What follows belongs to an exercise in optimizing a design on an open flow for small area; a production flow would make more cautious choices. RTL that was checked went through simulation tests only; none was proved equivalent to the original. Not every run is shown, and edits may drop behaviour that the tests do not exercise. Function not checked in runs 3 to 7: the RTL went through the layout flow alone.

==> run_1/layer_met1.png <==
Supply wires on this layer in grey.
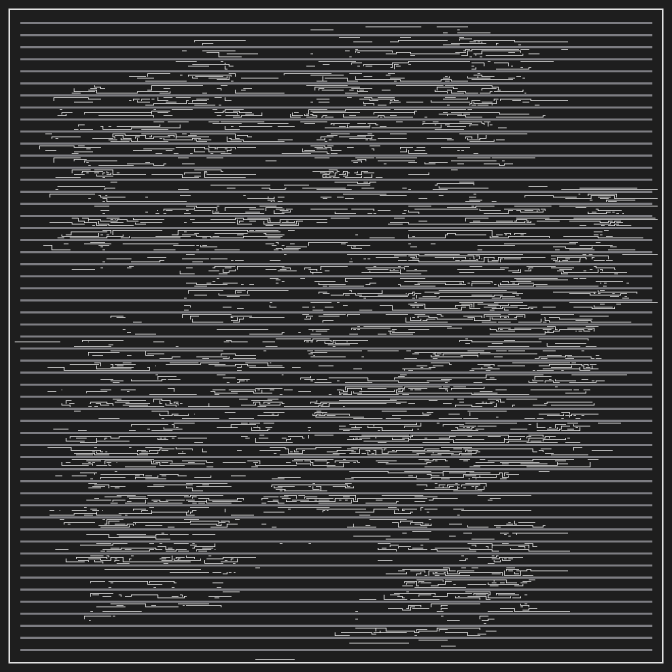
==> run_1/layer_met2.png <==
Bar = 50 µm.
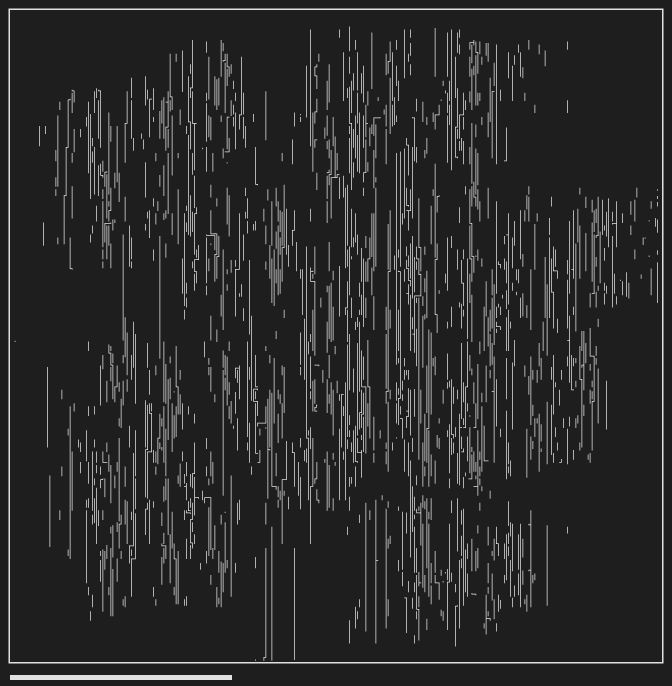
==> run_1/layer_met3.png <==
Bar = 50 µm. Cells faint in the background.
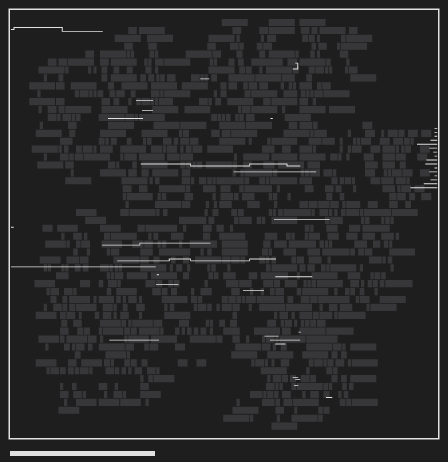
==> run_1/layer_met4.png <==
Bar = 50 µm. Supply wires on this layer in grey.
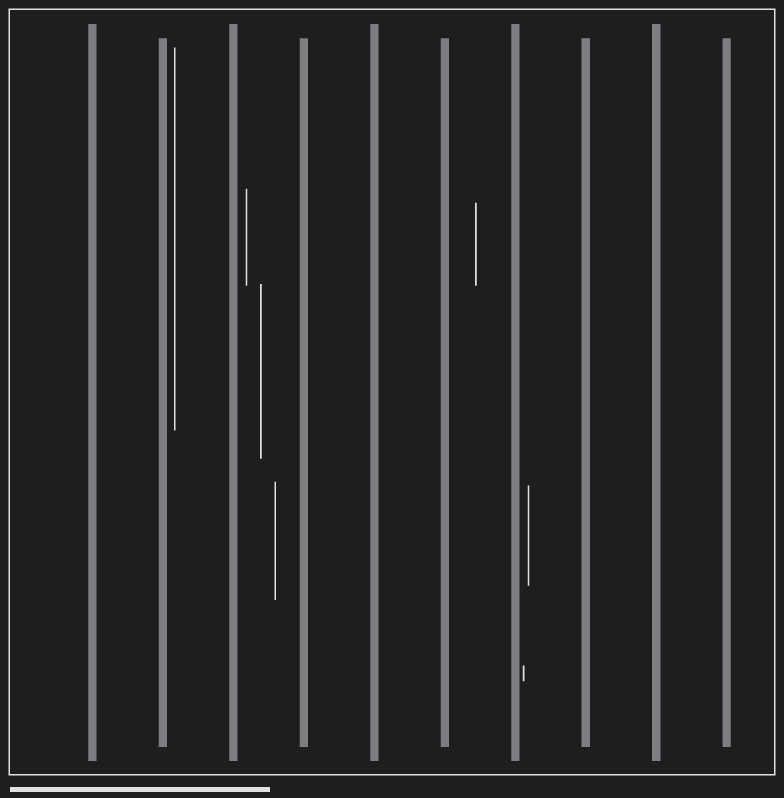
==> design/flow/design.v <==
`timescale 1ns/1ps
module compare(
    input [3:0] cnt0, cnt1, cnt2, cnt3, rec0, rec1, rec2, rec3,
    output reg is_new
);
    always @(cnt0, cnt1, cnt2, cnt3, rec0, rec1, rec2, rec3) begin
        if ({cnt3, cnt2, cnt1, cnt0} < {rec3, rec2, rec1, rec0}) is_new = 1;
        else is_new = 0;
    end
endmodule
`timescale 1ns/1ps
module control(
    input ck, reset,
    input start, pul,
    input one_ms, end_wait, is_new, zero, hit_5s,
    output enable, clear_ms_enable, clear_count_ms, write_enable, load_wait, dec_wait, inc_errors, load_rand, clear_5s,
    output led, block
);
    parameter [3:0] 
        IDLE = 0,
        WAIT_RAND = 1,
        ONE_MS = 2,
        ENABLE_MS = 3,
        COMPARE = 4,
        LOAD_MEMORY = 5,
        ERROR = 6,
        LOAD_ERROR = 7,
        WAIT_ERROR = 8,
        DEC_WAIT = 9;
    reg [3:0] state, state_next;
    always @(posedge ck, posedge reset) begin
        if (reset) state <= IDLE;
        else state <= state_next;
    end
    always @(state, start, pul, end_wait, one_ms, is_new, zero, hit_5s) begin
        case (state)
            IDLE: begin
                if (start) state_next = WAIT_RAND;
                else state_next = IDLE;
            end
            WAIT_RAND: begin
                if (zero) state_next = ONE_MS;
                else if (pul) state_next = ERROR;
                else state_next = WAIT_RAND;
            end
            ONE_MS: begin
                if (pul) state_next = COMPARE;
                else if (one_ms) state_next = ENABLE_MS;
                else state_next = ONE_MS;
            end
            ENABLE_MS: begin
                if (pul) state_next = COMPARE;
                else state_next = ONE_MS;
            end
            COMPARE: begin
                if (start && is_new) state_next = LOAD_MEMORY;
                else if (start && !is_new) state_next = WAIT_RAND;
                else state_next = COMPARE;
            end
            LOAD_MEMORY: begin
                state_next = WAIT_RAND;
            end
            ERROR: begin
                state_next = LOAD_ERROR;
            end
            LOAD_ERROR: begin
                state_next = WAIT_ERROR;
            end
            WAIT_ERROR: begin
                if (end_wait) state_next = IDLE;
                else if (hit_5s) state_next = DEC_WAIT;
                else state_next = WAIT_ERROR;
            end
            DEC_WAIT: begin
                state_next = WAIT_ERROR;
            end
            default: state_next = IDLE;
        endcase
    end
    reg [10:0] outputs;
    always @(state) begin
        case (state)
            IDLE:           outputs = 11'b0x10xx01x00;
            WAIT_RAND:      outputs = 11'b0110xx00x00;
            ONE_MS:         outputs = 11'b0000xx0xx10;
            ENABLE_MS:      outputs = 11'b1000xx0xx10;
            COMPARE:        outputs = 11'b0x00xx01x00;
            LOAD_MEMORY:    outputs = 11'b0x11xx01x00;
            ERROR:          outputs = 11'b0x10xx1xx01;
            LOAD_ERROR:     outputs = 11'b0x10100x101;
            WAIT_ERROR:     outputs = 11'b0x10000x001;
            DEC_WAIT:       outputs = 11'b0x10010x001;
            default:        outputs = 11'b0;
        endcase
    end
    assign {enable, clear_ms_enable, clear_count_ms, write_enable, load_wait, dec_wait, inc_errors, load_rand, clear_5s, led, block} = outputs;
endmodule
`timescale 1ns/1ps
module count6bit(
    input ck, reset,
    output reg [5:0] count
);
    reg [5:0] count_next;
    always @(posedge ck, posedge reset) begin
        if (reset) count <= 0;
        else count <= count_next;
    end
    always @(count) begin
        count_next = count + 1;
    end
endmodule
`timescale 1ns/1ps
module count_5s(
    input ck, reset, clear,
    output reg hit
);
    reg [28:0] count, count_next;
    always @(posedge ck) begin
        if (reset) count <= 0;
        else count <= count_next;
    end
    always @(count, clear) begin
        hit = 0;
        if (clear) begin
            count_next = 0;
        end
        else if (count == 50_000) begin
            count_next = 0;
            hit = 1;
        end
        else begin
            count_next = count + 1;
        end
    end
endmodule
`timescale 1ns/1ps
module count_errors(
    input ck, reset, inc_errors,
    output reg [1:0] error_count
);
    reg [1:0] error_count_next;
    always @(posedge ck, posedge reset) begin
        if (reset) error_count <= 0;
        else error_count <= error_count_next;
    end
    always @(error_count, inc_errors) begin
        if (inc_errors) begin
            if (error_count == 3) error_count_next = error_count;
            else error_count_next = error_count + 1;
        end
        else begin
            error_count_next = error_count;
        end
    end
endmodule
`timescale 1ns/1ps
module counter(
    input ck, reset, clear, enable,
    output carry,
    output reg [3:0] count
);
    reg [3:0] count_next;
    always @(posedge ck, posedge reset) begin
        if (reset) count <= 9;
        else count <= count_next;
    end
    always @(count, enable, clear) begin
        if (clear) begin
            count_next = 0;
        end
        else if (enable) begin
            if (count == 9) begin
                count_next = 0;
            end
            else count_next = count + 1;
        end
        else begin
            count_next = count;
        end
    end
    assign carry = (count == 9 && enable) ? 1 : 0;
endmodule
module count_ms(
    input ck, reset, clear, enable,
    output [3:0] cnt0, cnt1, cnt2, cnt3
);
    wire carry0, carry1, carry2, carry3;
    counter c0(ck, reset, clear, enable, carry0, cnt0);
    counter c1(ck, reset, clear, carry0, carry1, cnt1);
    counter c2(ck, reset, clear, carry1, carry2, cnt2);
    counter c3(ck, reset, clear, carry2, carry3, cnt3);
endmodule
`timescale 1ns/1ps
module count_ds(
    input ck, reset, 
    output reg enable_ds
);
    parameter [23:0] MAX_COUNT = 1_000;
    reg [23:0] count, count_next;
    always @(posedge ck, posedge reset) begin
        if (reset) count <= 0;
        else count <= count_next;
    end
    always @(count) begin
        if (count == MAX_COUNT) begin
            count_next = 0;
            enable_ds = 1;
        end
        else begin
            count_next = count + 1;
            enable_ds = 0;
        end
    end
endmodule
module dec_count(
    input ck, reset, load,
    input [5:0] new_value,
    output zero
);
    reg [5:0] value, value_next;
    wire enable;
    count_ds u0(ck, reset, enable);
    always @(posedge ck, posedge reset) begin
        if (reset) value <= 0;
        else value <= value_next;
    end
    always @(new_value, value, load, enable) begin
        if (load) value_next = new_value;
        else if (enable && value) value_next = value - 1;
        else value_next = value;
    end
    assign zero = ~|value;
endmodule
`timescale 1ns/1ps
module cnt_8(
    input ck, reset,
    input refresh,
    output reg [2:0] sel
);
    reg [2:0] sel_next;
    always @(posedge ck, posedge reset) begin
        if (reset) sel <= 0;
        else sel <= sel_next;
    end
    always @(sel, refresh) begin
        if (refresh) sel_next = sel + 1;
        else sel_next = sel;
    end
endmodule
module dec3_8(
    input [2:0] sel,
    output reg [7:0] an
);
    always @(sel) begin
        case (sel)
            3'h0: an = 8'b1111_1110;
            3'h1: an = 8'b1111_1101;
            3'h2: an = 8'b1111_1011;
            3'h3: an = 8'b1111_0111;
            3'h4: an = 8'b1110_1111;
            3'h5: an = 8'b1101_1111;
            3'h6: an = 8'b1011_1111;
            3'h7: an = 8'b0111_1111;
            default: an = 8'b1111_1111;
        endcase
    end
endmodule
module gen_refresh(
    input ck, reset,
    output refresh
);
    reg [26:0] cnt, cnt_next;
    parameter [26:0] MAX_CNT = 27'd9;
    always @(posedge ck, posedge reset) begin
        if (reset) cnt <= 0;
        else cnt <= cnt_next;
    end
    always @(cnt) begin
        if (cnt == MAX_CNT) cnt_next = 0;
        else cnt_next = cnt + 1;
    end
    assign refresh = (cnt == MAX_CNT) ? 1 : 0;
endmodule
module mux_4(
    input [3:0] seg0, seg1, seg2, seg3, seg4, seg5, seg6, seg7,
    input [2:0] sel,
    output reg [3:0] in_seg
);
    always @(seg0, seg1, seg2, seg3, seg4, seg5, seg6, seg7, sel) begin
        case (sel)
            4'h0: in_seg = seg0;
            4'h1: in_seg = seg1;
            4'h2: in_seg = seg2;
            4'h3: in_seg = seg3;
            4'h4: in_seg = seg4;
            4'h5: in_seg = seg5;
            4'h6: in_seg = seg6;
            4'h7: in_seg = seg7;
            default: in_seg = 4'h0;
        endcase
    end
endmodule
module seven_segments(
	input [3:0] in_seg,
	output reg [6:0] c  
);
	always @(in_seg) begin
		case (in_seg)
			4'h0: c = 7'b0000001;
			4'h1: c = 7'b1001111;
			4'h2: c = 7'b0010010;
			4'h3: c = 7'b0000110;
			4'h4: c = 7'b1001100;
			4'h5: c = 7'b0100100;
			4'h6: c = 7'b0100000;
			4'h7: c = 7'b0001111;
			4'h8: c = 7'b0000000;
			4'h9: c = 7'b0000100;
			4'hA: c = 7'b0001000;
			4'hB: c = 7'b1100000;
			4'hC: c = 7'b0110001;
			4'hD: c = 7'b1000010;
			4'hE: c = 7'b0110000;
			4'hF: c = 7'b0111000;
			default: c = 7'b1111111;
		endcase
	end
endmodule
module eight_display(
    input ck, reset,
    input [3:0] seg0, seg1, seg2, seg3, seg4, seg5, seg6, seg7,
    output [7:0] an,
    output [6:0] c
);
    wire refresh;
    wire [2:0] sel;
    wire [3:0] in_seg;
    gen_refresh u0(ck, reset, refresh);
    cnt_8 u1(ck, reset, refresh, sel);
    mux_4 u2(seg0, seg1, seg2, seg3, seg4, seg5, seg6, seg7, sel, in_seg);
    dec3_8 u3(sel, an);
    seven_segments u4(in_seg, c);
endmodule
`timescale 1ns/1ps
module memory(
    input ck, reset, write_enable,
    input [3:0] cnt0, cnt1, cnt2, cnt3,
    output reg [3:0] rec0, rec1, rec2, rec3
);
    reg [3:0] new_rec0, new_rec1, new_rec2, new_rec3;
    always @(posedge ck, posedge reset) begin
        if (reset) begin
            rec0 <= 9;
            rec1 <= 9;
            rec2 <= 9;
            rec3 <= 9;
        end
        else begin
            rec0 <= new_rec0;
            rec1 <= new_rec1;
            rec2 <= new_rec2;
            rec3 <= new_rec3;
        end
    end
    always @(write_enable, cnt0, cnt1, cnt2, cnt3, rec0, rec1, rec2, rec3) begin
        if (write_enable) begin
            new_rec0 = cnt0;
            new_rec1 = cnt1;
            new_rec2 = cnt2;
            new_rec3 = cnt3;
        end
        else begin
            new_rec0 = rec0;
            new_rec1 = rec1;
            new_rec2 = rec2;
            new_rec3 = rec3;
        end
    end
endmodule
`timescale 1ns/1ps
module ms_enable(
    input ck, reset, clear,
    output reg one_ms
);
    reg [16:0] count, count_next;
    always @(posedge ck, posedge reset) begin
        if (reset) count <= 0;
        else count <= count_next;
    end
    always @(count, clear) begin
        one_ms = 0;
        if (clear) begin
            count_next = 0;
        end
        else if (count == 10) begin
            count_next = 0;
            one_ms = 1;
        end
        else begin
            count_next = count + 1;
        end
    end
endmodule
`timescale 1ns/1ps
module wait_count(
    input ck, load_wait, dec_wait,
    input [1:0] new_error_count,
    output end_wait
);
    reg [1:0] error_count, error_count_next;
    always @(posedge ck) begin
        error_count <= error_count_next;
    end
    always @(error_count, load_wait, dec_wait, new_error_count) begin
        if (load_wait) begin
            error_count_next = new_error_count;
        end
        else if (dec_wait) begin
            error_count_next = error_count - 1;
        end
        else begin
            error_count_next = error_count;
        end
    end
    assign end_wait = ~|error_count;
endmodule
`timescale 1ns / 1ps
module datapath(
    input ck, reset,
    input enable, clear_ms_enable, clear_count_ms, write_enable, load_wait, dec_wait, inc_errors, load_rand, clear_5s,
    output zero, hit_5s, end_wait, one_ms, is_new,
    output [3:0] cnt0, cnt1, cnt2, cnt3, rec0, rec1, rec2, rec3
);
    wire [5:0] new_value;
    count6bit u0(ck, reset, new_value);
    dec_count u1(ck, reset, load_rand, new_value, zero);
    ms_enable u2(ck, reset, clear_ms_enable, one_ms);
    count_ms u3(ck, reset, clear_count_ms, enable, cnt0, cnt1, cnt2, cnt3);
    memory u4(ck, reset, write_enable, cnt0, cnt1, cnt2, cnt3, rec0, rec1, rec2, rec3);
    compare u5(cnt0, cnt1, cnt2, cnt3, rec0, rec1, rec2, rec3, is_new);
    count_5s u6(ck, reset, clear_5s, hit_5s);
    wire [1:0] error_count;
    count_errors u7(ck, reset, inc_errors, error_count);
    wait_count u8(ck, load_wait, dec_wait, error_count, end_wait);
endmodule
`timescale 1ns/1ps
module top(
    input ck, reset,
    input start_button, reflex_button,
    output CA, CB, CC, CD, CE, CF, CG, DP,
    output led, block,
    output [7:0] AN
);
    wire refresh;
    wire enable, clear_ms_enable, clear_count_ms, write_enable, load_wait, dec_wait, inc_errors, load_rand, clear_5s, zero, hit_5s, end_wait, one_ms, is_new;
    wire [3:0] cnt0, cnt1, cnt2, cnt3, rec0, rec1, rec2, rec3;
    assign DP = AN[7] & AN[3];
    datapath u0(ck, reset, enable, clear_ms_enable, clear_count_ms, write_enable, load_wait, dec_wait, inc_errors, load_rand, clear_5s, zero, hit_5s, end_wait, one_ms, is_new, cnt0, cnt1, cnt2, cnt3, rec0, rec1, rec2, rec3);
    control u1(ck, reset, start_button, reflex_button, one_ms, end_wait, is_new, zero, hit_5s, enable, clear_ms_enable, clear_count_ms, write_enable, load_wait, dec_wait, inc_errors, load_rand, clear_5s, led, block);
    eight_display u2(ck, reset, cnt0, cnt1, cnt2, cnt3, rec0, rec1, rec2, rec3, AN, {CA, CB, CC, CD, CE, CF, CG});
endmodule
==> design/flow/run.sh <==
#!/bin/bash
# synth_recipe.tcl (not shown) runs the flow's synth.tcl, then flattens the netlist and writes it again
# the make line also repeats each setting of config.mk as NAME=value (left out here)
make -C /OpenROAD-flow-scripts/flow DESIGN_CONFIG=/design/flow/config.mk WORK_HOME=/design/flow/orfs CLKGATE_MAP_FILE= SYNTH_SCRIPT=/design/flow/synth_recipe.tcl finish
==> design/flow/config.mk <==
export PLATFORM = sky130hd
export DESIGN_NAME = top
export DESIGN_NICKNAME = top
export VERILOG_FILES = /design/flow/design.v
export SDC_FILE = /design/flow/constraint.sdc
export NUM_CORES = 4
export LEC_CHECK = 0
export CAP_MARGIN = 20
export CORE_MARGIN = 2
export CORE_UTILIZATION = 40
export SLEW_MARGIN = 20
==> design/flow/constraint.sdc <==
create_clock -name core_clock -period 10.0 [get_ports {ck}]
set_input_delay 2.0000 -clock core_clock [delete_from_list [all_inputs] [get_ports {ck}]]
set_output_delay 2.0000 -clock core_clock [all_outputs]
set_load 0.01 [all_outputs]
==> impl_table.tex, run 1 <==
\begin{tabular}{lr}
\hline
Metric & Value \\
\hline
\multicolumn{2}{l}{\textbf{Outcome}} \\
Outcome & finished clean \\
\multicolumn{2}{l}{\textbf{STA}} \\
Finish-stage setup viols & 0 \\
Worst Hold Margin & 0.467 ns \\
Setup slack after layout & 3.98 ns \\
Number of endpoints with negative hold slack in the final report & 0 \\
Final worst path period need & 6.02 ns \\
Pins over their slew limit & 0 \\
\multicolumn{2}{l}{\textbf{Drt}} \\
Met2 wire length & 7250 µm \\
Via density per instance & 5.08 \\
Antenna Nets Post-Route & 0 \\
Residual DRC count & 0 \\
\multicolumn{2}{l}{\textbf{Synth}} \\
EDFF count, synth & 2 \\
Ys Warns & 16 \\
Primary flip-flop cell chosen by synthesis mapping & sky130\_fd\_sc\_hd\_\_dfrtp\_1 \\
Synthesized netlist net count & 919 \\
Flop and latch count out of synthesis & 152 \\
Synth cell count leaders & sky130\_fd\_sc\_hd\_\_nor2\_1, sky130\_fd\_sc\_hd\_\_dfrtp\_1, sky130\_fd\_sc\_hd\_\_nand2\_1 \\
Top-count cell post-synth & sky130\_fd\_sc\_hd\_\_nor2\_1 \\
\multicolumn{2}{l}{\textbf{CTS}} \\
Hold buffers post-CTS & 0 \\
Clock buffer count from CTS & 17 \\
CTS tree & built \\
Clock sink count & 152 \\
Buffer cell driving the clock tree root & sky130\_fd\_sc\_hd\_\_clkbuf\_16 \\
Clock transition at the registers of the reported paths & 0.07 ns \\
\multicolumn{2}{l}{\textbf{Floorplanning}} \\
Vertical die dimension & 147 µm \\
\multicolumn{2}{l}{\textbf{Layout}} \\
Net count of the finished layout & 938 \\
Final cell count without fillers & 1,168 \\
Share of the core filled with cells in the final layout & 0.460 \\
Fraction of layout instances using a drive strength above 1 & 0.0824 \\
Total non-filler cell area in the finished layout & 9280 µm² \\
\multicolumn{2}{l}{\textbf{GRT}} \\
Leftover overflow at the end of global routing & 0 \\
\multicolumn{2}{l}{\textbf{Hold path}} \\
Startpoint of the most critical hold path & u0.u1.u0.count[23] \\
\multicolumn{2}{l}{\textbf{Setup path}} \\
Destination of the worst register-to-register timing path & u0.u3.c3.count[2] \\
Launch point of the critical path & u2.u1.sel[2] \\
Arrival time at the worst endpoint & 4.02 ns \\
Worst path cell trace & inv\_1, ha\_1, or4\_4, nand2b\_4, a31oi\_1, inv\_1, ha\_1, mux2i\_1, a32o\_1, clkdlybuf4s50\_1 \\
\multicolumn{2}{l}{\textbf{Placement}} \\
Pre-CTS setup slack & 4.45 ns \\
Placed cell count & 1,136 \\
\hline
\end{tabular}
About layer_met1.png:
862 nets have wire on it. The longest straight run is 28.5 µm. The wires run mostly horizontal. The layer carries 8,230 µm of wire. The layer holds 51% of the routed length.
grt met1 use: 0.225
total vias in the final route: 5,935
total wire length after detailed routing: 16,100 µm

About layer_met2.png:
The longest straight run is 47.6 µm. The layer holds 45% of the routed length. The layer carries 7,250 µm of wire. The wires run mostly vertical. 717 nets have wire on it.
global-route met2 utilization: 0.240

About layer_met3.png:
The layer carries 419 µm of wire. The wires run mostly horizontal. The layer holds 2.6% of the routed length. 32 nets have wire on it. The longest straight run is 49.4 µm.
global routing usage on met3: 0.0379

About layer_met4.png:
3 nets have wire on it. The longest straight run is 73.4 µm. The layer holds 1.2% of the routed length. The wires run mostly vertical. The layer carries 185 µm of wire.

[run 1: flip-flops by register name (all words and copies together), names as in the netlist]
register and flops:
u0.u6.count 29, u2.u0.cnt 27, u0.u1.u0.count 24, u0.u2.count 17, u0.u0.count 6, u0.u1.value 6
u0.u3.c0.count 4, u0.u3.c1.count 4, u0.u3.c2.count 4, u0.u3.c3.count 4, u0.u4.rec0 4, u0.u4.rec1 4
u0.u4.rec2 4, u0.u4.rec3 4, u1.state 4, u2.u1.sel 3, u0.u7.error_count 2, u0.u8.error_count 2
[run 1: cells by family (layout without fill, tap and decap cells)]
family,count (synthesis),after routing
flops,152,152
simple gates,370,370
buf+inv,80,112
xor+xnor,98,98
mux,19,19
compound gates,98,98
fa+ha+maj,49,49
[run 1: cell type report]
class | instances | share of cell area
multi-input cells | 634 | 0.451
inverters | 56 | 0.0229
clock buffers | 19 | 0.0488
well taps | 270 | 0.0364
clock inverters | 13 | 0.0183
repair buffers | 24 | 0.0251
flip-flops and latches | 152 | 0.397
==> run_1/routing.png <==
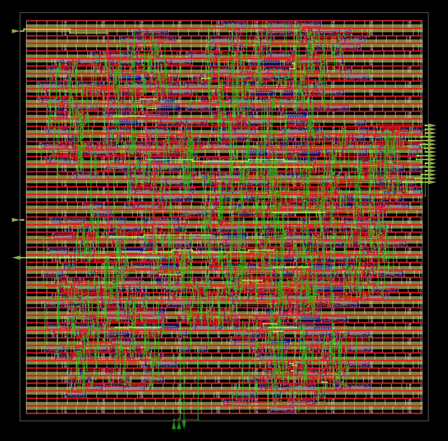

## Run 2: what changed since run 1
==> design/flow/design.v (replaced) <==
`timescale 1ns/1ps
module top(
    input ck, reset,
    input start_button, reflex_button,
    output CA, CB, CC, CD, CE, CF, CG, DP,
    output led, block,
    output [7:0] AN
);
    localparam [2:0] S_IDLE = 3'd0, S_WR = 3'd1, S_T = 3'd2, S_CMP = 3'd3, S_LM = 3'd4, S_LOCK = 3'd5;
    reg [2:0] st;
    reg [5:0] r6;        
    reg [9:0] ds;        
    reg [5:0] val;       
    reg [15:0] k;        
    reg [1:0] err;       
    reg [1:0] w;         
    reg [3:0] cnt0, cnt1, cnt2, cnt3;
    reg [3:0] rec0, rec1, rec2, rec3;
    reg [3:0] rf;        
    reg [2:0] sel;
    wire in_wr = (st == S_WR);
    wire in_t = (st == S_T);
    wire in_lock = (st == S_LOCK);
    wire en_ds = (ds == 10'd1000);
    wire zero = ~|val;
    wire wrap = in_t ? (k[3] & k[1]) : (k == 16'd50000);
    wire ms_tick = in_t & k[3] & k[1] & ~k[0];
    wire lock_end = ~|w & k[3] & k[2] & k[1];
    wire [1:0] err_inc = (err == 2'd3) ? 2'd3 : err + 2'd1;
    wire is_new = {cnt3, cnt2, cnt1, cnt0} < {rec3, rec2, rec1, rec0};
    wire clr_cnt = ~(in_t | (st == S_CMP));
    reg [2:0] st_n;
    always @(*) begin
        case (st)
            S_IDLE: st_n = start_button ? S_WR : S_IDLE;
            S_WR:   st_n = zero ? S_T : (reflex_button ? S_LOCK : S_WR);
            S_T:    st_n = reflex_button ? S_CMP : S_T;
            S_CMP:  st_n = start_button ? (is_new ? S_LM : S_WR) : S_CMP;
            S_LM:   st_n = S_WR;
            S_LOCK: st_n = lock_end ? S_IDLE : S_LOCK;
            default: st_n = S_IDLE;
        endcase
    end
    always @(posedge ck or posedge reset)
        if (reset) st <= S_IDLE;
        else st <= st_n;
    always @(posedge ck or posedge reset)
        if (reset) begin
            r6 <= 6'd0;
            ds <= 10'd0;
            err <= 2'd0;
            rf <= 4'd0;
            sel <= 3'd0;
        end else begin
            r6 <= r6 + 6'd1;
            ds <= en_ds ? 10'd0 : ds + 10'd1;
            if (in_wr & ~zero & reflex_button) err <= err_inc;
            rf <= (rf == 4'd9) ? 4'd0 : rf + 4'd1;
            if (rf == 4'd9) sel <= sel + 3'd1;
        end
    always @(posedge ck) begin
        if (in_wr) begin
            if (en_ds & ~zero) val <= val - 6'd1;
        end else
            val <= r6;
        k <= in_wr ? 16'd11 : (wrap ? 16'd0 : k + 16'd1);
        if (~in_lock) w <= err_inc;
        else if (wrap) w <= w - 2'd1;
    end
    wire c0 = ms_tick & (cnt0 == 4'd9);
    wire c1 = c0 & (cnt1 == 4'd9);
    wire c2 = c1 & (cnt2 == 4'd9);
    always @(posedge ck or posedge reset)
        if (reset) cnt0 <= 4'd9;
        else if (clr_cnt) cnt0 <= 4'd0;
        else if (ms_tick) cnt0 <= (cnt0 == 4'd9) ? 4'd0 : cnt0 + 4'd1;
    always @(posedge ck) begin
        if (clr_cnt) begin
            cnt1 <= 4'd0; cnt2 <= 4'd0; cnt3 <= 4'd0;
        end else begin
            if (c0) cnt1 <= (cnt1 == 4'd9) ? 4'd0 : cnt1 + 4'd1;
            if (c1) cnt2 <= (cnt2 == 4'd9) ? 4'd0 : cnt2 + 4'd1;
            if (c2) cnt3 <= (cnt3 == 4'd9) ? 4'd0 : cnt3 + 4'd1;
        end
    end
    always @(posedge ck or posedge reset)
        if (reset) begin
            rec0 <= 4'd9; rec1 <= 4'd9; rec2 <= 4'd9; rec3 <= 4'd9;
        end else if (st == S_LM) begin
            rec0 <= cnt0; rec1 <= cnt1; rec2 <= cnt2; rec3 <= cnt3;
        end
    reg [3:0] dig;
    always @(*) begin
        case (sel)
            3'd0: dig = cnt0;
            3'd1: dig = cnt1;
            3'd2: dig = cnt2;
            3'd3: dig = cnt3;
            3'd4: dig = rec0;
            3'd5: dig = rec1;
            3'd6: dig = rec2;
            default: dig = rec3;
        endcase
    end
    reg [6:0] seg;
    always @(*) begin
        case (dig)
            4'd0: seg = 7'b0000001;
            4'd1: seg = 7'b1001111;
            4'd2: seg = 7'b0010010;
            4'd3: seg = 7'b0000110;
            4'd4: seg = 7'b1001100;
            4'd5: seg = 7'b0100100;
            4'd6: seg = 7'b0100000;
            4'd7: seg = 7'b0001111;
            4'd8: seg = 7'b0000000;
            4'd9: seg = 7'b0000100;
            default: seg = 7'bxxxxxxx;
        endcase
    end
    assign {CA, CB, CC, CD, CE, CF, CG} = seg;
    assign AN = ~(8'd1 << sel);
    assign DP = ~(sel[1] & sel[0]);
    assign led = in_t;
    assign block = in_lock;
endmodule
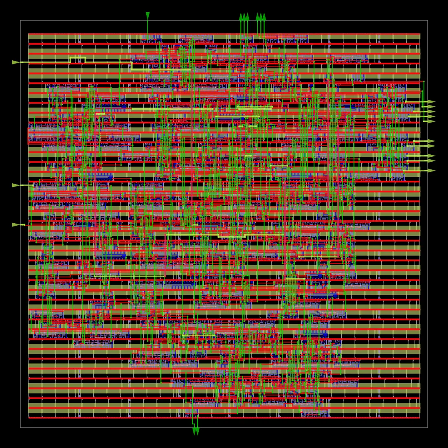
(run_2/routing.png)
total global routing track utilization: 0.161
metal3 WL: 237 µm
total vias in the final route: 3,555
met2 wire length: 4360 µm

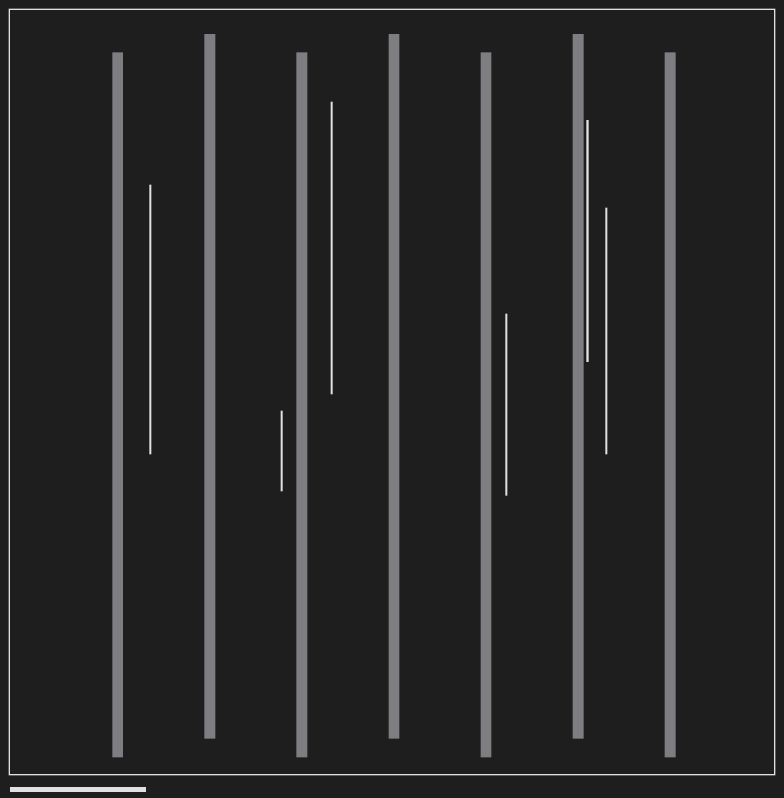
(run_2/layer_met4.png)
Bar = 20 µm. Supply wires on this layer in grey.
The layer carries 192 µm of wire. 4 nets have wire on it. The layer holds 2.0% of the routed length. The longest straight run is 42.8 µm.
total wire length after detailed routing: 9490 µm

==> impl_table.tex, run 2 <==
\begin{tabular}{lr}
\hline
Metric & Value \\
\hline
\multicolumn{2}{l}{\textbf{CTS}} \\
Clock buffer count from CTS & 9 (-8) \\
Buffer cell driving the clock tree root & sky130\_fd\_sc\_hd\_\_clkbuf\_16 \\
Hold buffers post-CTS & 0 (unchanged) \\
CTS tree & built \\
\multicolumn{2}{l}{\textbf{Layout}} \\
Multi-input gate share of the layout cell area & 0.457 (+0.00614) \\
Largest cell class by area & multi-input gates \\
Flip-flop and latch count & 84 (-45\%) \\
Number of flip-flops under the largest register name & 16 (-45\%) \\
Count of buffers not belonging to the clock network in the layout & 22 (-8.3\%) \\
Largest regs & k: 16 flops, ds: 10 flops \\
Non-clock buffer share of cell area & 0.0410 (+0.0159) \\
Total non-filler cell area in the finished layout & 5310 µm² (-43\%) \\
Share of the core filled with cells in the final layout & 0.463 (+0.00277) \\
Number of clock-tree buffers in the layout & 15 (-4) \\
Final cell count without fillers & 681 (-42\%) \\
Fraction of layout instances using a drive strength above 1 & 0.0781 (-0.00434) \\
Non-clock inverter count in the final layout & 47 (-16\%) \\
Reg with most FFs & k \\
Clock tree cell share of total cell area & 0.0551 (-0.0120) \\
\multicolumn{2}{l}{\textbf{Hold path}} \\
Startpoint of the most critical hold path & r6[5] \\
\multicolumn{2}{l}{\textbf{Drt}} \\
Residual DRC count & 0 (unchanged) \\
Via density per instance & 5.22 (+2.7\%) \\
Antenna Nets Post-Route & 0 (unchanged) \\
\multicolumn{2}{l}{\textbf{GRT}} \\
Grt met1 use & 0.216 (-0.00917) \\
Global routing usage on met3 & 0.0329 (-0.00495) \\
Leftover overflow at the end of global routing & 0 (unchanged) \\
Global-route met2 utilization & 0.260 (+0.0201) \\
\multicolumn{2}{l}{\textbf{Floorplanning}} \\
Vertical die dimension & 113 µm (-23\%) \\
Well-tap cell count & 143 (-47\%) \\
\multicolumn{2}{l}{\textbf{Synth}} \\
Ys Warns & 1 (-15) \\
Primary flip-flop cell chosen by synthesis mapping & sky130\_fd\_sc\_hd\_\_dfrtp\_1 \\
Top-count cell post-synth & sky130\_fd\_sc\_hd\_\_nand2\_1 \\
Synth cell count leaders & sky130\_fd\_sc\_hd\_\_nand2\_1, sky130\_fd\_sc\_hd\_\_inv\_1, sky130\_fd\_sc\_hd\_\_nor2\_1 \\
Flop and latch count out of synthesis & 84 (-45\%) \\
\multicolumn{2}{l}{\textbf{STA}} \\
Number of endpoints with negative hold slack in the final report & 0 (unchanged) \\
Pins over their slew limit & 0 (unchanged) \\
Final worst path period need & 5.73 ns (-0.291 ns) \\
Finish-stage setup viols & 0 (unchanged) \\
\multicolumn{2}{l}{\textbf{Placement}} \\
Placed cell count & 665 (-41\%) \\
\multicolumn{2}{l}{\textbf{Setup path}} \\
Worst path cell trace & inv\_1, ha\_1, or4\_1, o22ai\_1, inv\_1, ha\_1, a21oi\_1, clkdlybuf4s50\_1 \\
Arrival time at the worst endpoint & 3.73 ns (-0.29 ns) \\
\multicolumn{2}{l}{\textbf{Outcome}} \\
Outcome & finished clean \\
\hline
\end{tabular}
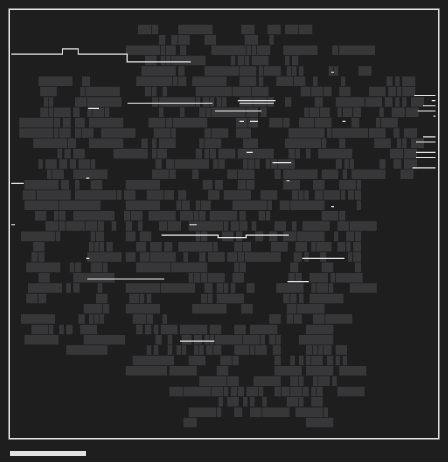
(run_2/layer_met3.png)
Bar = 20 µm. Cells faint in the background.
The wires run mostly horizontal. The longest straight run is 22.1 µm.

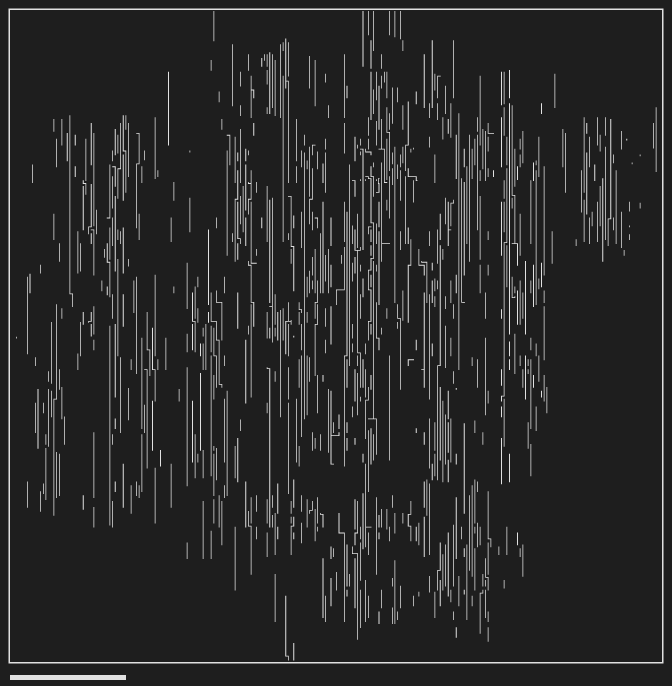
(run_2/layer_met2.png)
Bar = 20 µm.
The layer carries 4,360 µm of wire. The wires run mostly vertical. The layer holds 46% of the routed length. The longest straight run is 45.9 µm.

-- run 2: cell types whose count changed after synthesis, moves of 18 or more --
cell | previous run | this run
sky130_fd_sc_hd__dfrtp_1 | 105 | 38
sky130_fd_sc_hd__nand3_1 | 45 | 25
sky130_fd_sc_hd__nand4_1 | 27 | 9
sky130_fd_sc_hd__nor2_1 | 112 | 46
sky130_fd_sc_hd__xnor2_1 | 42 | 21
sky130_fd_sc_hd__xor2_1 | 56 | 16
-- run 2: metrics by stage --
step	hold slack [ns]	setup WS, ns
after floorplan	0.427	5.36
after global placement	0.455	4.78
after detailed placement	0.463	4.66
after CTS	0.474	4.29
after global routing	0.488	4.04
final	0.468	4.27
==> run_2/layer_met1.png <==
Supply wires on this layer in grey.
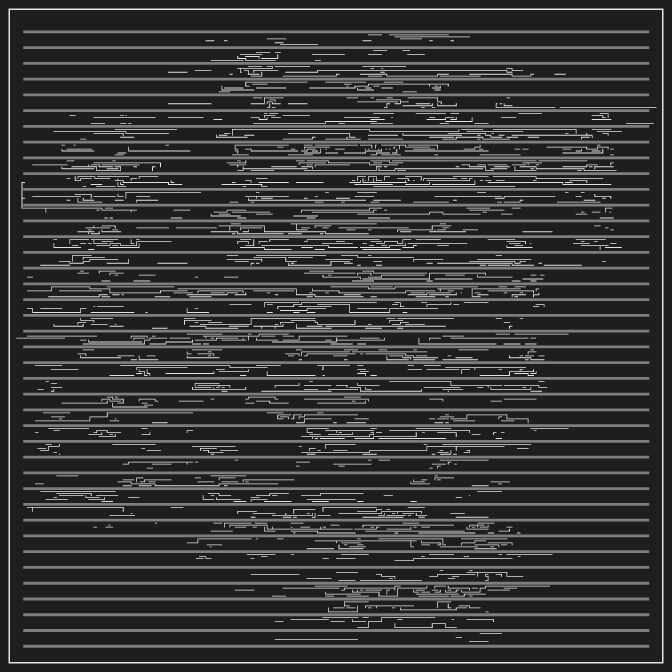

## Run 3: files that changed since run 2, shown whole
==> design/flow/design.v <==
`timescale 1ns/1ps
module top(
    input ck, reset,
    input start_button, reflex_button,
    output CA, CB, CC, CD, CE, CF, CG, DP,
    output led, block,
    output [7:0] AN
);
    localparam [2:0] S_IDLE = 3'd0, S_WR = 3'd1, S_T = 3'd2, S_CMP = 3'd3, S_LM = 3'd4, S_LOCK = 3'd5;
    reg [2:0] st;
    reg [5:0] r6;        
    reg [9:0] ds;        
    reg [5:0] val;       
    reg [15:0] k;        
    reg [1:0] err;       
    reg [1:0] w;         
    reg [3:0] cnt0, cnt1, cnt2, cnt3;
    reg [3:0] rec0, rec1, rec2, rec3;
    reg [3:0] rf;        
    reg [2:0] sel;
    wire in_wr = (st == S_WR);
    wire in_t = (st == S_T);
    wire in_lock = (st == S_LOCK);
    wire rf9 = rf[3] & rf[0];
    wire en_ds = (ds[8:0] == 9'd278);
    wire zero = ~|val;
    wire lock_hit = (k[15:2] == 14'b11010011000000);
    wire ms_tick = in_t & k[10];
    wire wrap = ms_tick | lock_hit;
    wire lock_end = ~|w & k[2];
    wire k_fb = ~(k[15] ^ k[9] ^ k[3] ^ k[0]);
    wire r6_fb = r6[5] ^ (r6[4] | ~|r6[3:0]);
    wire val_top = val[0] ^ (val[5] | ~|val[4:1]);
    wire [1:0] err_inc = {err[1] | err[0], err[1] | ~err[0]};
    wire [15:0] ca = {cnt3, cnt2, cnt1, cnt0};
    wire [15:0] cb = {rec3, rec2, rec1, rec0};
    wire [16:0] bw;
    assign bw[0] = 1'b0;
    genvar gi;
    generate for (gi = 0; gi < 16; gi = gi + 1) begin : g_cmp
        assign bw[gi+1] = (~ca[gi] & cb[gi]) | (~ca[gi] & bw[gi]) | (cb[gi] & bw[gi]);
    end endgenerate
    wire is_new = bw[16];
    wire clr_cnt = ~(in_t | (st == S_CMP));
    reg [2:0] st_n;
    always @(*) begin
        case (st)
            S_IDLE: st_n = start_button ? S_WR : S_IDLE;
            S_WR:   st_n = zero ? S_T : (reflex_button ? S_LOCK : S_WR);
            S_T:    st_n = reflex_button ? S_CMP : S_T;
            S_CMP:  st_n = start_button ? (is_new ? S_LM : S_WR) : S_CMP;
            S_LM:   st_n = S_WR;
            S_LOCK: st_n = lock_end ? S_IDLE : S_LOCK;
            default: st_n = S_IDLE;
        endcase
    end
    always @(posedge ck or posedge reset)
        if (reset) st <= S_IDLE;
        else st <= st_n;
    always @(posedge ck or posedge reset)
        if (reset) begin
            r6 <= 6'd0;
            ds <= 10'd556;
            err <= 2'd0;
            rf <= 4'd0;
            sel <= 3'd0;
        end else begin
            r6 <= {r6[4:0], r6_fb};
            ds <= {ds[8:0], ds[9] ^ ds[2] ^ en_ds};
            if (in_wr & ~zero & reflex_button) err <= err_inc;
            rf <= rf9 ? 4'd0 : {rf[3] ^ (rf[2] & rf[1] & rf[0]), rf[2] ^ (rf[1] & rf[0]), rf[1] ^ rf[0], ~rf[0]};
            if (rf9) sel <= {sel[2] ^ (sel[1] & sel[0]), sel[1] ^ sel[0], ~sel[0]};
        end
    always @(posedge ck) begin
        if (in_wr) begin
            if (en_ds & ~zero) val <= {val_top, val[5:1]};
        end else
            val <= r6;
        k <= in_wr ? 16'd0 : (wrap ? 16'd1 : {k[14:0], k_fb});
        if (~in_lock) w <= err_inc;
        else if (lock_hit) w <= {w[1] ~^ w[0], ~w[0]};
    end
    function [3:0] inc10(input [3:0] d);
        inc10 = {(d[3] & ~d[0]) | (d[2] & d[1] & d[0]), d[2] ^ (d[1] & d[0]), (d[1] ^ d[0]) & ~d[3], ~d[0]};
    endfunction
    wire c0 = ms_tick & cnt0[3] & cnt0[0];
    wire c1 = c0 & cnt1[3] & cnt1[0];
    wire c2 = c1 & cnt2[3] & cnt2[0];
    always @(posedge ck or posedge reset)
        if (reset) cnt0 <= 4'd9;
        else if (clr_cnt) cnt0 <= 4'd0;
        else if (ms_tick) cnt0 <= inc10(cnt0);
    always @(posedge ck) begin
        if (clr_cnt) begin
            cnt1 <= 4'd0; cnt2 <= 4'd0; cnt3 <= 4'd0;
        end else begin
            if (c0) cnt1 <= inc10(cnt1);
            if (c1) cnt2 <= inc10(cnt2);
            if (c2) cnt3 <= inc10(cnt3);
        end
    end
    always @(posedge ck or posedge reset)
        if (reset) begin
            rec0 <= 4'd9; rec1 <= 4'd9; rec2 <= 4'd9; rec3 <= 4'd9;
        end else if (st == S_LM) begin
            rec0 <= cnt0; rec1 <= cnt1; rec2 <= cnt2; rec3 <= cnt3;
        end
    reg [3:0] dig;
    always @(*) begin
        case (sel)
            3'd0: dig = cnt0;
            3'd1: dig = cnt1;
            3'd2: dig = cnt2;
            3'd3: dig = cnt3;
            3'd4: dig = rec0;
            3'd5: dig = rec1;
            3'd6: dig = rec2;
            default: dig = rec3;
        endcase
    end
    reg [6:0] seg;
    always @(*) begin
        case (dig)
            4'd0: seg = 7'b0000001;
            4'd1: seg = 7'b1001111;
            4'd2: seg = 7'b0010010;
            4'd3: seg = 7'b0000110;
            4'd4: seg = 7'b1001100;
            4'd5: seg = 7'b0100100;
            4'd6: seg = 7'b0100000;
            4'd7: seg = 7'b0001111;
            4'd8: seg = 7'b0000000;
            4'd9: seg = 7'b0000100;
            default: seg = 7'bxxxxxxx;
        endcase
    end
    assign {CA, CB, CC, CD, CE, CF, CG} = seg;
    assign AN = ~(8'd1 << sel);
    assign DP = ~(sel[1] & sel[0]);
    assign led = in_t;
    assign block = in_lock;
endmodule
==> design/flow/config.mk <==
export PLATFORM = sky130hd
export DESIGN_NAME = top
export DESIGN_NICKNAME = top
export VERILOG_FILES = /design/flow/design.v
export SDC_FILE = /design/flow/constraint.sdc
export NUM_CORES = 4
export LEC_CHECK = 0
export ABC_AREA = 1
export CAP_MARGIN = 20
export CORE_MARGIN = 2
export CORE_UTILIZATION = 40
export CTS_BUF_LIST = sky130_fd_sc_hd__clkbuf_8
export SLEW_MARGIN = 20
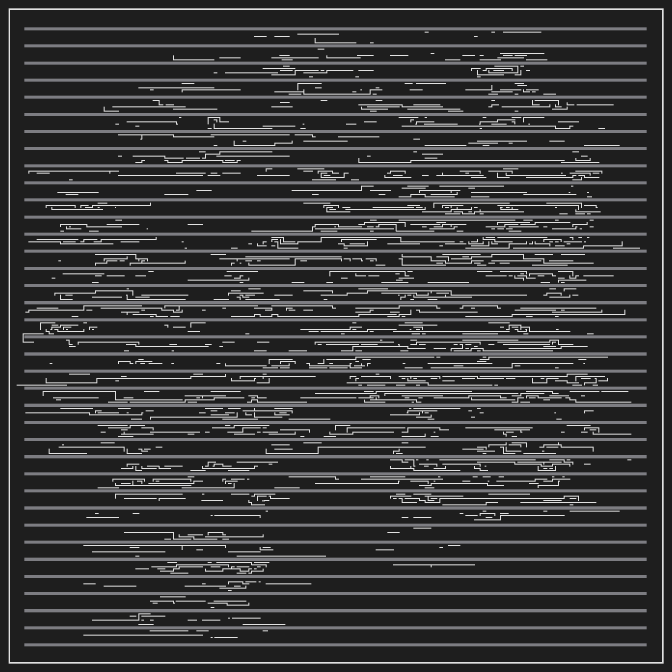
(run_3/layer_met1.png)
Supply wires on this layer in grey.
484 nets have wire on it. The layer holds 48% of the routed length.
total vias in the final route: 2,984
total wire length after detailed routing: 8070 µm

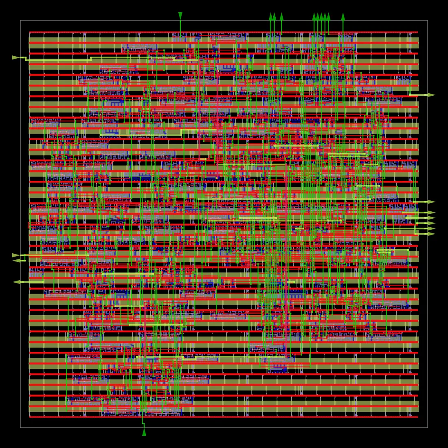
(run_3/routing.png)
final routed wire length divided by cell count: 12.7 µm
met2 wire length: 3740 µm

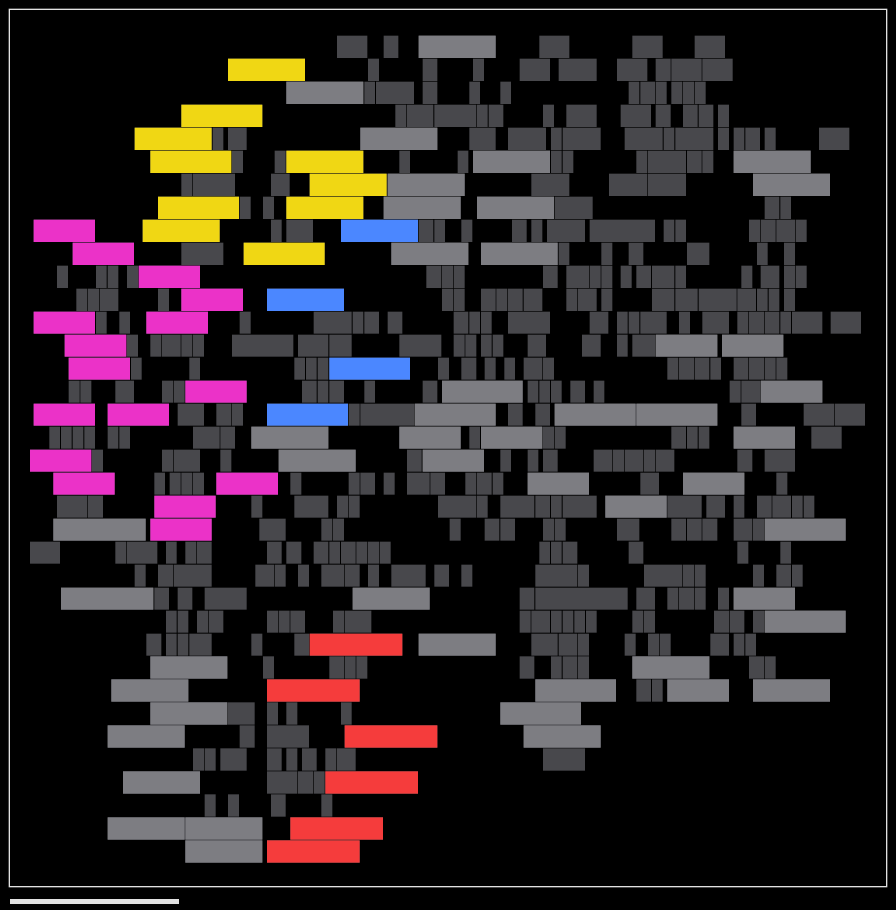
(run_3/flops_by_reg.png)
Bar = 20 µm. Other sequential cells in the stronger grey, the rest of the logic in the fainter grey.
Key: cnt0 = blue [sequential cells 4]; val = red [sequential cells 6, where bottom middle]; ds = yellow [sequential cells 10, where top left]; k = magenta [sequential cells 16, where left middle]
Another 48 sequential cells are not coloured.

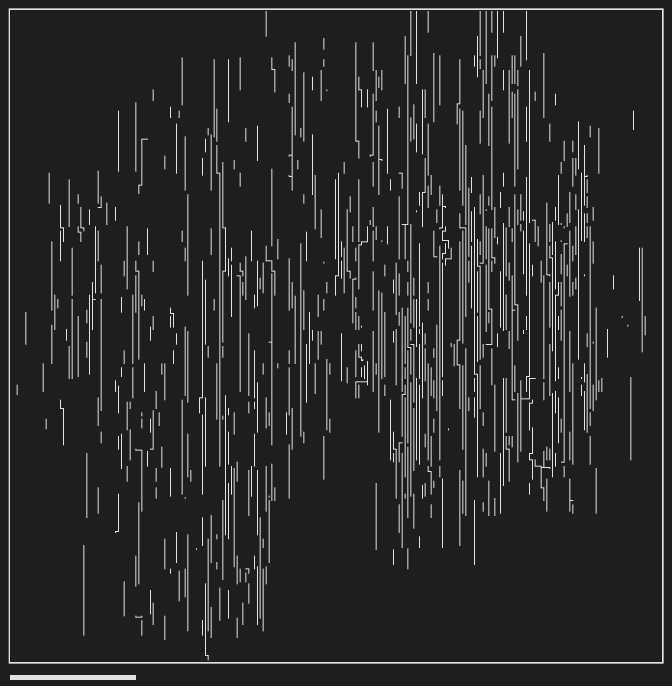
(run_3/layer_met2.png)
Bar = 20 µm.
The wires run mostly vertical. The layer carries 3,740 µm of wire.
global-route met2 utilization: 0.253

==> impl_table.tex, run 3 <==
\begin{tabular}{lr}
\hline
Metric & Value \\
\hline
\multicolumn{2}{l}{\textbf{Outcome}} \\
Outcome & finished clean \\
\multicolumn{2}{l}{\textbf{CTS}} \\
CTS tree & built \\
Hold buffers post-CTS & 0 (unchanged) \\
Clock buffer count from CTS & 9 (unchanged) \\
Buffer cell driving the clock tree root & sky130\_fd\_sc\_hd\_\_clkbuf\_8 \\
\multicolumn{2}{l}{\textbf{Layout}} \\
Count of buffers not belonging to the clock network in the layout & 22 (unchanged) \\
Clock tree cell share of total cell area & 0.0410 (-0.0142) \\
Number of flip-flops under the largest register name & 16 (unchanged) \\
Flip-flop and latch count & 84 (unchanged) \\
Non-clock inverter count in the final layout & 104 (+120\%) \\
Largest regs & k: 16 flops, ds: 10 flops \\
Number of clock-tree buffers in the layout & 9 (-6) \\
Total non-filler cell area in the finished layout & 4520 µm² (-15\%) \\
Final cell count without fillers & 633 (-7.0\%) \\
Reg with most FFs & k \\
Largest cell class by area & flip-flops and latches \\
Share of the core filled with cells in the final layout & 0.467 (+0.00360) \\
\multicolumn{2}{l}{\textbf{GRT}} \\
Grt met1 use & 0.218 (+0.00183) \\
Total global routing track utilization & 0.161 (-0.000832) \\
Leftover overflow at the end of global routing & 0 (unchanged) \\
\multicolumn{2}{l}{\textbf{Synth}} \\
Primary flip-flop cell chosen by synthesis mapping & sky130\_fd\_sc\_hd\_\_dfrtp\_1 \\
Top-count cell post-synth & sky130\_fd\_sc\_hd\_\_inv\_1 \\
Flop and latch count out of synthesis & 84 (unchanged) \\
Ys Warns & 1 (unchanged) \\
\multicolumn{2}{l}{\textbf{Floorplanning}} \\
Vertical die dimension & 104 µm (-7.9\%) \\
\multicolumn{2}{l}{\textbf{STA}} \\
Number of endpoints with negative hold slack in the final report & 0 (unchanged) \\
Finish-stage setup viols & 0 (unchanged) \\
Pins over their slew limit & 0 (unchanged) \\
Final worst path period need & 5.28 ns (-0.443 ns) \\
Worst Hold Margin & 0.379 ns (-0.0888 ns) \\
Setup slack after layout & 4.72 ns (+0.443 ns) \\
Slew of the pin with the lowest slew margin & 0.923 ns \\
\multicolumn{2}{l}{\textbf{Drt}} \\
Antenna Nets Post-Route & 0 (unchanged) \\
Metal3 WL & 366 µm (+54\%) \\
Via density per instance & 4.71 (-9.7\%) \\
\multicolumn{2}{l}{\textbf{Setup path}} \\
Worst path cell trace & ha\_1, ha\_1, nor4\_4, a211oi\_1, a22oi\_1, inv\_1, ha\_1, o21ai\_0, a21oi\_1, clkdlybuf4s50\_1 \\
Arrival time at the worst endpoint & 3.28 ns (-0.45 ns) \\
\multicolumn{2}{l}{\textbf{Placement}} \\
Placed cell count & 617 (-7.2\%) \\
\hline
\end{tabular}
## run 3: changes by cell type in the layout (fill, tap and decap cells not counted), sizes merged, moves of 7 or more
| cell | delta |
|---|---|
| and3 | -9 |
| ha | -18 |
| inv | +60 |
| nand2 | +21 |
| nand3 | -16 |
| nor2b | -9 |
| o21ai | +11 |
| o22ai | +15 |
| or3 | -7 |
| xnor2 | -15 |
| xor2 | -14 |
## run 3: kinds of logic (layout without fill, tap and decap cells)
| logic type | Yosys count | count (layout) | share of synthesized area |
|---|---|---|---|
| compound gates | 101 | 101 | 0.145 |
| buf+inv | 110 | 142 | 0.104 |
| xor+xnor | 8 | 8 | 0.0176 |
| fa+ha+maj | 17 | 17 | 0.0536 |
| flops | 84 | 84 | 0.509 |
| simple gates | 148 | 148 | 0.172 |
## run 3: worst max path at each step
stage | depth (start not counted) | slack [ns] | start | endpoint
finish | 10 | 4.72 | sel[0] | CD
global route | 10 | 4.43 | sel[0] | CD
CTS | 10 | 4.67 | sel[0] | CD
detailed placement | 10 | 5.09 | sel[0] | CD
global placement | 10 | 5.22 | sel[0] | CD
floorplan | 9 | 5.80 | sel[0] | CD
==> run_3/layer_met3.png <==
Bar = 20 µm. Cells faint in the background.
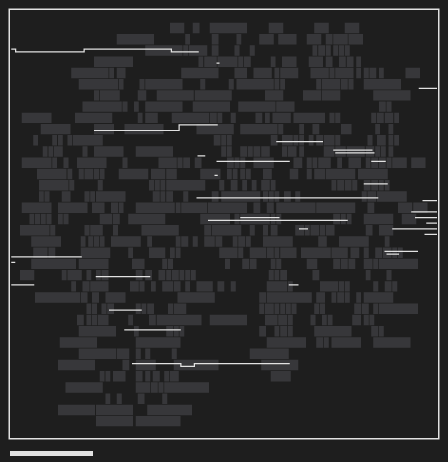

## Run 4: what changed since run 3
--- a/design/flow/config.mk
+++ b/design/flow/config.mk
@@ -9,5 +9,5 @@
 export CAP_MARGIN = 20
 export CORE_MARGIN = 2
 export CORE_UTILIZATION = 40
-export CTS_BUF_LIST = sky130_fd_sc_hd__clkbuf_8
+export CTS_BUF_LIST = sky130_fd_sc_hd__clkbuf_4 sky130_fd_sc_hd__clkbuf_8
 export SLEW_MARGIN = 20
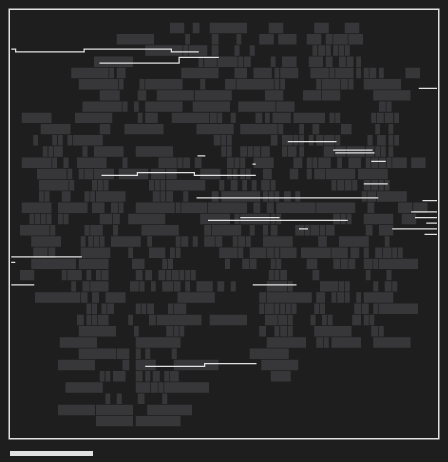
(run_4/layer_met3.png)
Bar = 20 µm. Cells faint in the background.
The wires run mostly horizontal. The longest straight run is 43.7 µm. The layer carries 338 µm of wire. 20 nets have wire on it. The layer holds 4.2% of the routed length.

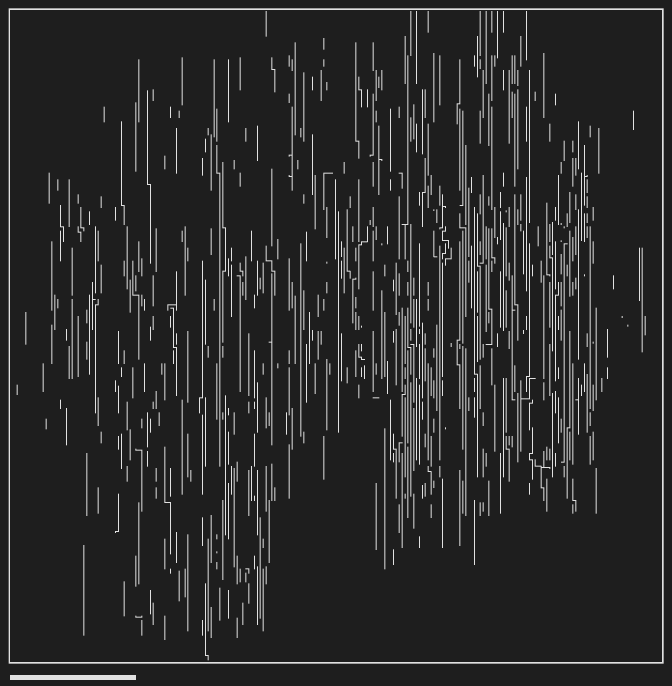
(run_4/layer_met2.png)
Bar = 20 µm.
The longest straight run is 46.6 µm. The wires run mostly vertical. The layer holds 47% of the routed length. The layer carries 3,810 µm of wire.
global-route met2 utilization: 0.254
total vias in the final route: 2,971
total wire length after detailed routing: 8060 µm

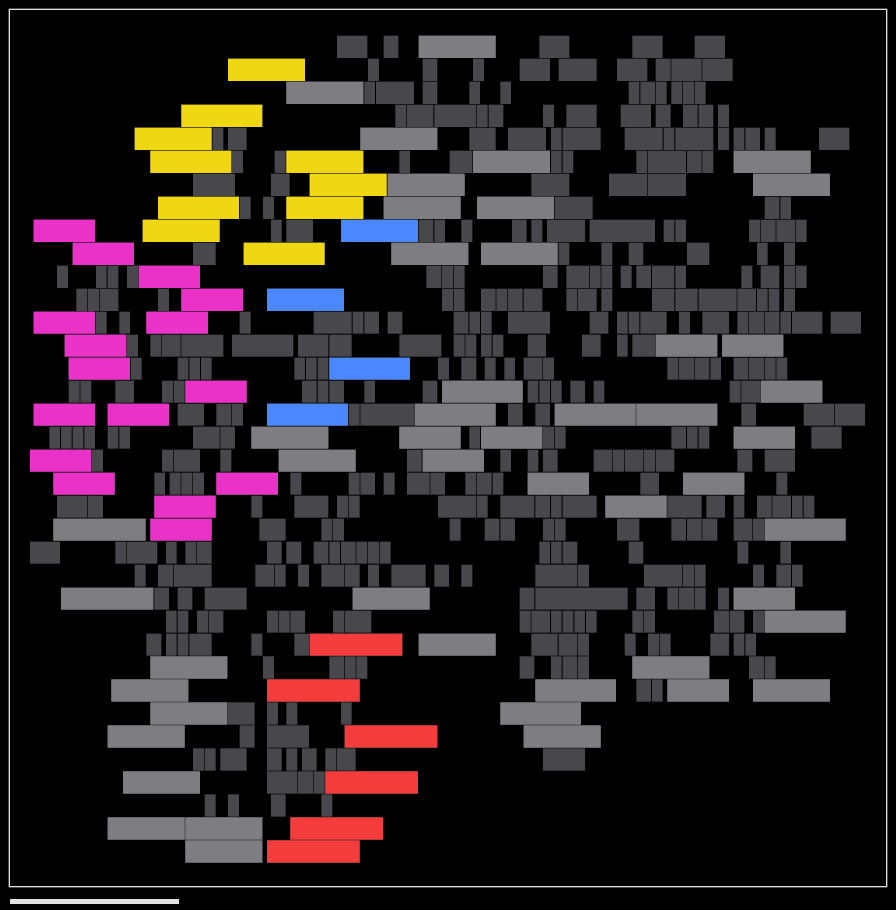
(run_4/flops_by_reg.png)
Bar = 20 µm. Other sequential cells in the stronger grey, the rest of the logic in the fainter grey.
Seq. cell area: 2020 µm²
share of cell area taken by flip-flops and latches: 0.446
share of the core filled with cells in the final layout: 0.467

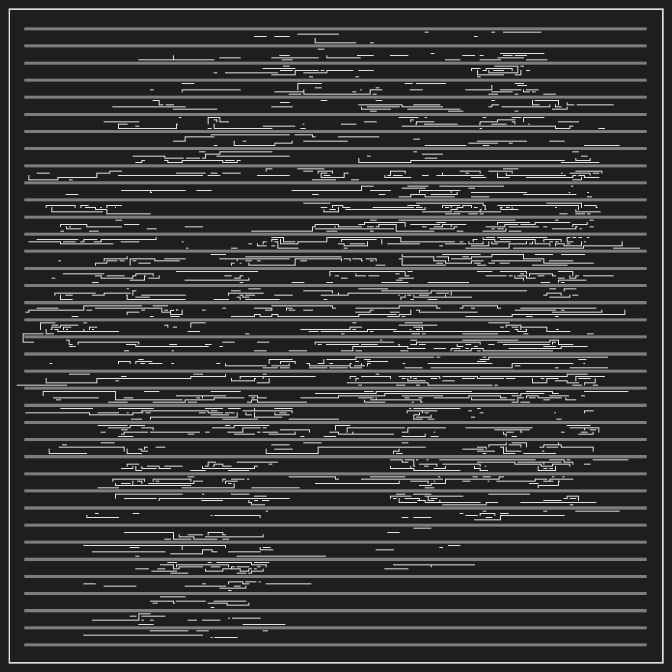
(run_4/layer_met1.png)
Supply wires on this layer in grey.
grt met1 use: 0.216

==> impl_table.tex, run 4 <==
\begin{tabular}{lr}
\hline
Metric & Value \\
\hline
\multicolumn{2}{l}{\textbf{Outcome}} \\
Outcome & finished clean \\
\multicolumn{2}{l}{\textbf{CTS}} \\
Buffer cell driving the clock tree root & sky130\_fd\_sc\_hd\_\_clkbuf\_8 \\
CTS tree & built \\
\multicolumn{2}{l}{\textbf{STA}} \\
Worst Hold Margin & 0.379 ns (+0.0000130 ns) \\
Pins over their slew limit & 0 (unchanged) \\
Number of endpoints with negative hold slack in the final report & 0 (unchanged) \\
Slew of the pin with the lowest slew margin & 0.916 ns (-0.00744 ns) \\
Setup slack after layout & 4.72 ns (+0.00114 ns) \\
\multicolumn{2}{l}{\textbf{Setup path}} \\
Number of logic stages on the critical path including buffering & 10 (unchanged) \\
Worst path cell trace & ha\_1, ha\_1, nor4\_4, a211oi\_1, a22oi\_1, inv\_1, ha\_1, o21ai\_0, a21oi\_1, clkdlybuf4s50\_1 \\
Arrival time at the worst endpoint & 3.28 ns (about the same) \\
\multicolumn{2}{l}{\textbf{GRT}} \\
Leftover overflow at the end of global routing & 0 (unchanged) \\
\multicolumn{2}{l}{\textbf{Synth}} \\
Ys Warns & 1 (unchanged) \\
Flop and latch count out of synthesis & 84 (unchanged) \\
Primary flip-flop cell chosen by synthesis mapping & sky130\_fd\_sc\_hd\_\_dfrtp\_1 \\
\multicolumn{2}{l}{\textbf{Drt}} \\
Final routed wire length divided by cell count & 12.7 µm (about the same) \\
Via density per instance & 4.69 (-0.44\%) \\
Metal3 WL & 338 µm (-7.7\%) \\
\multicolumn{2}{l}{\textbf{Floorplanning}} \\
Vertical die dimension & 104 µm (unchanged) \\
\multicolumn{2}{l}{\textbf{Layout}} \\
Reg with most FFs & k \\
\hline
\end{tabular}
==> run 4: changes by cell type in the layout (fill, tap and decap cells not counted) <==
cell / delta
sky130_fd_sc_hd__inv_1: -2
sky130_fd_sc_hd__clkbuf_4: +2
==> run 4: cells by family (layout without fill, tap and decap cells) <==
kind of cell,after synthesis,after routing,synth area share
and+or+nand+nor,148,148,0.172
adders and majority gates,17,17,0.0536
AOI/OAI and AO/OA,101,101,0.145
buffers and inverters,110,142,0.104
DFF,84,84,0.509
xor gates and xnor gates,8,8,0.0176
==> run 4: how the worst max path moves through the flow <==
stage	start	to	slack [ns]
4_1_cts	sel[0]	CD	4.67
6_report	sel[0]	CD	4.72
3_5_place_dp	sel[0]	CD	5.09
3_3_place_gp	sel[0]	CD	5.22
2_1_floorplan	sel[0]	CD	5.80
5_1_grt	sel[0]	CD	4.43
==> run 4: layout make-up <==
cell class	instances	area, µm²
timing repair buffer	22	218
clock inverter	5	53.8
multi-input combinational	274	1540
clock buffer	11	139
inverter	104	392
fill	950	5160
sequential	84	2020
tap	133	166
==> run_4/routing.png <==
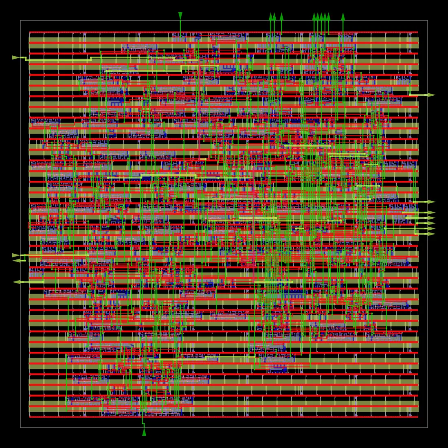

## Run 5: what changed since run 4
--- a/design/flow/design.v
+++ b/design/flow/design.v
@@ -32,15 +32,9 @@
     wire r6_fb = r6[5] ^ (r6[4] | ~|r6[3:0]);
     wire val_top = val[0] ^ (val[5] | ~|val[4:1]);
     wire [1:0] err_inc = {err[1] | err[0], err[1] | ~err[0]};
-    wire [15:0] ca = {cnt3, cnt2, cnt1, cnt0};
-    wire [15:0] cb = {rec3, rec2, rec1, rec0};
-    wire [16:0] bw;
-    assign bw[0] = 1'b0;
-    genvar gi;
-    generate for (gi = 0; gi < 16; gi = gi + 1) begin : g_cmp
-        assign bw[gi+1] = (~ca[gi] & cb[gi]) | (~ca[gi] & bw[gi]) | (cb[gi] & bw[gi]);
-    end endgenerate
-    wire is_new = bw[16];
+    wire eq = ({cnt3, cnt2, cnt1, cnt0} == {rec3, rec2, rec1, rec0});
+    reg ge;
+    wire is_new = ~(ge | eq);
     wire clr_cnt = ~(in_t | (st == S_CMP));
     reg [2:0] st_n;
     always @(*) begin
@@ -99,6 +93,8 @@
             if (c2) cnt3 <= inc10(cnt3);
         end
     end
+    always @(posedge ck)
+        ge <= ~clr_cnt & ~(c2 & cnt3[3] & cnt3[0]) & (ge | eq);
     always @(posedge ck or posedge reset)
         if (reset) begin
             rec0 <= 4'd9; rec1 <= 4'd9; rec2 <= 4'd9; rec3 <= 4'd9;
==> design/flow/flow/run.sh (new file) <==
#!/bin/bash
# Standard ORFS layout, with two changes:
#  - synthesis maps logic with an area-oriented ABC script (flow/abc_area.script);
#    everything else in synthesis, including register mapping, is the standard one
#  - port buffers use the smallest buffer cell
# Each step's full output goes to a log file in the work folder.
set -euo pipefail
W=$PWD
rm -rf "$W/myscripts"
cp -r "$FLOW_HOME/scripts" "$W/myscripts"
cp "$W/flow/abc_area.script" "$W/myscripts/abc_area.script"
SCRIPTS_DIR="$W/myscripts" bash "$W/standard.sh" synth > "$W/synth.log" 2>&1
BUFFER_PORTS_ARGS="-buffer_cell sky130_fd_sc_hd__buf_1" bash "$W/standard.sh" > "$W/layout.log" 2>&1
==> design/flow/flow/abc_area.script (new file) <==
strash
dc2
balance -l
resub -K 6 -l
rewrite -l
resub -K 6 -N 2 -l
refactor -l
resub -K 8 -l
balance -l
resub -K 8 -N 2 -l
rewrite -l
resub -K 10 -l
rewrite -z -l
resub -K 10 -N 2 -l
balance -l
resub -K 12 -l
refactor -z -l
resub -K 12 -N 2 -l
rewrite -z -l
balance -l
dch -f
amap
topo
==> design/flow/standard.sh (new file) <==
#!/bin/bash
# synth_recipe.tcl (not shown) runs the flow's synth.tcl, then flattens the netlist and writes it again
# the make line also repeats each setting of config.mk as NAME=value (left out here)
make -C /OpenROAD-flow-scripts/flow DESIGN_CONFIG=/design/flow/config.mk WORK_HOME=/design/flow/orfs CLKGATE_MAP_FILE= SYNTH_SCRIPT=/design/flow/synth_recipe.tcl "${@:-finish}"
--- a/design/flow/config.mk
+++ b/design/flow/config.mk
@@ -9,5 +9,5 @@
 export CAP_MARGIN = 20
 export CORE_MARGIN = 2
 export CORE_UTILIZATION = 40
-export CTS_BUF_LIST = sky130_fd_sc_hd__clkbuf_4 sky130_fd_sc_hd__clkbuf_8
+export CTS_BUF_LIST = sky130_fd_sc_hd__clkbuf_8
 export SLEW_MARGIN = 20
removed: design/flow/run.sh
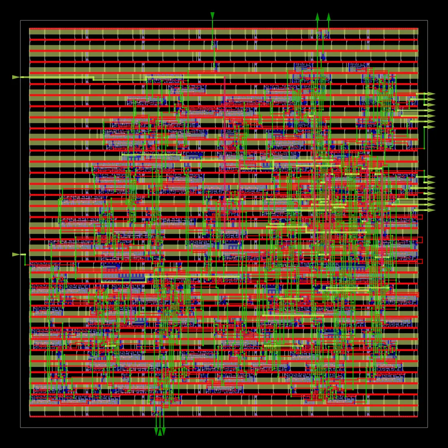
(run_5/routing.png)
total vias in the final route: 2,834
metal3 WL: 350 µm
top layer in use: met4
met2 wire length: 3610 µm
total global routing track utilization: 0.166

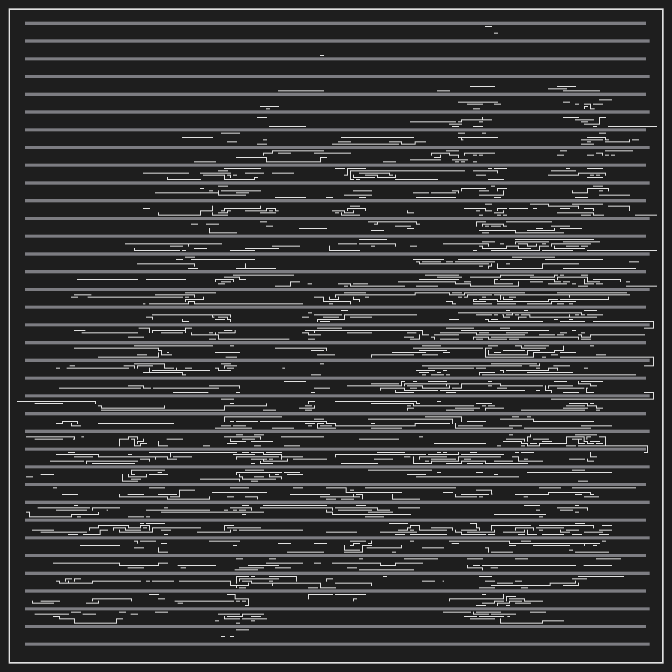
(run_5/layer_met1.png)
Supply wires on this layer in grey.
The layer carries 3,500 µm of wire. The layer holds 46% of the routed length.

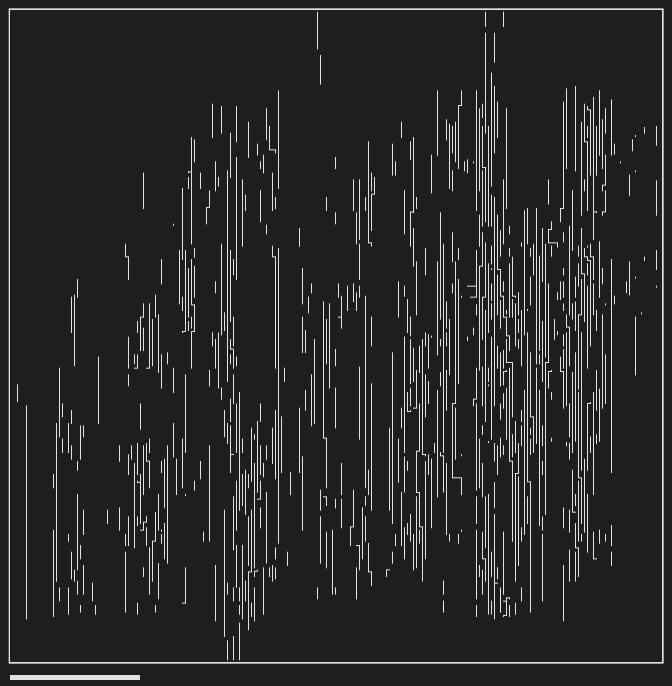
(run_5/layer_met2.png)
Bar = 20 µm.
global-route met2 utilization: 0.268
total wire length after detailed routing: 7640 µm

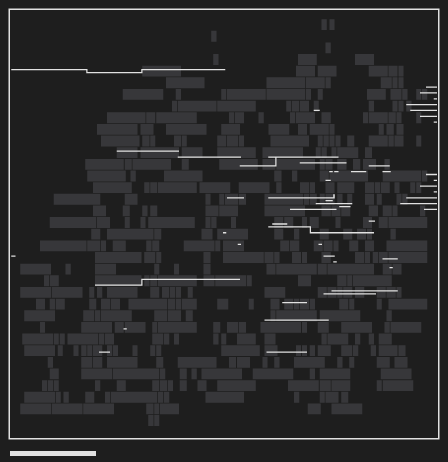
(run_5/layer_met3.png)
Bar = 20 µm. Cells faint in the background.
The wires run mostly horizontal. The layer holds 4.6% of the routed length. The longest straight run is 22.8 µm. 37 nets have wire on it.
global routing usage on met3: 0.0522

==> impl_table.tex, run 5 <==
\begin{tabular}{lr}
\hline
Metric & Value \\
\hline
\multicolumn{2}{l}{\textbf{Synth}} \\
Ys Warns & 1 (unchanged) \\
Primary flip-flop cell chosen by synthesis mapping & sky130\_fd\_sc\_hd\_\_dfrtp\_1 \\
\multicolumn{2}{l}{\textbf{Layout}} \\
Multi-input gate share of the layout cell area & 0.333 (-0.00744) \\
Share of cell area taken by flip-flops and latches & 0.493 (+0.0471) \\
Fraction of layout instances using a drive strength above 1 & 0.0782 \\
Final-layout fill cell count & 889 (-6.4\%) \\
Largest cell class by area & flip-flops and latches \\
Seq. cell area & 2040 µm² (+0.99\%) \\
Flip-flop and latch count & 85 (+1.2\%) \\
Non-clock buffer share of cell area & 0.0209 (-0.0272) \\
Count of buffers not belonging to the clock network in the layout & 22 (unchanged) \\
Number of clock-tree buffers in the layout & 9 (-2) \\
Multi-input logic area & 1380 µm² (-11\%) \\
Share of the core filled with cells in the final layout & 0.456 (-0.0113) \\
Clock tree cell share of total cell area & 0.0536 (+0.0110) \\
\multicolumn{2}{l}{\textbf{Setup path}} \\
Crit path max-delay cell type & sky130\_fd\_sc\_hd\_\_dfrtp\_1 \\
Worst setup path endpoint & CA \\
Launch point of the critical path & sel[0] \\
Arrival time at the worst endpoint & 3.11 ns (-0.17 ns) \\
Worst path cell trace & ha\_1, ha\_1, nor4\_1, clkinv\_1, o21ai\_0, clkinv\_1, ha\_1, o21ai\_0, nor2\_1, buf\_1 \\
\multicolumn{2}{l}{\textbf{Drt}} \\
Detailed-route wire length on metal 1 & 3500 µm \\
Via density per instance & 5.32 (+13\%) \\
Final routed wire length divided by cell count & 14.3 µm (+13\%) \\
\multicolumn{2}{l}{\textbf{GRT}} \\
Grt met1 use & 0.204 (-0.0114) \\
Layer carrying the most global-route usage & met2 \\
Leftover overflow at the end of global routing & 0 (unchanged) \\
\multicolumn{2}{l}{\textbf{STA}} \\
Pins over their slew limit & 0 (unchanged) \\
Number of endpoints with negative hold slack in the final report & 0 (unchanged) \\
Slew of the pin with the lowest slew margin & 0.995 ns (+0.0790 ns) \\
Setup slack after layout & 4.89 ns (+0.168 ns) \\
\multicolumn{2}{l}{\textbf{CTS}} \\
Maximum count of clock buffers along a single path & 2 \\
CTS tree & built \\
Buffer cell driving the clock tree root & sky130\_fd\_sc\_hd\_\_clkbuf\_8 \\
Hold buffers post-CTS & 0 \\
\multicolumn{2}{l}{\textbf{Floorplanning}} \\
Well-tap cell count & 111 (-17\%) \\
Vertical die dimension & 100 µm (-3.6\%) \\
\multicolumn{2}{l}{\textbf{Hold path}} \\
Startpoint of the most critical hold path & ds[0] \\
\multicolumn{2}{l}{\textbf{Outcome}} \\
Outcome & finished clean \\
\hline
\end{tabular}
run 5: changes by cell type in the layout (fill, tap and decap cells not counted), sizes merged, moves of 8 or more:
| cell | delta |
|---|---|
| buf | +21 |
| clkdlybuf4s50 | -21 |
| clkinv | +70 |
| inv | -101 |
| nand2 | -65 |
| nor2 | +9 |
| nor4 | +8 |
| o21ai | -39 |
| o22ai | +26 |
run 5: per-stage QoR:
stage                     hold slack (ns)  area [µm²]
after floorplan                     0.345        3680
after global placement              0.350        3910
after detailed placement            0.356        3910
after CTS                           0.375        4140
after global routing                0.381        4140
final                               0.368        4140
run 5: worst max-delay path, delay by kind of cell (launching register included):
kind / cells / cell delay (ns)
buffers and inverters: 3 / 0.55
AOI/OAI and AO/OA: 2 / 0.64
and+or+nand+nor: 2 / 0.45
DFF: 1 / 0.42
adders and majority gates: 3 / 0.70
run 5: logic make-up (layout without fill, tap and decap cells):
| kind of cell | Yosys count | after routing | synth area share |
|---|---|---|---|
| compound gates | 105 | 105 | 0.185 |
| fa+ha+maj | 17 | 17 | 0.0577 |
| buf+inv | 73 | 111 | 0.0744 |
| flops | 85 | 85 | 0.554 |
| simple gates | 104 | 104 | 0.129 |
==> run_5/layer_met4.png <==
Bar = 20 µm. Supply wires on this layer in grey.
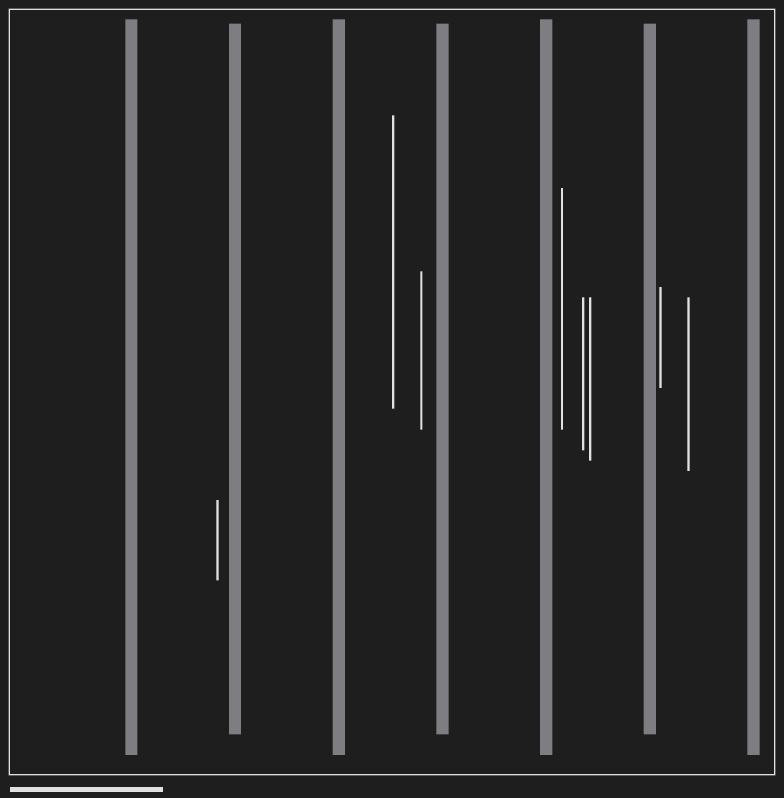

## Run 6: files that changed since run 5, shown whole
==> design/flow/design.v <==
`timescale 1ns/1ps
module top(
    input ck, reset,
    input start_button, reflex_button,
    output CA, CB, CC, CD, CE, CF, CG, DP,
    output led, block,
    output [7:0] AN
);
    localparam [3:0] S_IDLE = 4'd0, S_WR = 4'd1, S_T = 4'd2, S_CMP = 4'd3, S_LM = 4'd4;
    reg [3:0] st;
    reg [5:0] r6;        
    reg [9:0] ds;        
    reg [5:0] val;       
    reg [9:0] kl;        
    reg [1:0] err;       
    reg [3:0] cnt0, cnt1, cnt2, cnt3;
    reg [3:0] rec0, rec1, rec2, rec3;
    reg [3:0] rf;        
    reg [2:0] sel;
    reg ge;              
    wire in_idle = (st == S_IDLE);
    wire in_wr = (st == S_WR);
    wire in_t = (st == S_T);
    wire in_cmp = (st == S_CMP);
    wire in_lm = (st == S_LM);
    wire in_lock = st[3];
    wire [1:0] w = st[1:0];
    wire [15:0] k = {val, kl};
    wire k_fb = ~(k[15] ^ k[9] ^ k[3] ^ k[0]);
    wire lock_hit = (k[15:2] == 14'b11010011000000);
    wire ms_tick = in_t & k[10];
    wire wrap = ms_tick | lock_hit;
    wire lock_end = k[2];
    wire en_ds = (ds[8:0] == 9'd278);
    wire zero = ~|val;
    wire r6_top = r6[0] ^ (r6[5] | ~|r6[4:1]);
    wire val_fb = val[5] ^ (val[4] | ~|val[3:0]);
    wire [1:0] err_inc = {err[1] | err[0], err[1] | ~err[0]};
    wire eq = ({cnt3, cnt2, cnt1, cnt0} == {rec3, rec2, rec1, rec0});
    wire is_new = ~(ge | eq);
    wire clr_cnt = ~(in_t | in_cmp);
    reg [3:0] st_n;
    always @(*) begin
        if (in_lock) begin
            if (w == 2'd0) st_n = lock_end ? S_IDLE : st;
            else st_n = lock_hit ? {2'b10, w[1] & w[0], ~w[0]} : st;
        end else begin
            case (st)
                S_IDLE: st_n = start_button ? S_WR : S_IDLE;
                S_WR:   st_n = zero ? S_T : (reflex_button ? {2'b10, err_inc} : S_WR);
                S_T:    st_n = reflex_button ? S_CMP : S_T;
                S_CMP:  st_n = start_button ? (is_new ? S_LM : S_WR) : S_CMP;
                default: st_n = S_WR;
            endcase
        end
    end
    always @(posedge ck or posedge reset)
        if (reset) st <= S_IDLE;
        else st <= st_n;
    reg rf_fb;
    always @(*) begin
        case (rf)
            4'd0, 4'd2, 4'd5, 4'd11, 4'd7: rf_fb = 1'b1;
            4'd1, 4'd15, 4'd14, 4'd12, 4'd8: rf_fb = 1'b0;
            default: rf_fb = 1'bx;
        endcase
    end
    wire rf9 = rf[3] & ~rf[2] & ~rf[1];
    always @(posedge ck or posedge reset)
        if (reset) begin
            r6 <= 6'd0;
            ds <= 10'd556;
            err <= 2'd0;
            rf <= 4'd0;
            sel <= 3'd0;
        end else begin
            r6 <= {r6_top, r6[5:1]};
            ds <= {ds[8:0], ds[9] ^ ds[2] ^ en_ds};
            if (in_wr & ~zero & reflex_button) err <= err_inc;
            rf <= {rf[2:0], rf_fb};
            if (rf9) sel <= {sel[2] ^ (sel[1] & sel[0]), sel[1] ^ sel[0], ~sel[0]};
        end
    always @(posedge ck) begin
        if (in_wr) begin
            kl <= 10'd0;
            if (reflex_button) val <= 6'd0;
            else if (en_ds & ~zero) val <= {val[4:0], val_fb};
        end else if (in_t | in_lock) begin
            if (wrap) {val, kl} <= 16'd1;
            else {val, kl} <= {k[14:0], k_fb};
        end else begin
            val <= r6;
            kl <= 10'd0;
        end
    end
    function [3:0] inc10(input [3:0] d);
        inc10 = {(d[3] & ~d[0]) | (d[2] & d[1] & d[0]), d[2] ^ (d[1] & d[0]), (d[1] ^ d[0]) & ~d[3], ~d[0]};
    endfunction
    wire c0 = ms_tick & cnt0[3] & cnt0[0];
    wire c1 = c0 & cnt1[3] & cnt1[0];
    wire c2 = c1 & cnt2[3] & cnt2[0];
    wire c3 = c2 & cnt3[3] & cnt3[0];
    always @(posedge ck or posedge reset)
        if (reset) begin
            cnt0 <= 4'd9; cnt1 <= 4'd9; cnt2 <= 4'd9; cnt3 <= 4'd9;
        end else if (clr_cnt) begin
            cnt0 <= 4'd0; cnt1 <= 4'd0; cnt2 <= 4'd0; cnt3 <= 4'd0;
        end else begin
            if (ms_tick) cnt0 <= inc10(cnt0);
            if (c0) cnt1 <= inc10(cnt1);
            if (c1) cnt2 <= inc10(cnt2);
            if (c2) cnt3 <= inc10(cnt3);
        end
    always @(posedge ck)
        ge <= ~clr_cnt & ~c3 & (ge | eq);
    always @(posedge ck)
        if (in_lm | reset) begin
            rec0 <= cnt0; rec1 <= cnt1; rec2 <= cnt2; rec3 <= cnt3;
        end
    reg [3:0] dig;
    always @(*) begin
        case (sel)
            3'd0: dig = cnt0;
            3'd1: dig = cnt1;
            3'd2: dig = cnt2;
            3'd3: dig = cnt3;
            3'd4: dig = rec0;
            3'd5: dig = rec1;
            3'd6: dig = rec2;
            default: dig = rec3;
        endcase
    end
    reg [6:0] seg;
    always @(*) begin
        case (dig)
            4'd0: seg = 7'b0000001;
            4'd1: seg = 7'b1001111;
            4'd2: seg = 7'b0010010;
            4'd3: seg = 7'b0000110;
            4'd4: seg = 7'b1001100;
            4'd5: seg = 7'b0100100;
            4'd6: seg = 7'b0100000;
            4'd7: seg = 7'b0001111;
            4'd8: seg = 7'b0000000;
            4'd9: seg = 7'b0000100;
            default: seg = 7'bxxxxxxx;
        endcase
    end
    assign {CA, CB, CC, CD, CE, CF, CG} = seg;
    assign AN = ~(8'd1 << sel);
    assign DP = ~(sel[1] & sel[0]);
    assign led = in_t;
    assign block = in_lock;
endmodule
==> design/flow/flow/run.sh <==
#!/bin/bash
# Standard ORFS layout (standard.sh), with these changes:
#  - synthesis maps logic with an area-oriented ABC script (flow/abc_area.script);
#    everything else in synthesis, including register mapping, is the standard one
#  - port buffers use the smallest buffer cell
#  - clock tree synthesis arguments from flow/cts_args.txt (no dummy loads)
# Each step's full output goes to a log file in the work folder.
set -euo pipefail
W=$PWD
rm -rf "$W/myscripts"
cp -r "$FLOW_HOME/scripts" "$W/myscripts"
cp "$W/flow/abc_area.script" "$W/myscripts/abc_area.script"
SCRIPTS_DIR="$W/myscripts" bash "$W/standard.sh" synth > "$W/synth.log" 2>&1
export BUFFER_PORTS_ARGS="-buffer_cell sky130_fd_sc_hd__buf_1"
export CTS_ARGS="$(cat "$W/flow/cts_args.txt")"
bash "$W/standard.sh" > "$W/layout.log" 2>&1
==> design/flow/flow/cts_args.txt <==
-sink_clustering_enable -repair_clock_nets -buf_list sky130_fd_sc_hd__clkbuf_8 -dont_use_dummy_load
==> design/flow/config.mk <==
export PLATFORM = sky130hd
export DESIGN_NAME = top
export DESIGN_NICKNAME = top
export VERILOG_FILES = /design/flow/design.v
export SDC_FILE = /design/flow/constraint.sdc
export NUM_CORES = 4
export LEC_CHECK = 0
export ABC_AREA = 1
export CAP_MARGIN = 20
export CORE_MARGIN = 2
export CORE_UTILIZATION = 40
export SLEW_MARGIN = 20
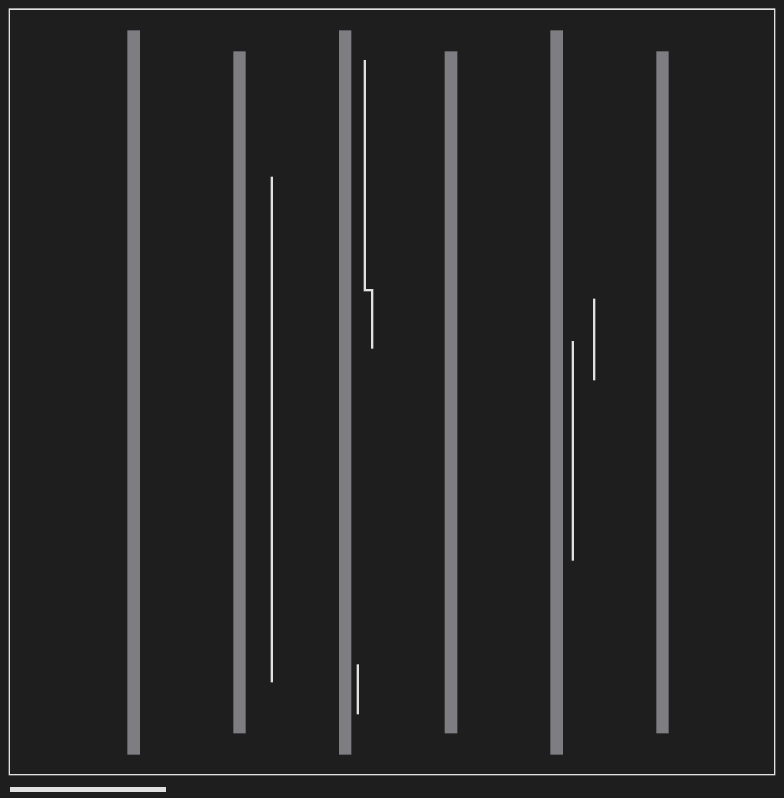
(run_6/layer_met4.png)
Bar = 20 µm. Supply wires on this layer in grey.
The layer carries 146 µm of wire. The longest straight run is 64.6 µm. The wires run mostly vertical. The layer holds 2.0% of the routed length. 5 nets have wire on it.

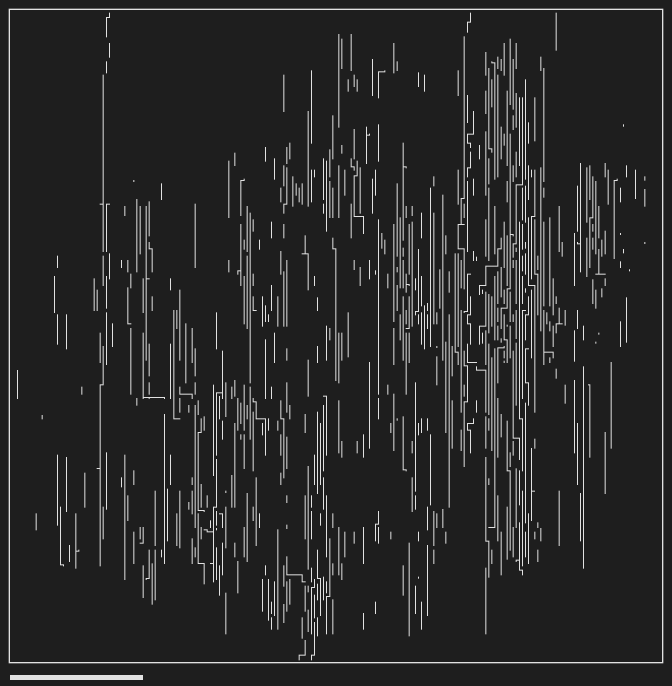
(run_6/layer_met2.png)
Bar = 20 µm.
The longest straight run is 30.3 µm. The wires run mostly vertical.

==> impl_table.tex, run 6 <==
\begin{tabular}{lr}
\hline
Metric & Value \\
\hline
\multicolumn{2}{l}{\textbf{STA}} \\
Setup slack after layout & 4.82 ns (-0.0621 ns) \\
Number of endpoints with negative hold slack in the final report & 0 (unchanged) \\
Pins over their slew limit & 0 (unchanged) \\
Finish-stage setup viols & 0 \\
Slew of the pin with the lowest slew margin & 0.682 ns (-0.313 ns) \\
Worst Hold Margin & 0.369 ns (+0.000744 ns) \\
\multicolumn{2}{l}{\textbf{Floorplanning}} \\
Vertical die dimension & 98.0 µm (-1.9\%) \\
Die ar. & 9610 µm² \\
Well-tap cell count & 108 (-2.7\%) \\
\multicolumn{2}{l}{\textbf{CTS}} \\
Buffer cell driving the clock tree root & sky130\_fd\_sc\_hd\_\_clkbuf\_8 \\
Worst skew pair latency & 0.35 ns \\
Maximum count of clock buffers along a single path & 2 (unchanged) \\
Clock buffer count from CTS & 9 \\
CTS tree & built \\
Clock sink count & 78 \\
Hold buffers post-CTS & 0 (unchanged) \\
\multicolumn{2}{l}{\textbf{Setup path}} \\
Worst path top cell family by delay & adder cells \\
Buffering stage count on the worst path with inverters included & 3 (unchanged) \\
Crit path max-delay cell type & sky130\_fd\_sc\_hd\_\_nor4\_1 \\
Worst path cell trace & ha\_1, ha\_1, nor4\_1, clkinv\_1, o21ai\_0, clkinv\_1, ha\_1, o21ai\_0, nor2\_1, buf\_1 \\
Arrival time at the worst endpoint & 3.18 ns (+0.07 ns) \\
\multicolumn{2}{l}{\textbf{Drt}} \\
Detailed-route wire length on metal 1 & 3610 µm (+3.1\%) \\
Residual DRC count & 0 \\
Metal3 WL & 354 µm (+1.1\%) \\
Final routed wire length divided by cell count & 15.2 µm (+5.8\%) \\
Top layer in use & met4 \\
Via density per instance & 5.48 (+3.1\%) \\
\multicolumn{2}{l}{\textbf{Synth}} \\
Primary flip-flop cell chosen by synthesis mapping & sky130\_fd\_sc\_hd\_\_dfrtp\_1 \\
Top-count cell post-synth & sky130\_fd\_sc\_hd\_\_clkinv\_1 \\
Top cell type's share of synthesized area & 0.233 \\
Ys Warns & 1 (unchanged) \\
\multicolumn{2}{l}{\textbf{Placement}} \\
Quantity of I/O buffers inserted on ports & 21 \\
Half-perimeter wire length after placement & 5660 µm \\
Area post-placement & 3770 µm² (-3.8\%) \\
Placer congestion estimate & 0.929 \\
\multicolumn{2}{l}{\textbf{Layout}} \\
Share of the core filled with cells in the final layout & 0.450 (-0.00573) \\
Seq. cell area & 2020 µm² (-0.86\%) \\
Flip-flop and latch count & 78 (-8.2\%) \\
Final cell count without fillers & 492 \\
Count of buffers not belonging to the clock network in the layout & 23 (+4.5\%) \\
Largest cell class by area & flip-flops and latches \\
Clock tree cell share of total cell area & 0.0318 (-0.0217) \\
Multi-input gate share of the layout cell area & 0.330 (-0.00284) \\
Non-clock buffer share of cell area & 0.0241 (+0.00325) \\
Number of clock-tree buffers in the layout & 9 (unchanged) \\
Total non-filler cell area in the finished layout & 3890 µm² (-5.9\%) \\
Count of inserted antenna diode cells & 0 \\
Fraction of layout instances using a drive strength above 1 & 0.0625 (-0.0157) \\
Final-layout fill cell count & 829 (-6.7\%) \\
Share of cell area taken by flip-flops and latches & 0.520 (+0.0266) \\
Multi-input logic area & 1280 µm² (-6.7\%) \\
\multicolumn{2}{l}{\textbf{GRT}} \\
Layer carrying the most global-route usage & met2 \\
Number of antenna violations at the first check in global routing & 0 \\
Grt met1 use & 0.231 (+0.0265) \\
Leftover overflow at the end of global routing & 0 (unchanged) \\
Global-route met2 utilization & 0.250 (-0.0174) \\
\multicolumn{2}{l}{\textbf{Outcome}} \\
Outcome & finished clean \\
\hline
\end{tabular}
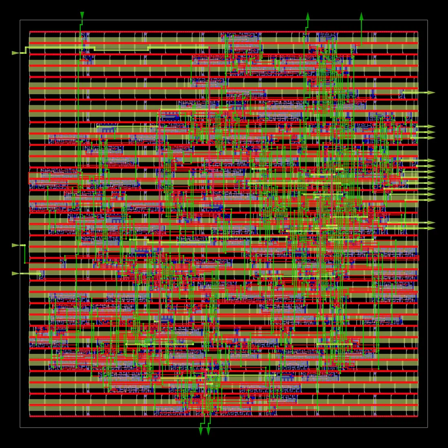
(run_6/routing.png)
total wire length after detailed routing: 7460 µm
met2 wire length: 3350 µm
total global routing track utilization: 0.168

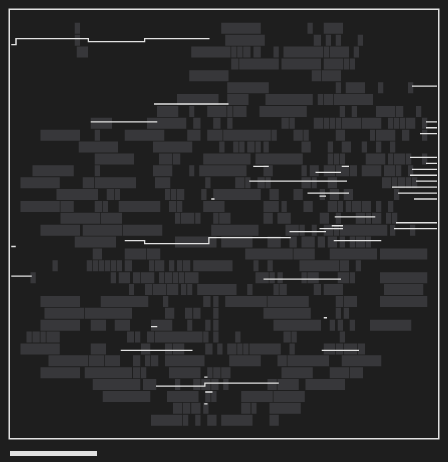
(run_6/layer_met3.png)
Bar = 20 µm. Cells faint in the background.
global routing usage on met3: 0.0565
total vias in the final route: 2,696

## run 6: cell count changes in the layout (fill, tap and decap cells not counted), moves of 6 or more
cell and change:
sky130_fd_sc_hd__dfxtp_1 -18, sky130_fd_sc_hd__edfxtp_1 +14, sky130_fd_sc_hd__clkinv_1 -11, sky130_fd_sc_hd__a211oi_1 -6, sky130_fd_sc_hd__a32o_1 +7, sky130_fd_sc_hd__o22ai_1 -21
sky130_fd_sc_hd__nor2_1 -7, sky130_fd_sc_hd__nand2_1 +8
## run 6: cells by family (layout without fill, tap and decap cells)
family	after synthesis	in the layout	synth area share
simple gates	107	107	0.137
fa+ha+maj	15	15	0.0531
flops	78	78	0.572
buf+inv	62	94	0.0658
compound gates	90	90	0.172
## run 6: path summary, 6_finish.rpt
check                       start      end  slack [ns]  cells past startpoint
max                        sel[0]       CA        4.82                     10
min reg2reg                 ds[0]    ds[1]        0.37                      0
max reg2reg                 st[3]  cnt3[3]        5.71                     17
min                         ds[0]    ds[1]        0.37                      0
min in group asynchronous   reset    st[2]        1.78                      3
max in group asynchronous   reset    st[3]        7.82                      3
==> run_6/layer_met1.png <==
Supply wires on this layer in grey.
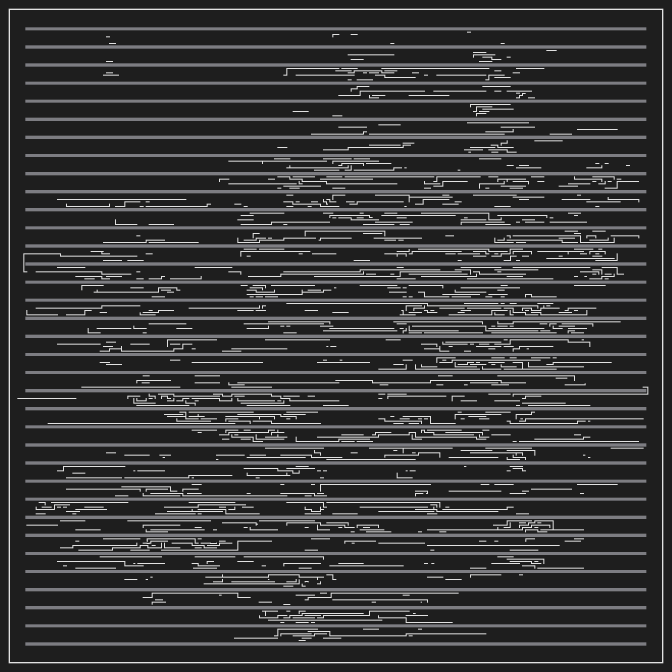

## Run 7: what changed since run 6
==> design/flow/flow/cts_args.txt (replaced) <==
-sink_clustering_enable -repair_clock_nets -buf_list sky130_fd_sc_hd__clkbuf_4 -sink_clustering_size 8 -dont_use_dummy_load
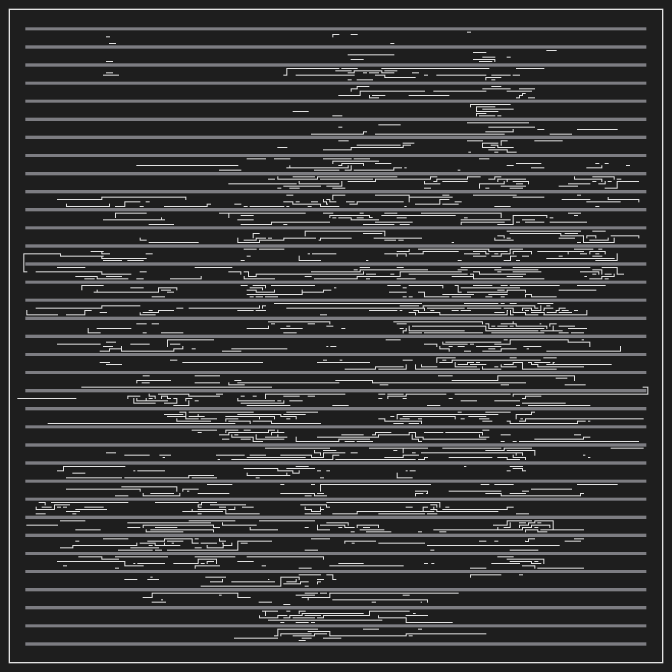
(run_7/layer_met1.png)
Supply wires on this layer in grey.
The longest straight run is 28.5 µm. The wires run mostly horizontal. The layer carries 3,600 µm of wire. 371 nets have wire on it. The layer holds 49% of the routed length.

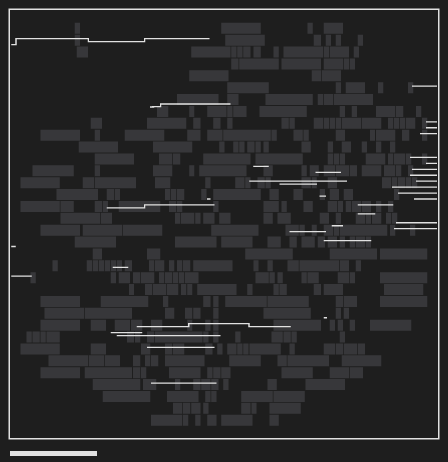
(run_7/layer_met3.png)
Bar = 20 µm. Cells faint in the background.
The layer holds 4.7% of the routed length. The longest straight run is 23.5 µm. The layer carries 349 µm of wire. 32 nets have wire on it.
total vias in the final route: 2,683
total wire length after detailed routing: 7410 µm

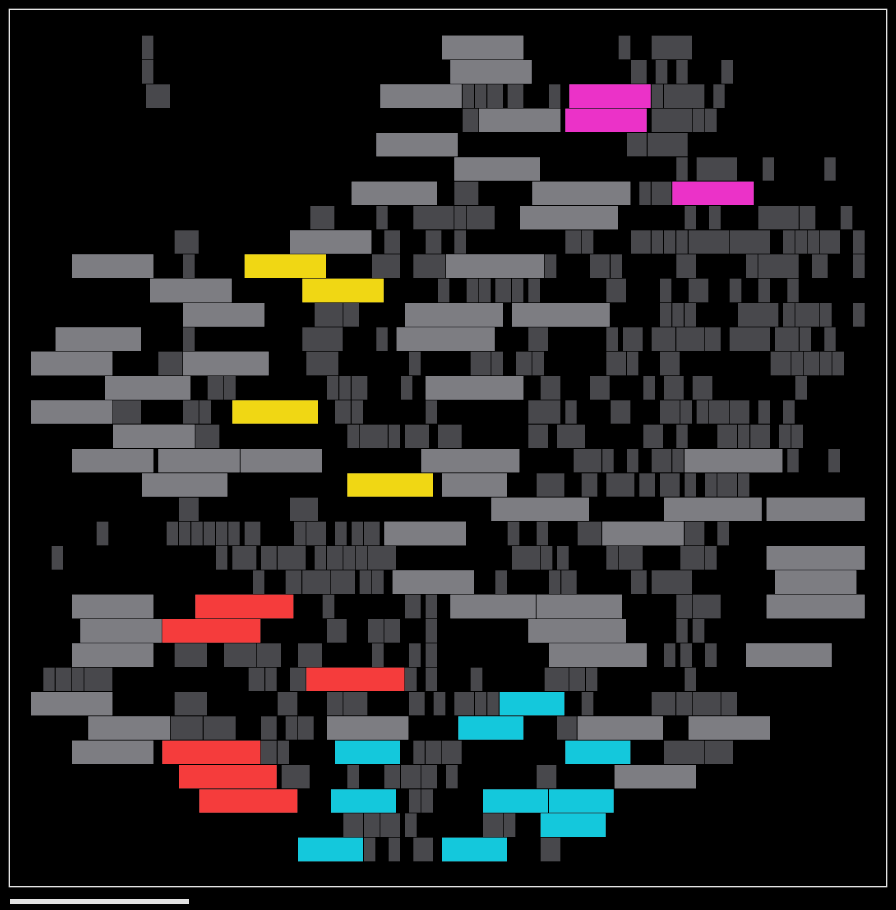
(run_7/flops_by_reg.png)
Bar = 20 µm. Other sequential cells in the stronger grey, the rest of the logic in the fainter grey.
Key: kl = cyan [sequential cells 10, where bottom middle]; val = red [sequential cells 6, where bottom left]; cnt3 = yellow [sequential cells 4]; sel = magenta [sequential cells 3]

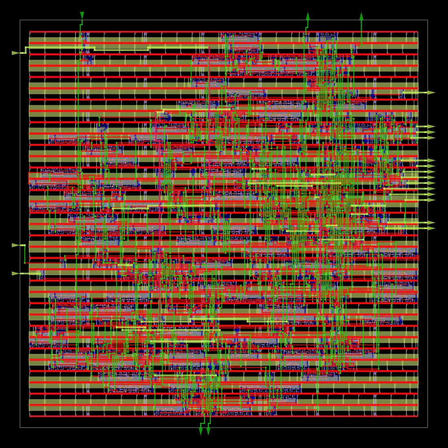
(run_7/routing.png)
total global routing track utilization: 0.165
met2 wire length: 3340 µm
final routed wire length divided by cell count: 15.1 µm
metal3 WL: 348 µm
detailed-route wire length on metal 1: 3600 µm

==> impl_table.tex, run 7 <==
\begin{tabular}{lr}
\hline
Metric & Value \\
\hline
\multicolumn{2}{l}{\textbf{Setup path}} \\
Buffering stage count on the worst path with inverters included & 3 (unchanged) \\
Worst reg-to-reg path cell count & 17 (unchanged) \\
Worst path top cell family by delay & adder cells \\
Crit path max-delay cell type & sky130\_fd\_sc\_hd\_\_nor4\_1 \\
Worst setup slack for register-to-register paths & 5.71 ns (about the same) \\
\multicolumn{2}{l}{\textbf{Drt}} \\
Via density per instance & 5.45 (-0.48\%) \\
\multicolumn{2}{l}{\textbf{Hold path}} \\
Hold Path Sink & ds[1] \\
\multicolumn{2}{l}{\textbf{Synth}} \\
Primary flip-flop cell chosen by synthesis mapping & sky130\_fd\_sc\_hd\_\_dfrtp\_1 \\
Combinational family with the most area after synthesis & compound AO/OA/AOI/OAI gates \\
Synthesized-area fraction occupied by ao, oa, aoi and oai cells & 0.172 (unchanged) \\
Top-count cell post-synth & sky130\_fd\_sc\_hd\_\_clkinv\_1 \\
Synth Area in Simple Gates & 0.137 (unchanged) \\
Top cell type's share of synthesized area & 0.233 (unchanged) \\
Ys Warns & 1 (unchanged) \\
Adder-Cell Fraction of Synth Area & 0.0531 (unchanged) \\
\multicolumn{2}{l}{\textbf{Layout}} \\
Share of the core filled with cells in the final layout & 0.444 (-0.00652) \\
Fraction of layout instances using a drive strength above 1 & 0.0625 (unchanged) \\
Count of inserted antenna diode cells & 0 (unchanged) \\
\multicolumn{2}{l}{\textbf{CTS}} \\
Maximum count of clock buffers along a single path & 2 (unchanged) \\
Worst skew pair latency & 0.41 ns (+0.06 ns) \\
Clock buffer count from CTS & 9 (unchanged) \\
Hold buffers post-CTS & 0 (unchanged) \\
CTS tree & built \\
Clock sink count & 78 (unchanged) \\
\multicolumn{2}{l}{\textbf{STA}} \\
Setup slack after layout & 4.77 ns (-0.0528 ns) \\
Worst Hold Margin & 0.375 ns (+0.00634 ns) \\
Number of endpoints with negative hold slack in the final report & 0 (unchanged) \\
\multicolumn{2}{l}{\textbf{Outcome}} \\
Outcome & finished clean \\
\multicolumn{2}{l}{\textbf{Floorplanning}} \\
Vertical die dimension & 98.0 µm (unchanged) \\
Die ar. & 9610 µm² (unchanged) \\
\multicolumn{2}{l}{\textbf{Placement}} \\
Quantity of I/O buffers inserted on ports & 21 (unchanged) \\
Area post-placement & 3770 µm² (unchanged) \\
\multicolumn{2}{l}{\textbf{GRT}} \\
Number of antenna violations at the first check in global routing & 0 (unchanged) \\
\hline
\end{tabular}
run 7: cell counts after synthesis:
Identical to the previous run, type by type.
run 7: how the worst max path moves through the flow:
stage / end / slack [ns] / depth (start not counted) / from
detailed placement: CA / 5.19 / 10 / sel[0]
CTS: CA / 4.70 / 10 / sel[0]
global route: CA / 4.30 / 10 / sel[0]
global placement: CA / 5.27 / 10 / sel[0]
floorplan: CF / 5.50 / 8 / sel[0]
finish: CA / 4.77 / 10 / sel[0]
run 7: layout make-up:
| class | instances | area, µm² | area share |
|---|---|---|---|
| sequential | 78 | 2020 | 0.527 |
| inverter | 62 | 233 | 0.0607 |
| tap | 108 | 135 | 0.0352 |
| timing repair buffer | 23 | 93.8 | 0.0245 |
| multi-input combinational | 212 | 1280 | 0.335 |
| clock buffer | 9 | 67.6 | 0.0176 |
run 7: routing by layer:
metal	GRT usage	routed length, µm
met1	0.231	3600
met2	0.249	3340
met3	0.0458	348
met4	0.0577	115
met5	0	0
==> run_7/layer_met2.png <==
Bar = 20 µm.
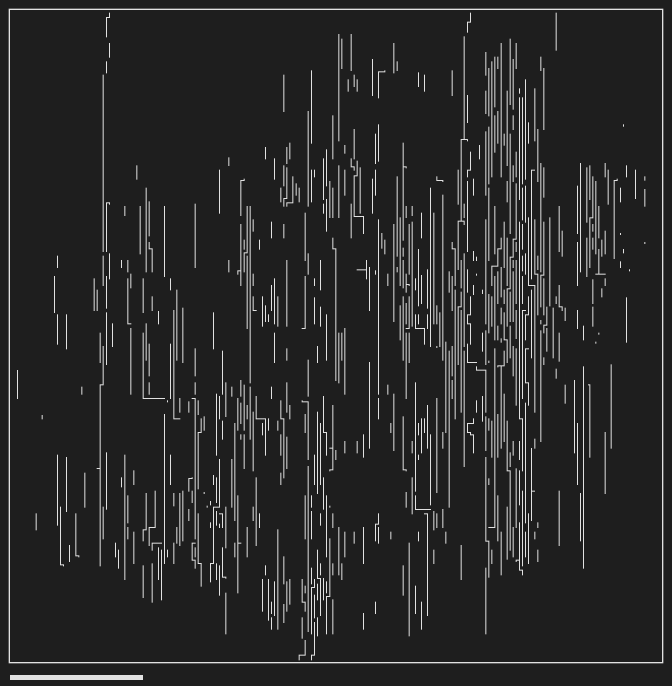

## Run 8: what changed since run 7
--- a/design/flow/design.v
+++ b/design/flow/design.v
@@ -13,8 +13,10 @@
     reg [5:0] val;       
     reg [9:0] kl;        
     reg [1:0] err;       
-    reg [3:0] cnt0, cnt1, cnt2, cnt3;
-    reg [3:0] rec0, rec1, rec2, rec3;
+    reg [3:0] ncnt0, ncnt1, ncnt2, ncnt3;
+    reg [3:0] nrec0, nrec1, nrec2, nrec3;
+    wire [3:0] cnt0 = ~ncnt0, cnt1 = ~ncnt1, cnt2 = ~ncnt2, cnt3 = ~ncnt3;
+    wire [3:0] rec0 = ~nrec0, rec1 = ~nrec1, rec2 = ~nrec2, rec3 = ~nrec3;
     reg [3:0] rf;        
     reg [2:0] sel;
     reg ge;              
@@ -102,20 +104,20 @@
     wire c3 = c2 & cnt3[3] & cnt3[0];
     always @(posedge ck or posedge reset)
         if (reset) begin
-            cnt0 <= 4'd9; cnt1 <= 4'd9; cnt2 <= 4'd9; cnt3 <= 4'd9;
+            ncnt0 <= ~4'd9; ncnt1 <= ~4'd9; ncnt2 <= ~4'd9; ncnt3 <= ~4'd9;
         end else if (clr_cnt) begin
-            cnt0 <= 4'd0; cnt1 <= 4'd0; cnt2 <= 4'd0; cnt3 <= 4'd0;
+            ncnt0 <= ~4'd0; ncnt1 <= ~4'd0; ncnt2 <= ~4'd0; ncnt3 <= ~4'd0;
         end else begin
-            if (ms_tick) cnt0 <= inc10(cnt0);
-            if (c0) cnt1 <= inc10(cnt1);
-            if (c1) cnt2 <= inc10(cnt2);
-            if (c2) cnt3 <= inc10(cnt3);
+            if (ms_tick) ncnt0 <= ~inc10(cnt0);
+            if (c0) ncnt1 <= ~inc10(cnt1);
+            if (c1) ncnt2 <= ~inc10(cnt2);
+            if (c2) ncnt3 <= ~inc10(cnt3);
         end
     always @(posedge ck)
         ge <= ~clr_cnt & ~c3 & (ge | eq);
     always @(posedge ck)
         if (in_lm | reset) begin
-            rec0 <= cnt0; rec1 <= cnt1; rec2 <= cnt2; rec3 <= cnt3;
+            nrec0 <= ncnt0; nrec1 <= ncnt1; nrec2 <= ncnt2; nrec3 <= ncnt3;
         end
     reg [3:0] dig;
     always @(*) begin
--- a/design/flow/flow/abc_area.script
+++ b/design/flow/flow/abc_area.script
@@ -18,6 +18,8 @@
 resub -K 12 -N 2 -l
 rewrite -z -l
 balance -l
-dch -f
-amap
+&get -n
+&dch -f
+&nf -p -R 1000
+&put
 topo
==> design/flow/flow/cts_args.txt (replaced) <==
-sink_clustering_enable -repair_clock_nets -buf_list sky130_fd_sc_hd__clkbuf_4 -sink_clustering_size 6 -dont_use_dummy_load
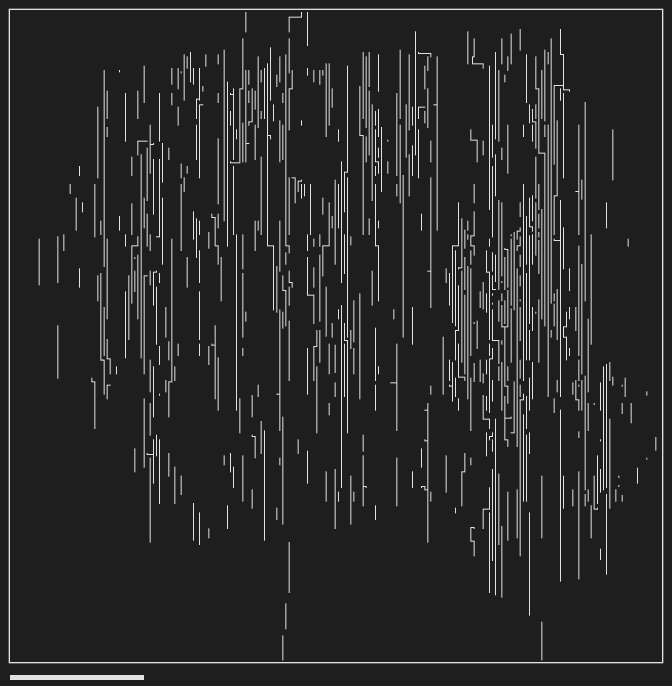
(run_8/layer_met2.png)
Bar = 20 µm.
The layer carries 3,370 µm of wire. 306 nets have wire on it. The layer holds 48% of the routed length.
total vias in the final route: 2,480
global-route met2 utilization: 0.260
total wire length after detailed routing: 7020 µm

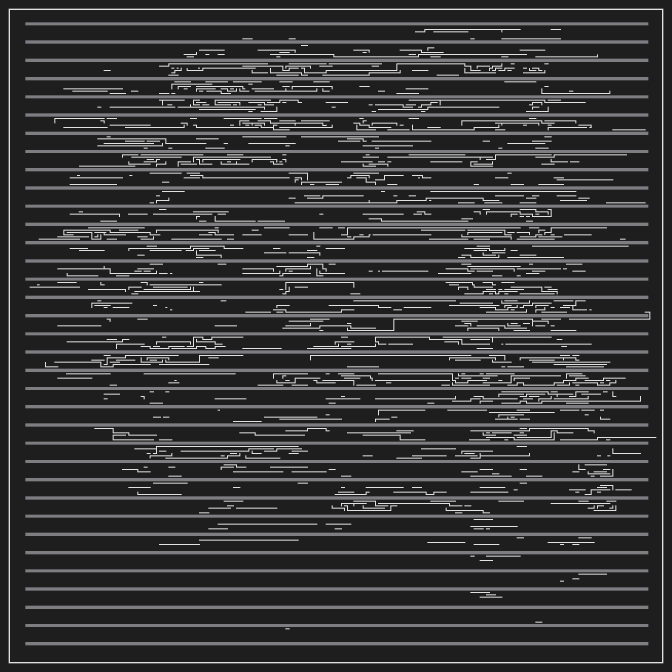
(run_8/layer_met1.png)
Supply wires on this layer in grey.
grt met1 use: 0.197

==> impl_table.tex, run 8 <==
\begin{tabular}{lr}
\hline
Metric & Value \\
\hline
\multicolumn{2}{l}{\textbf{Outcome}} \\
Outcome & finished clean \\
\multicolumn{2}{l}{\textbf{CTS}} \\
CTS tree & built \\
Clock buffer count from CTS & 9 (unchanged) \\
Clock sink count & 78 (unchanged) \\
Maximum count of clock buffers along a single path & 2 (unchanged) \\
\multicolumn{2}{l}{\textbf{Synth}} \\
Synth Area in Simple Gates & 0.156 (+0.0188) \\
Primary flip-flop cell chosen by synthesis mapping & sky130\_fd\_sc\_hd\_\_dfrtp\_1 \\
Adder-Cell Fraction of Synth Area & 0.0539 (+0.000878) \\
\multicolumn{2}{l}{\textbf{Hold path}} \\
Hold Path Sink & ds[9] \\
\multicolumn{2}{l}{\textbf{Layout}} \\
Clock tree cell share of total cell area & 0.0179 (+0.000304) \\
Number of clock-tree buffers in the layout & 9 (unchanged) \\
Count of inserted antenna diode cells & 0 (unchanged) \\
Count of buffers not belonging to the clock network in the layout & 22 (-4.3\%) \\
Seq. cell area & 2020 µm² (unchanged) \\
Flip-flop and latch count & 78 (unchanged) \\
Multi-input logic area & 1360 µm² (+6.3\%) \\
Multi-input gates & 221 (+4.2\%) \\
Largest cell class by area & flip-flops and latches \\
\multicolumn{2}{l}{\textbf{Setup path}} \\
Launch point of the critical path & sel[0] \\
Worst path top cell family by delay & simple AND/OR/NAND/NOR gates \\
Crit path max-delay cell type & sky130\_fd\_sc\_hd\_\_nor4\_1 \\
Number of logic stages on the critical path including buffering & 12 (+2) \\
Worst setup path endpoint & CA \\
\multicolumn{2}{l}{\textbf{GRT}} \\
Global routing usage on met3 & 0.0576 (+0.0117) \\
Layer carrying the most global-route usage & met2 \\
\multicolumn{2}{l}{\textbf{Drt}} \\
Detailed-route wire length on metal 1 & 3230 µm (-10\%) \\
Metal3 WL & 350 µm (+0.57\%) \\
Final routed wire length divided by cell count & 15.2 µm (+0.70\%) \\
\multicolumn{2}{l}{\textbf{Floorplanning}} \\
Well-tap cell count & 108 (unchanged) \\
\hline
\end{tabular}
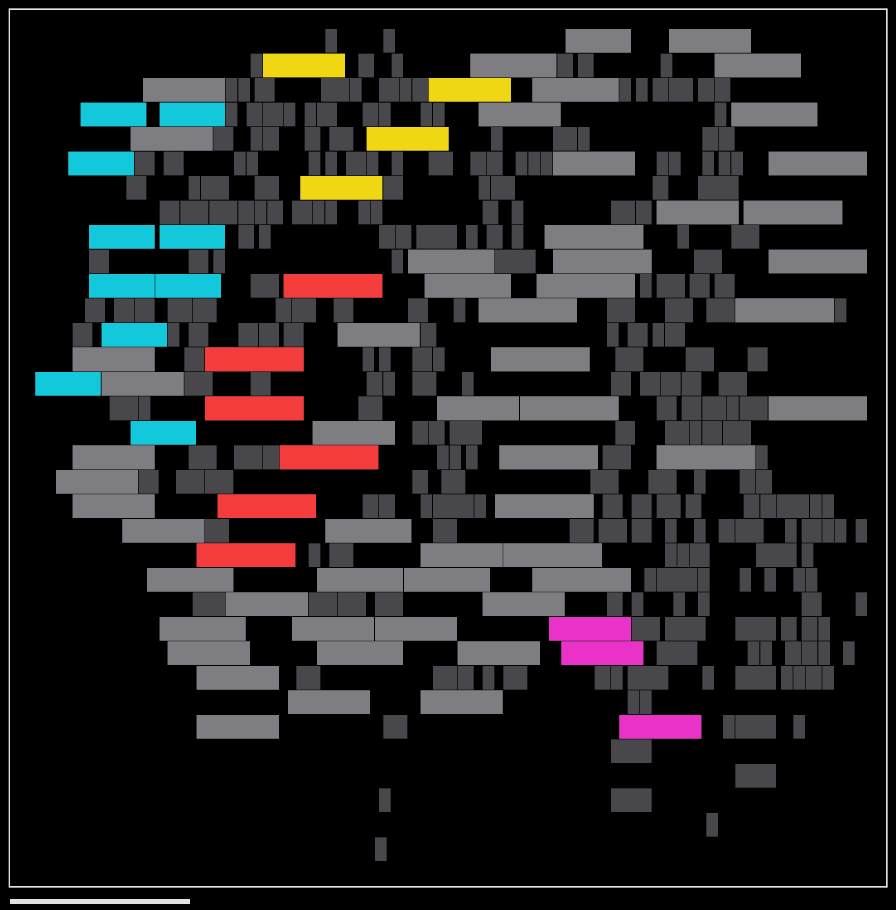
(run_8/flops_by_reg.png)
Bar = 20 µm. Other sequential cells in the stronger grey, the rest of the logic in the fainter grey.
Key: sel = magenta [sequential cells 3]; kl = cyan [sequential cells 10]; st = yellow [sequential cells 4, where top middle]; val = red [sequential cells 6]

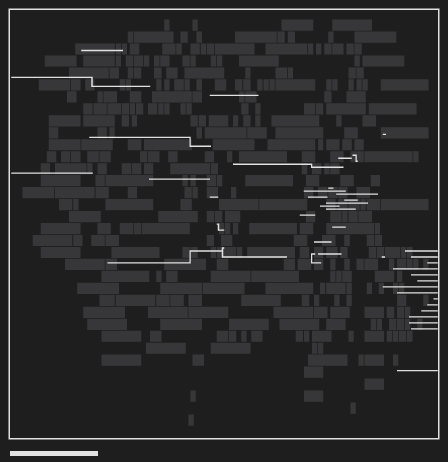
(run_8/layer_met3.png)
Bar = 20 µm. Cells faint in the background.
The layer carries 350 µm of wire. The longest straight run is 22.8 µm.

## run 8: cell count changes after synthesis, moves of 7 or more
cell / before / now
sky130_fd_sc_hd__xor2_1: 0 / 9
sky130_fd_sc_hd__nor2b_1: 7 / 0
sky130_fd_sc_hd__o22ai_1: 23 / 12
sky130_fd_sc_hd__nand2_1: 24 / 38
sky130_fd_sc_hd__and2_0: 0 / 11
sky130_fd_sc_hd__nor2_1: 45 / 26
sky130_fd_sc_hd__a32o_1: 7 / 0
sky130_fd_sc_hd__clkinv_1: 62 / 25
sky130_fd_sc_hd__xnor2_1: 0 / 10
## run 8: per-stage QoR
| stage | setup slack, ns | hold slack (ns) | utilization | cell area, µm² |
|---|---|---|---|---|
| 6_report | 4.56 | 0.382 | 0.439 | 3770 |
| 5_1_grt | 4.18 | 0.390 | 0.439 | 3770 |
| 4_1_cts | 4.55 | 0.384 | 0.439 | 3770 |
| 3_5_place_dp | 5.00 | 0.350 | 0.431 | 3700 |
| 3_3_place_gp | 5.11 | 0.351 | 0.431 | 3700 |
| 2_1_floorplan | 5.42 | 0.345 | - | 3480 |

-- what the ideal ports hide --
The flow's constraints put no driver on any port. The routed layouts listed below were extracted and timed again, unchanged, in two steps. Step 1 (the two cells are an assumption about what drives the block):
set clk [get_ports {ck}]
set_driving_cell -lib_cell sky130_fd_sc_hd__clkbuf_16 $clk
set_driving_cell -lib_cell sky130_fd_sc_hd__buf_2 [delete_from_list [all_inputs] $clk]
Step 2 also shifts input and output timing later by t, the mid clock arrival at the registers, as if the neighbouring blocks saw the same clock. Slacks: no drivers / after step 1 / after step 2; pairs: no drivers / after step 1.
run	t (ns)	setup slack, ns	hold slack, ns	slew at the worst register clock pin (ns)	worst data-port slew with drivers (ns)
run 1	0.469	3.983 / 3.937 / 4.405	0.467 / 0.467 / 0.467	0.07 / 0.07	0.04
run 2	0.372	4.275 / 4.235 / 4.608	0.468 / 0.468 / 0.468	0.06 / 0.06	0.03
run 3	0.387	4.717 / 4.688 / 5.075	0.379 / 0.379 / 0.379	0.09 / 0.09	0.04
run 4	0.386	4.719 / 4.689 / 5.075	0.379 / 0.379 / 0.379	0.09 / 0.09	0.04
run 5	0.379	4.887 / 4.857 / 5.235	0.368 / 0.368 / 0.368	0.09 / 0.09	0.03
run 6	0.372	4.825 / 4.794 / 5.167	0.369 / 0.369 / 0.369	0.08 / 0.08	0.03
run 7	0.427	4.772 / 4.743 / 5.171	0.375 / 0.375 / 0.375	0.12 / 0.12	0.03
run 8	0.415	4.564 / 4.537 / 4.952	0.382 / 0.382 / 0.382	0.12 / 0.12	0.03
After both steps every run listed still meets setup and hold.
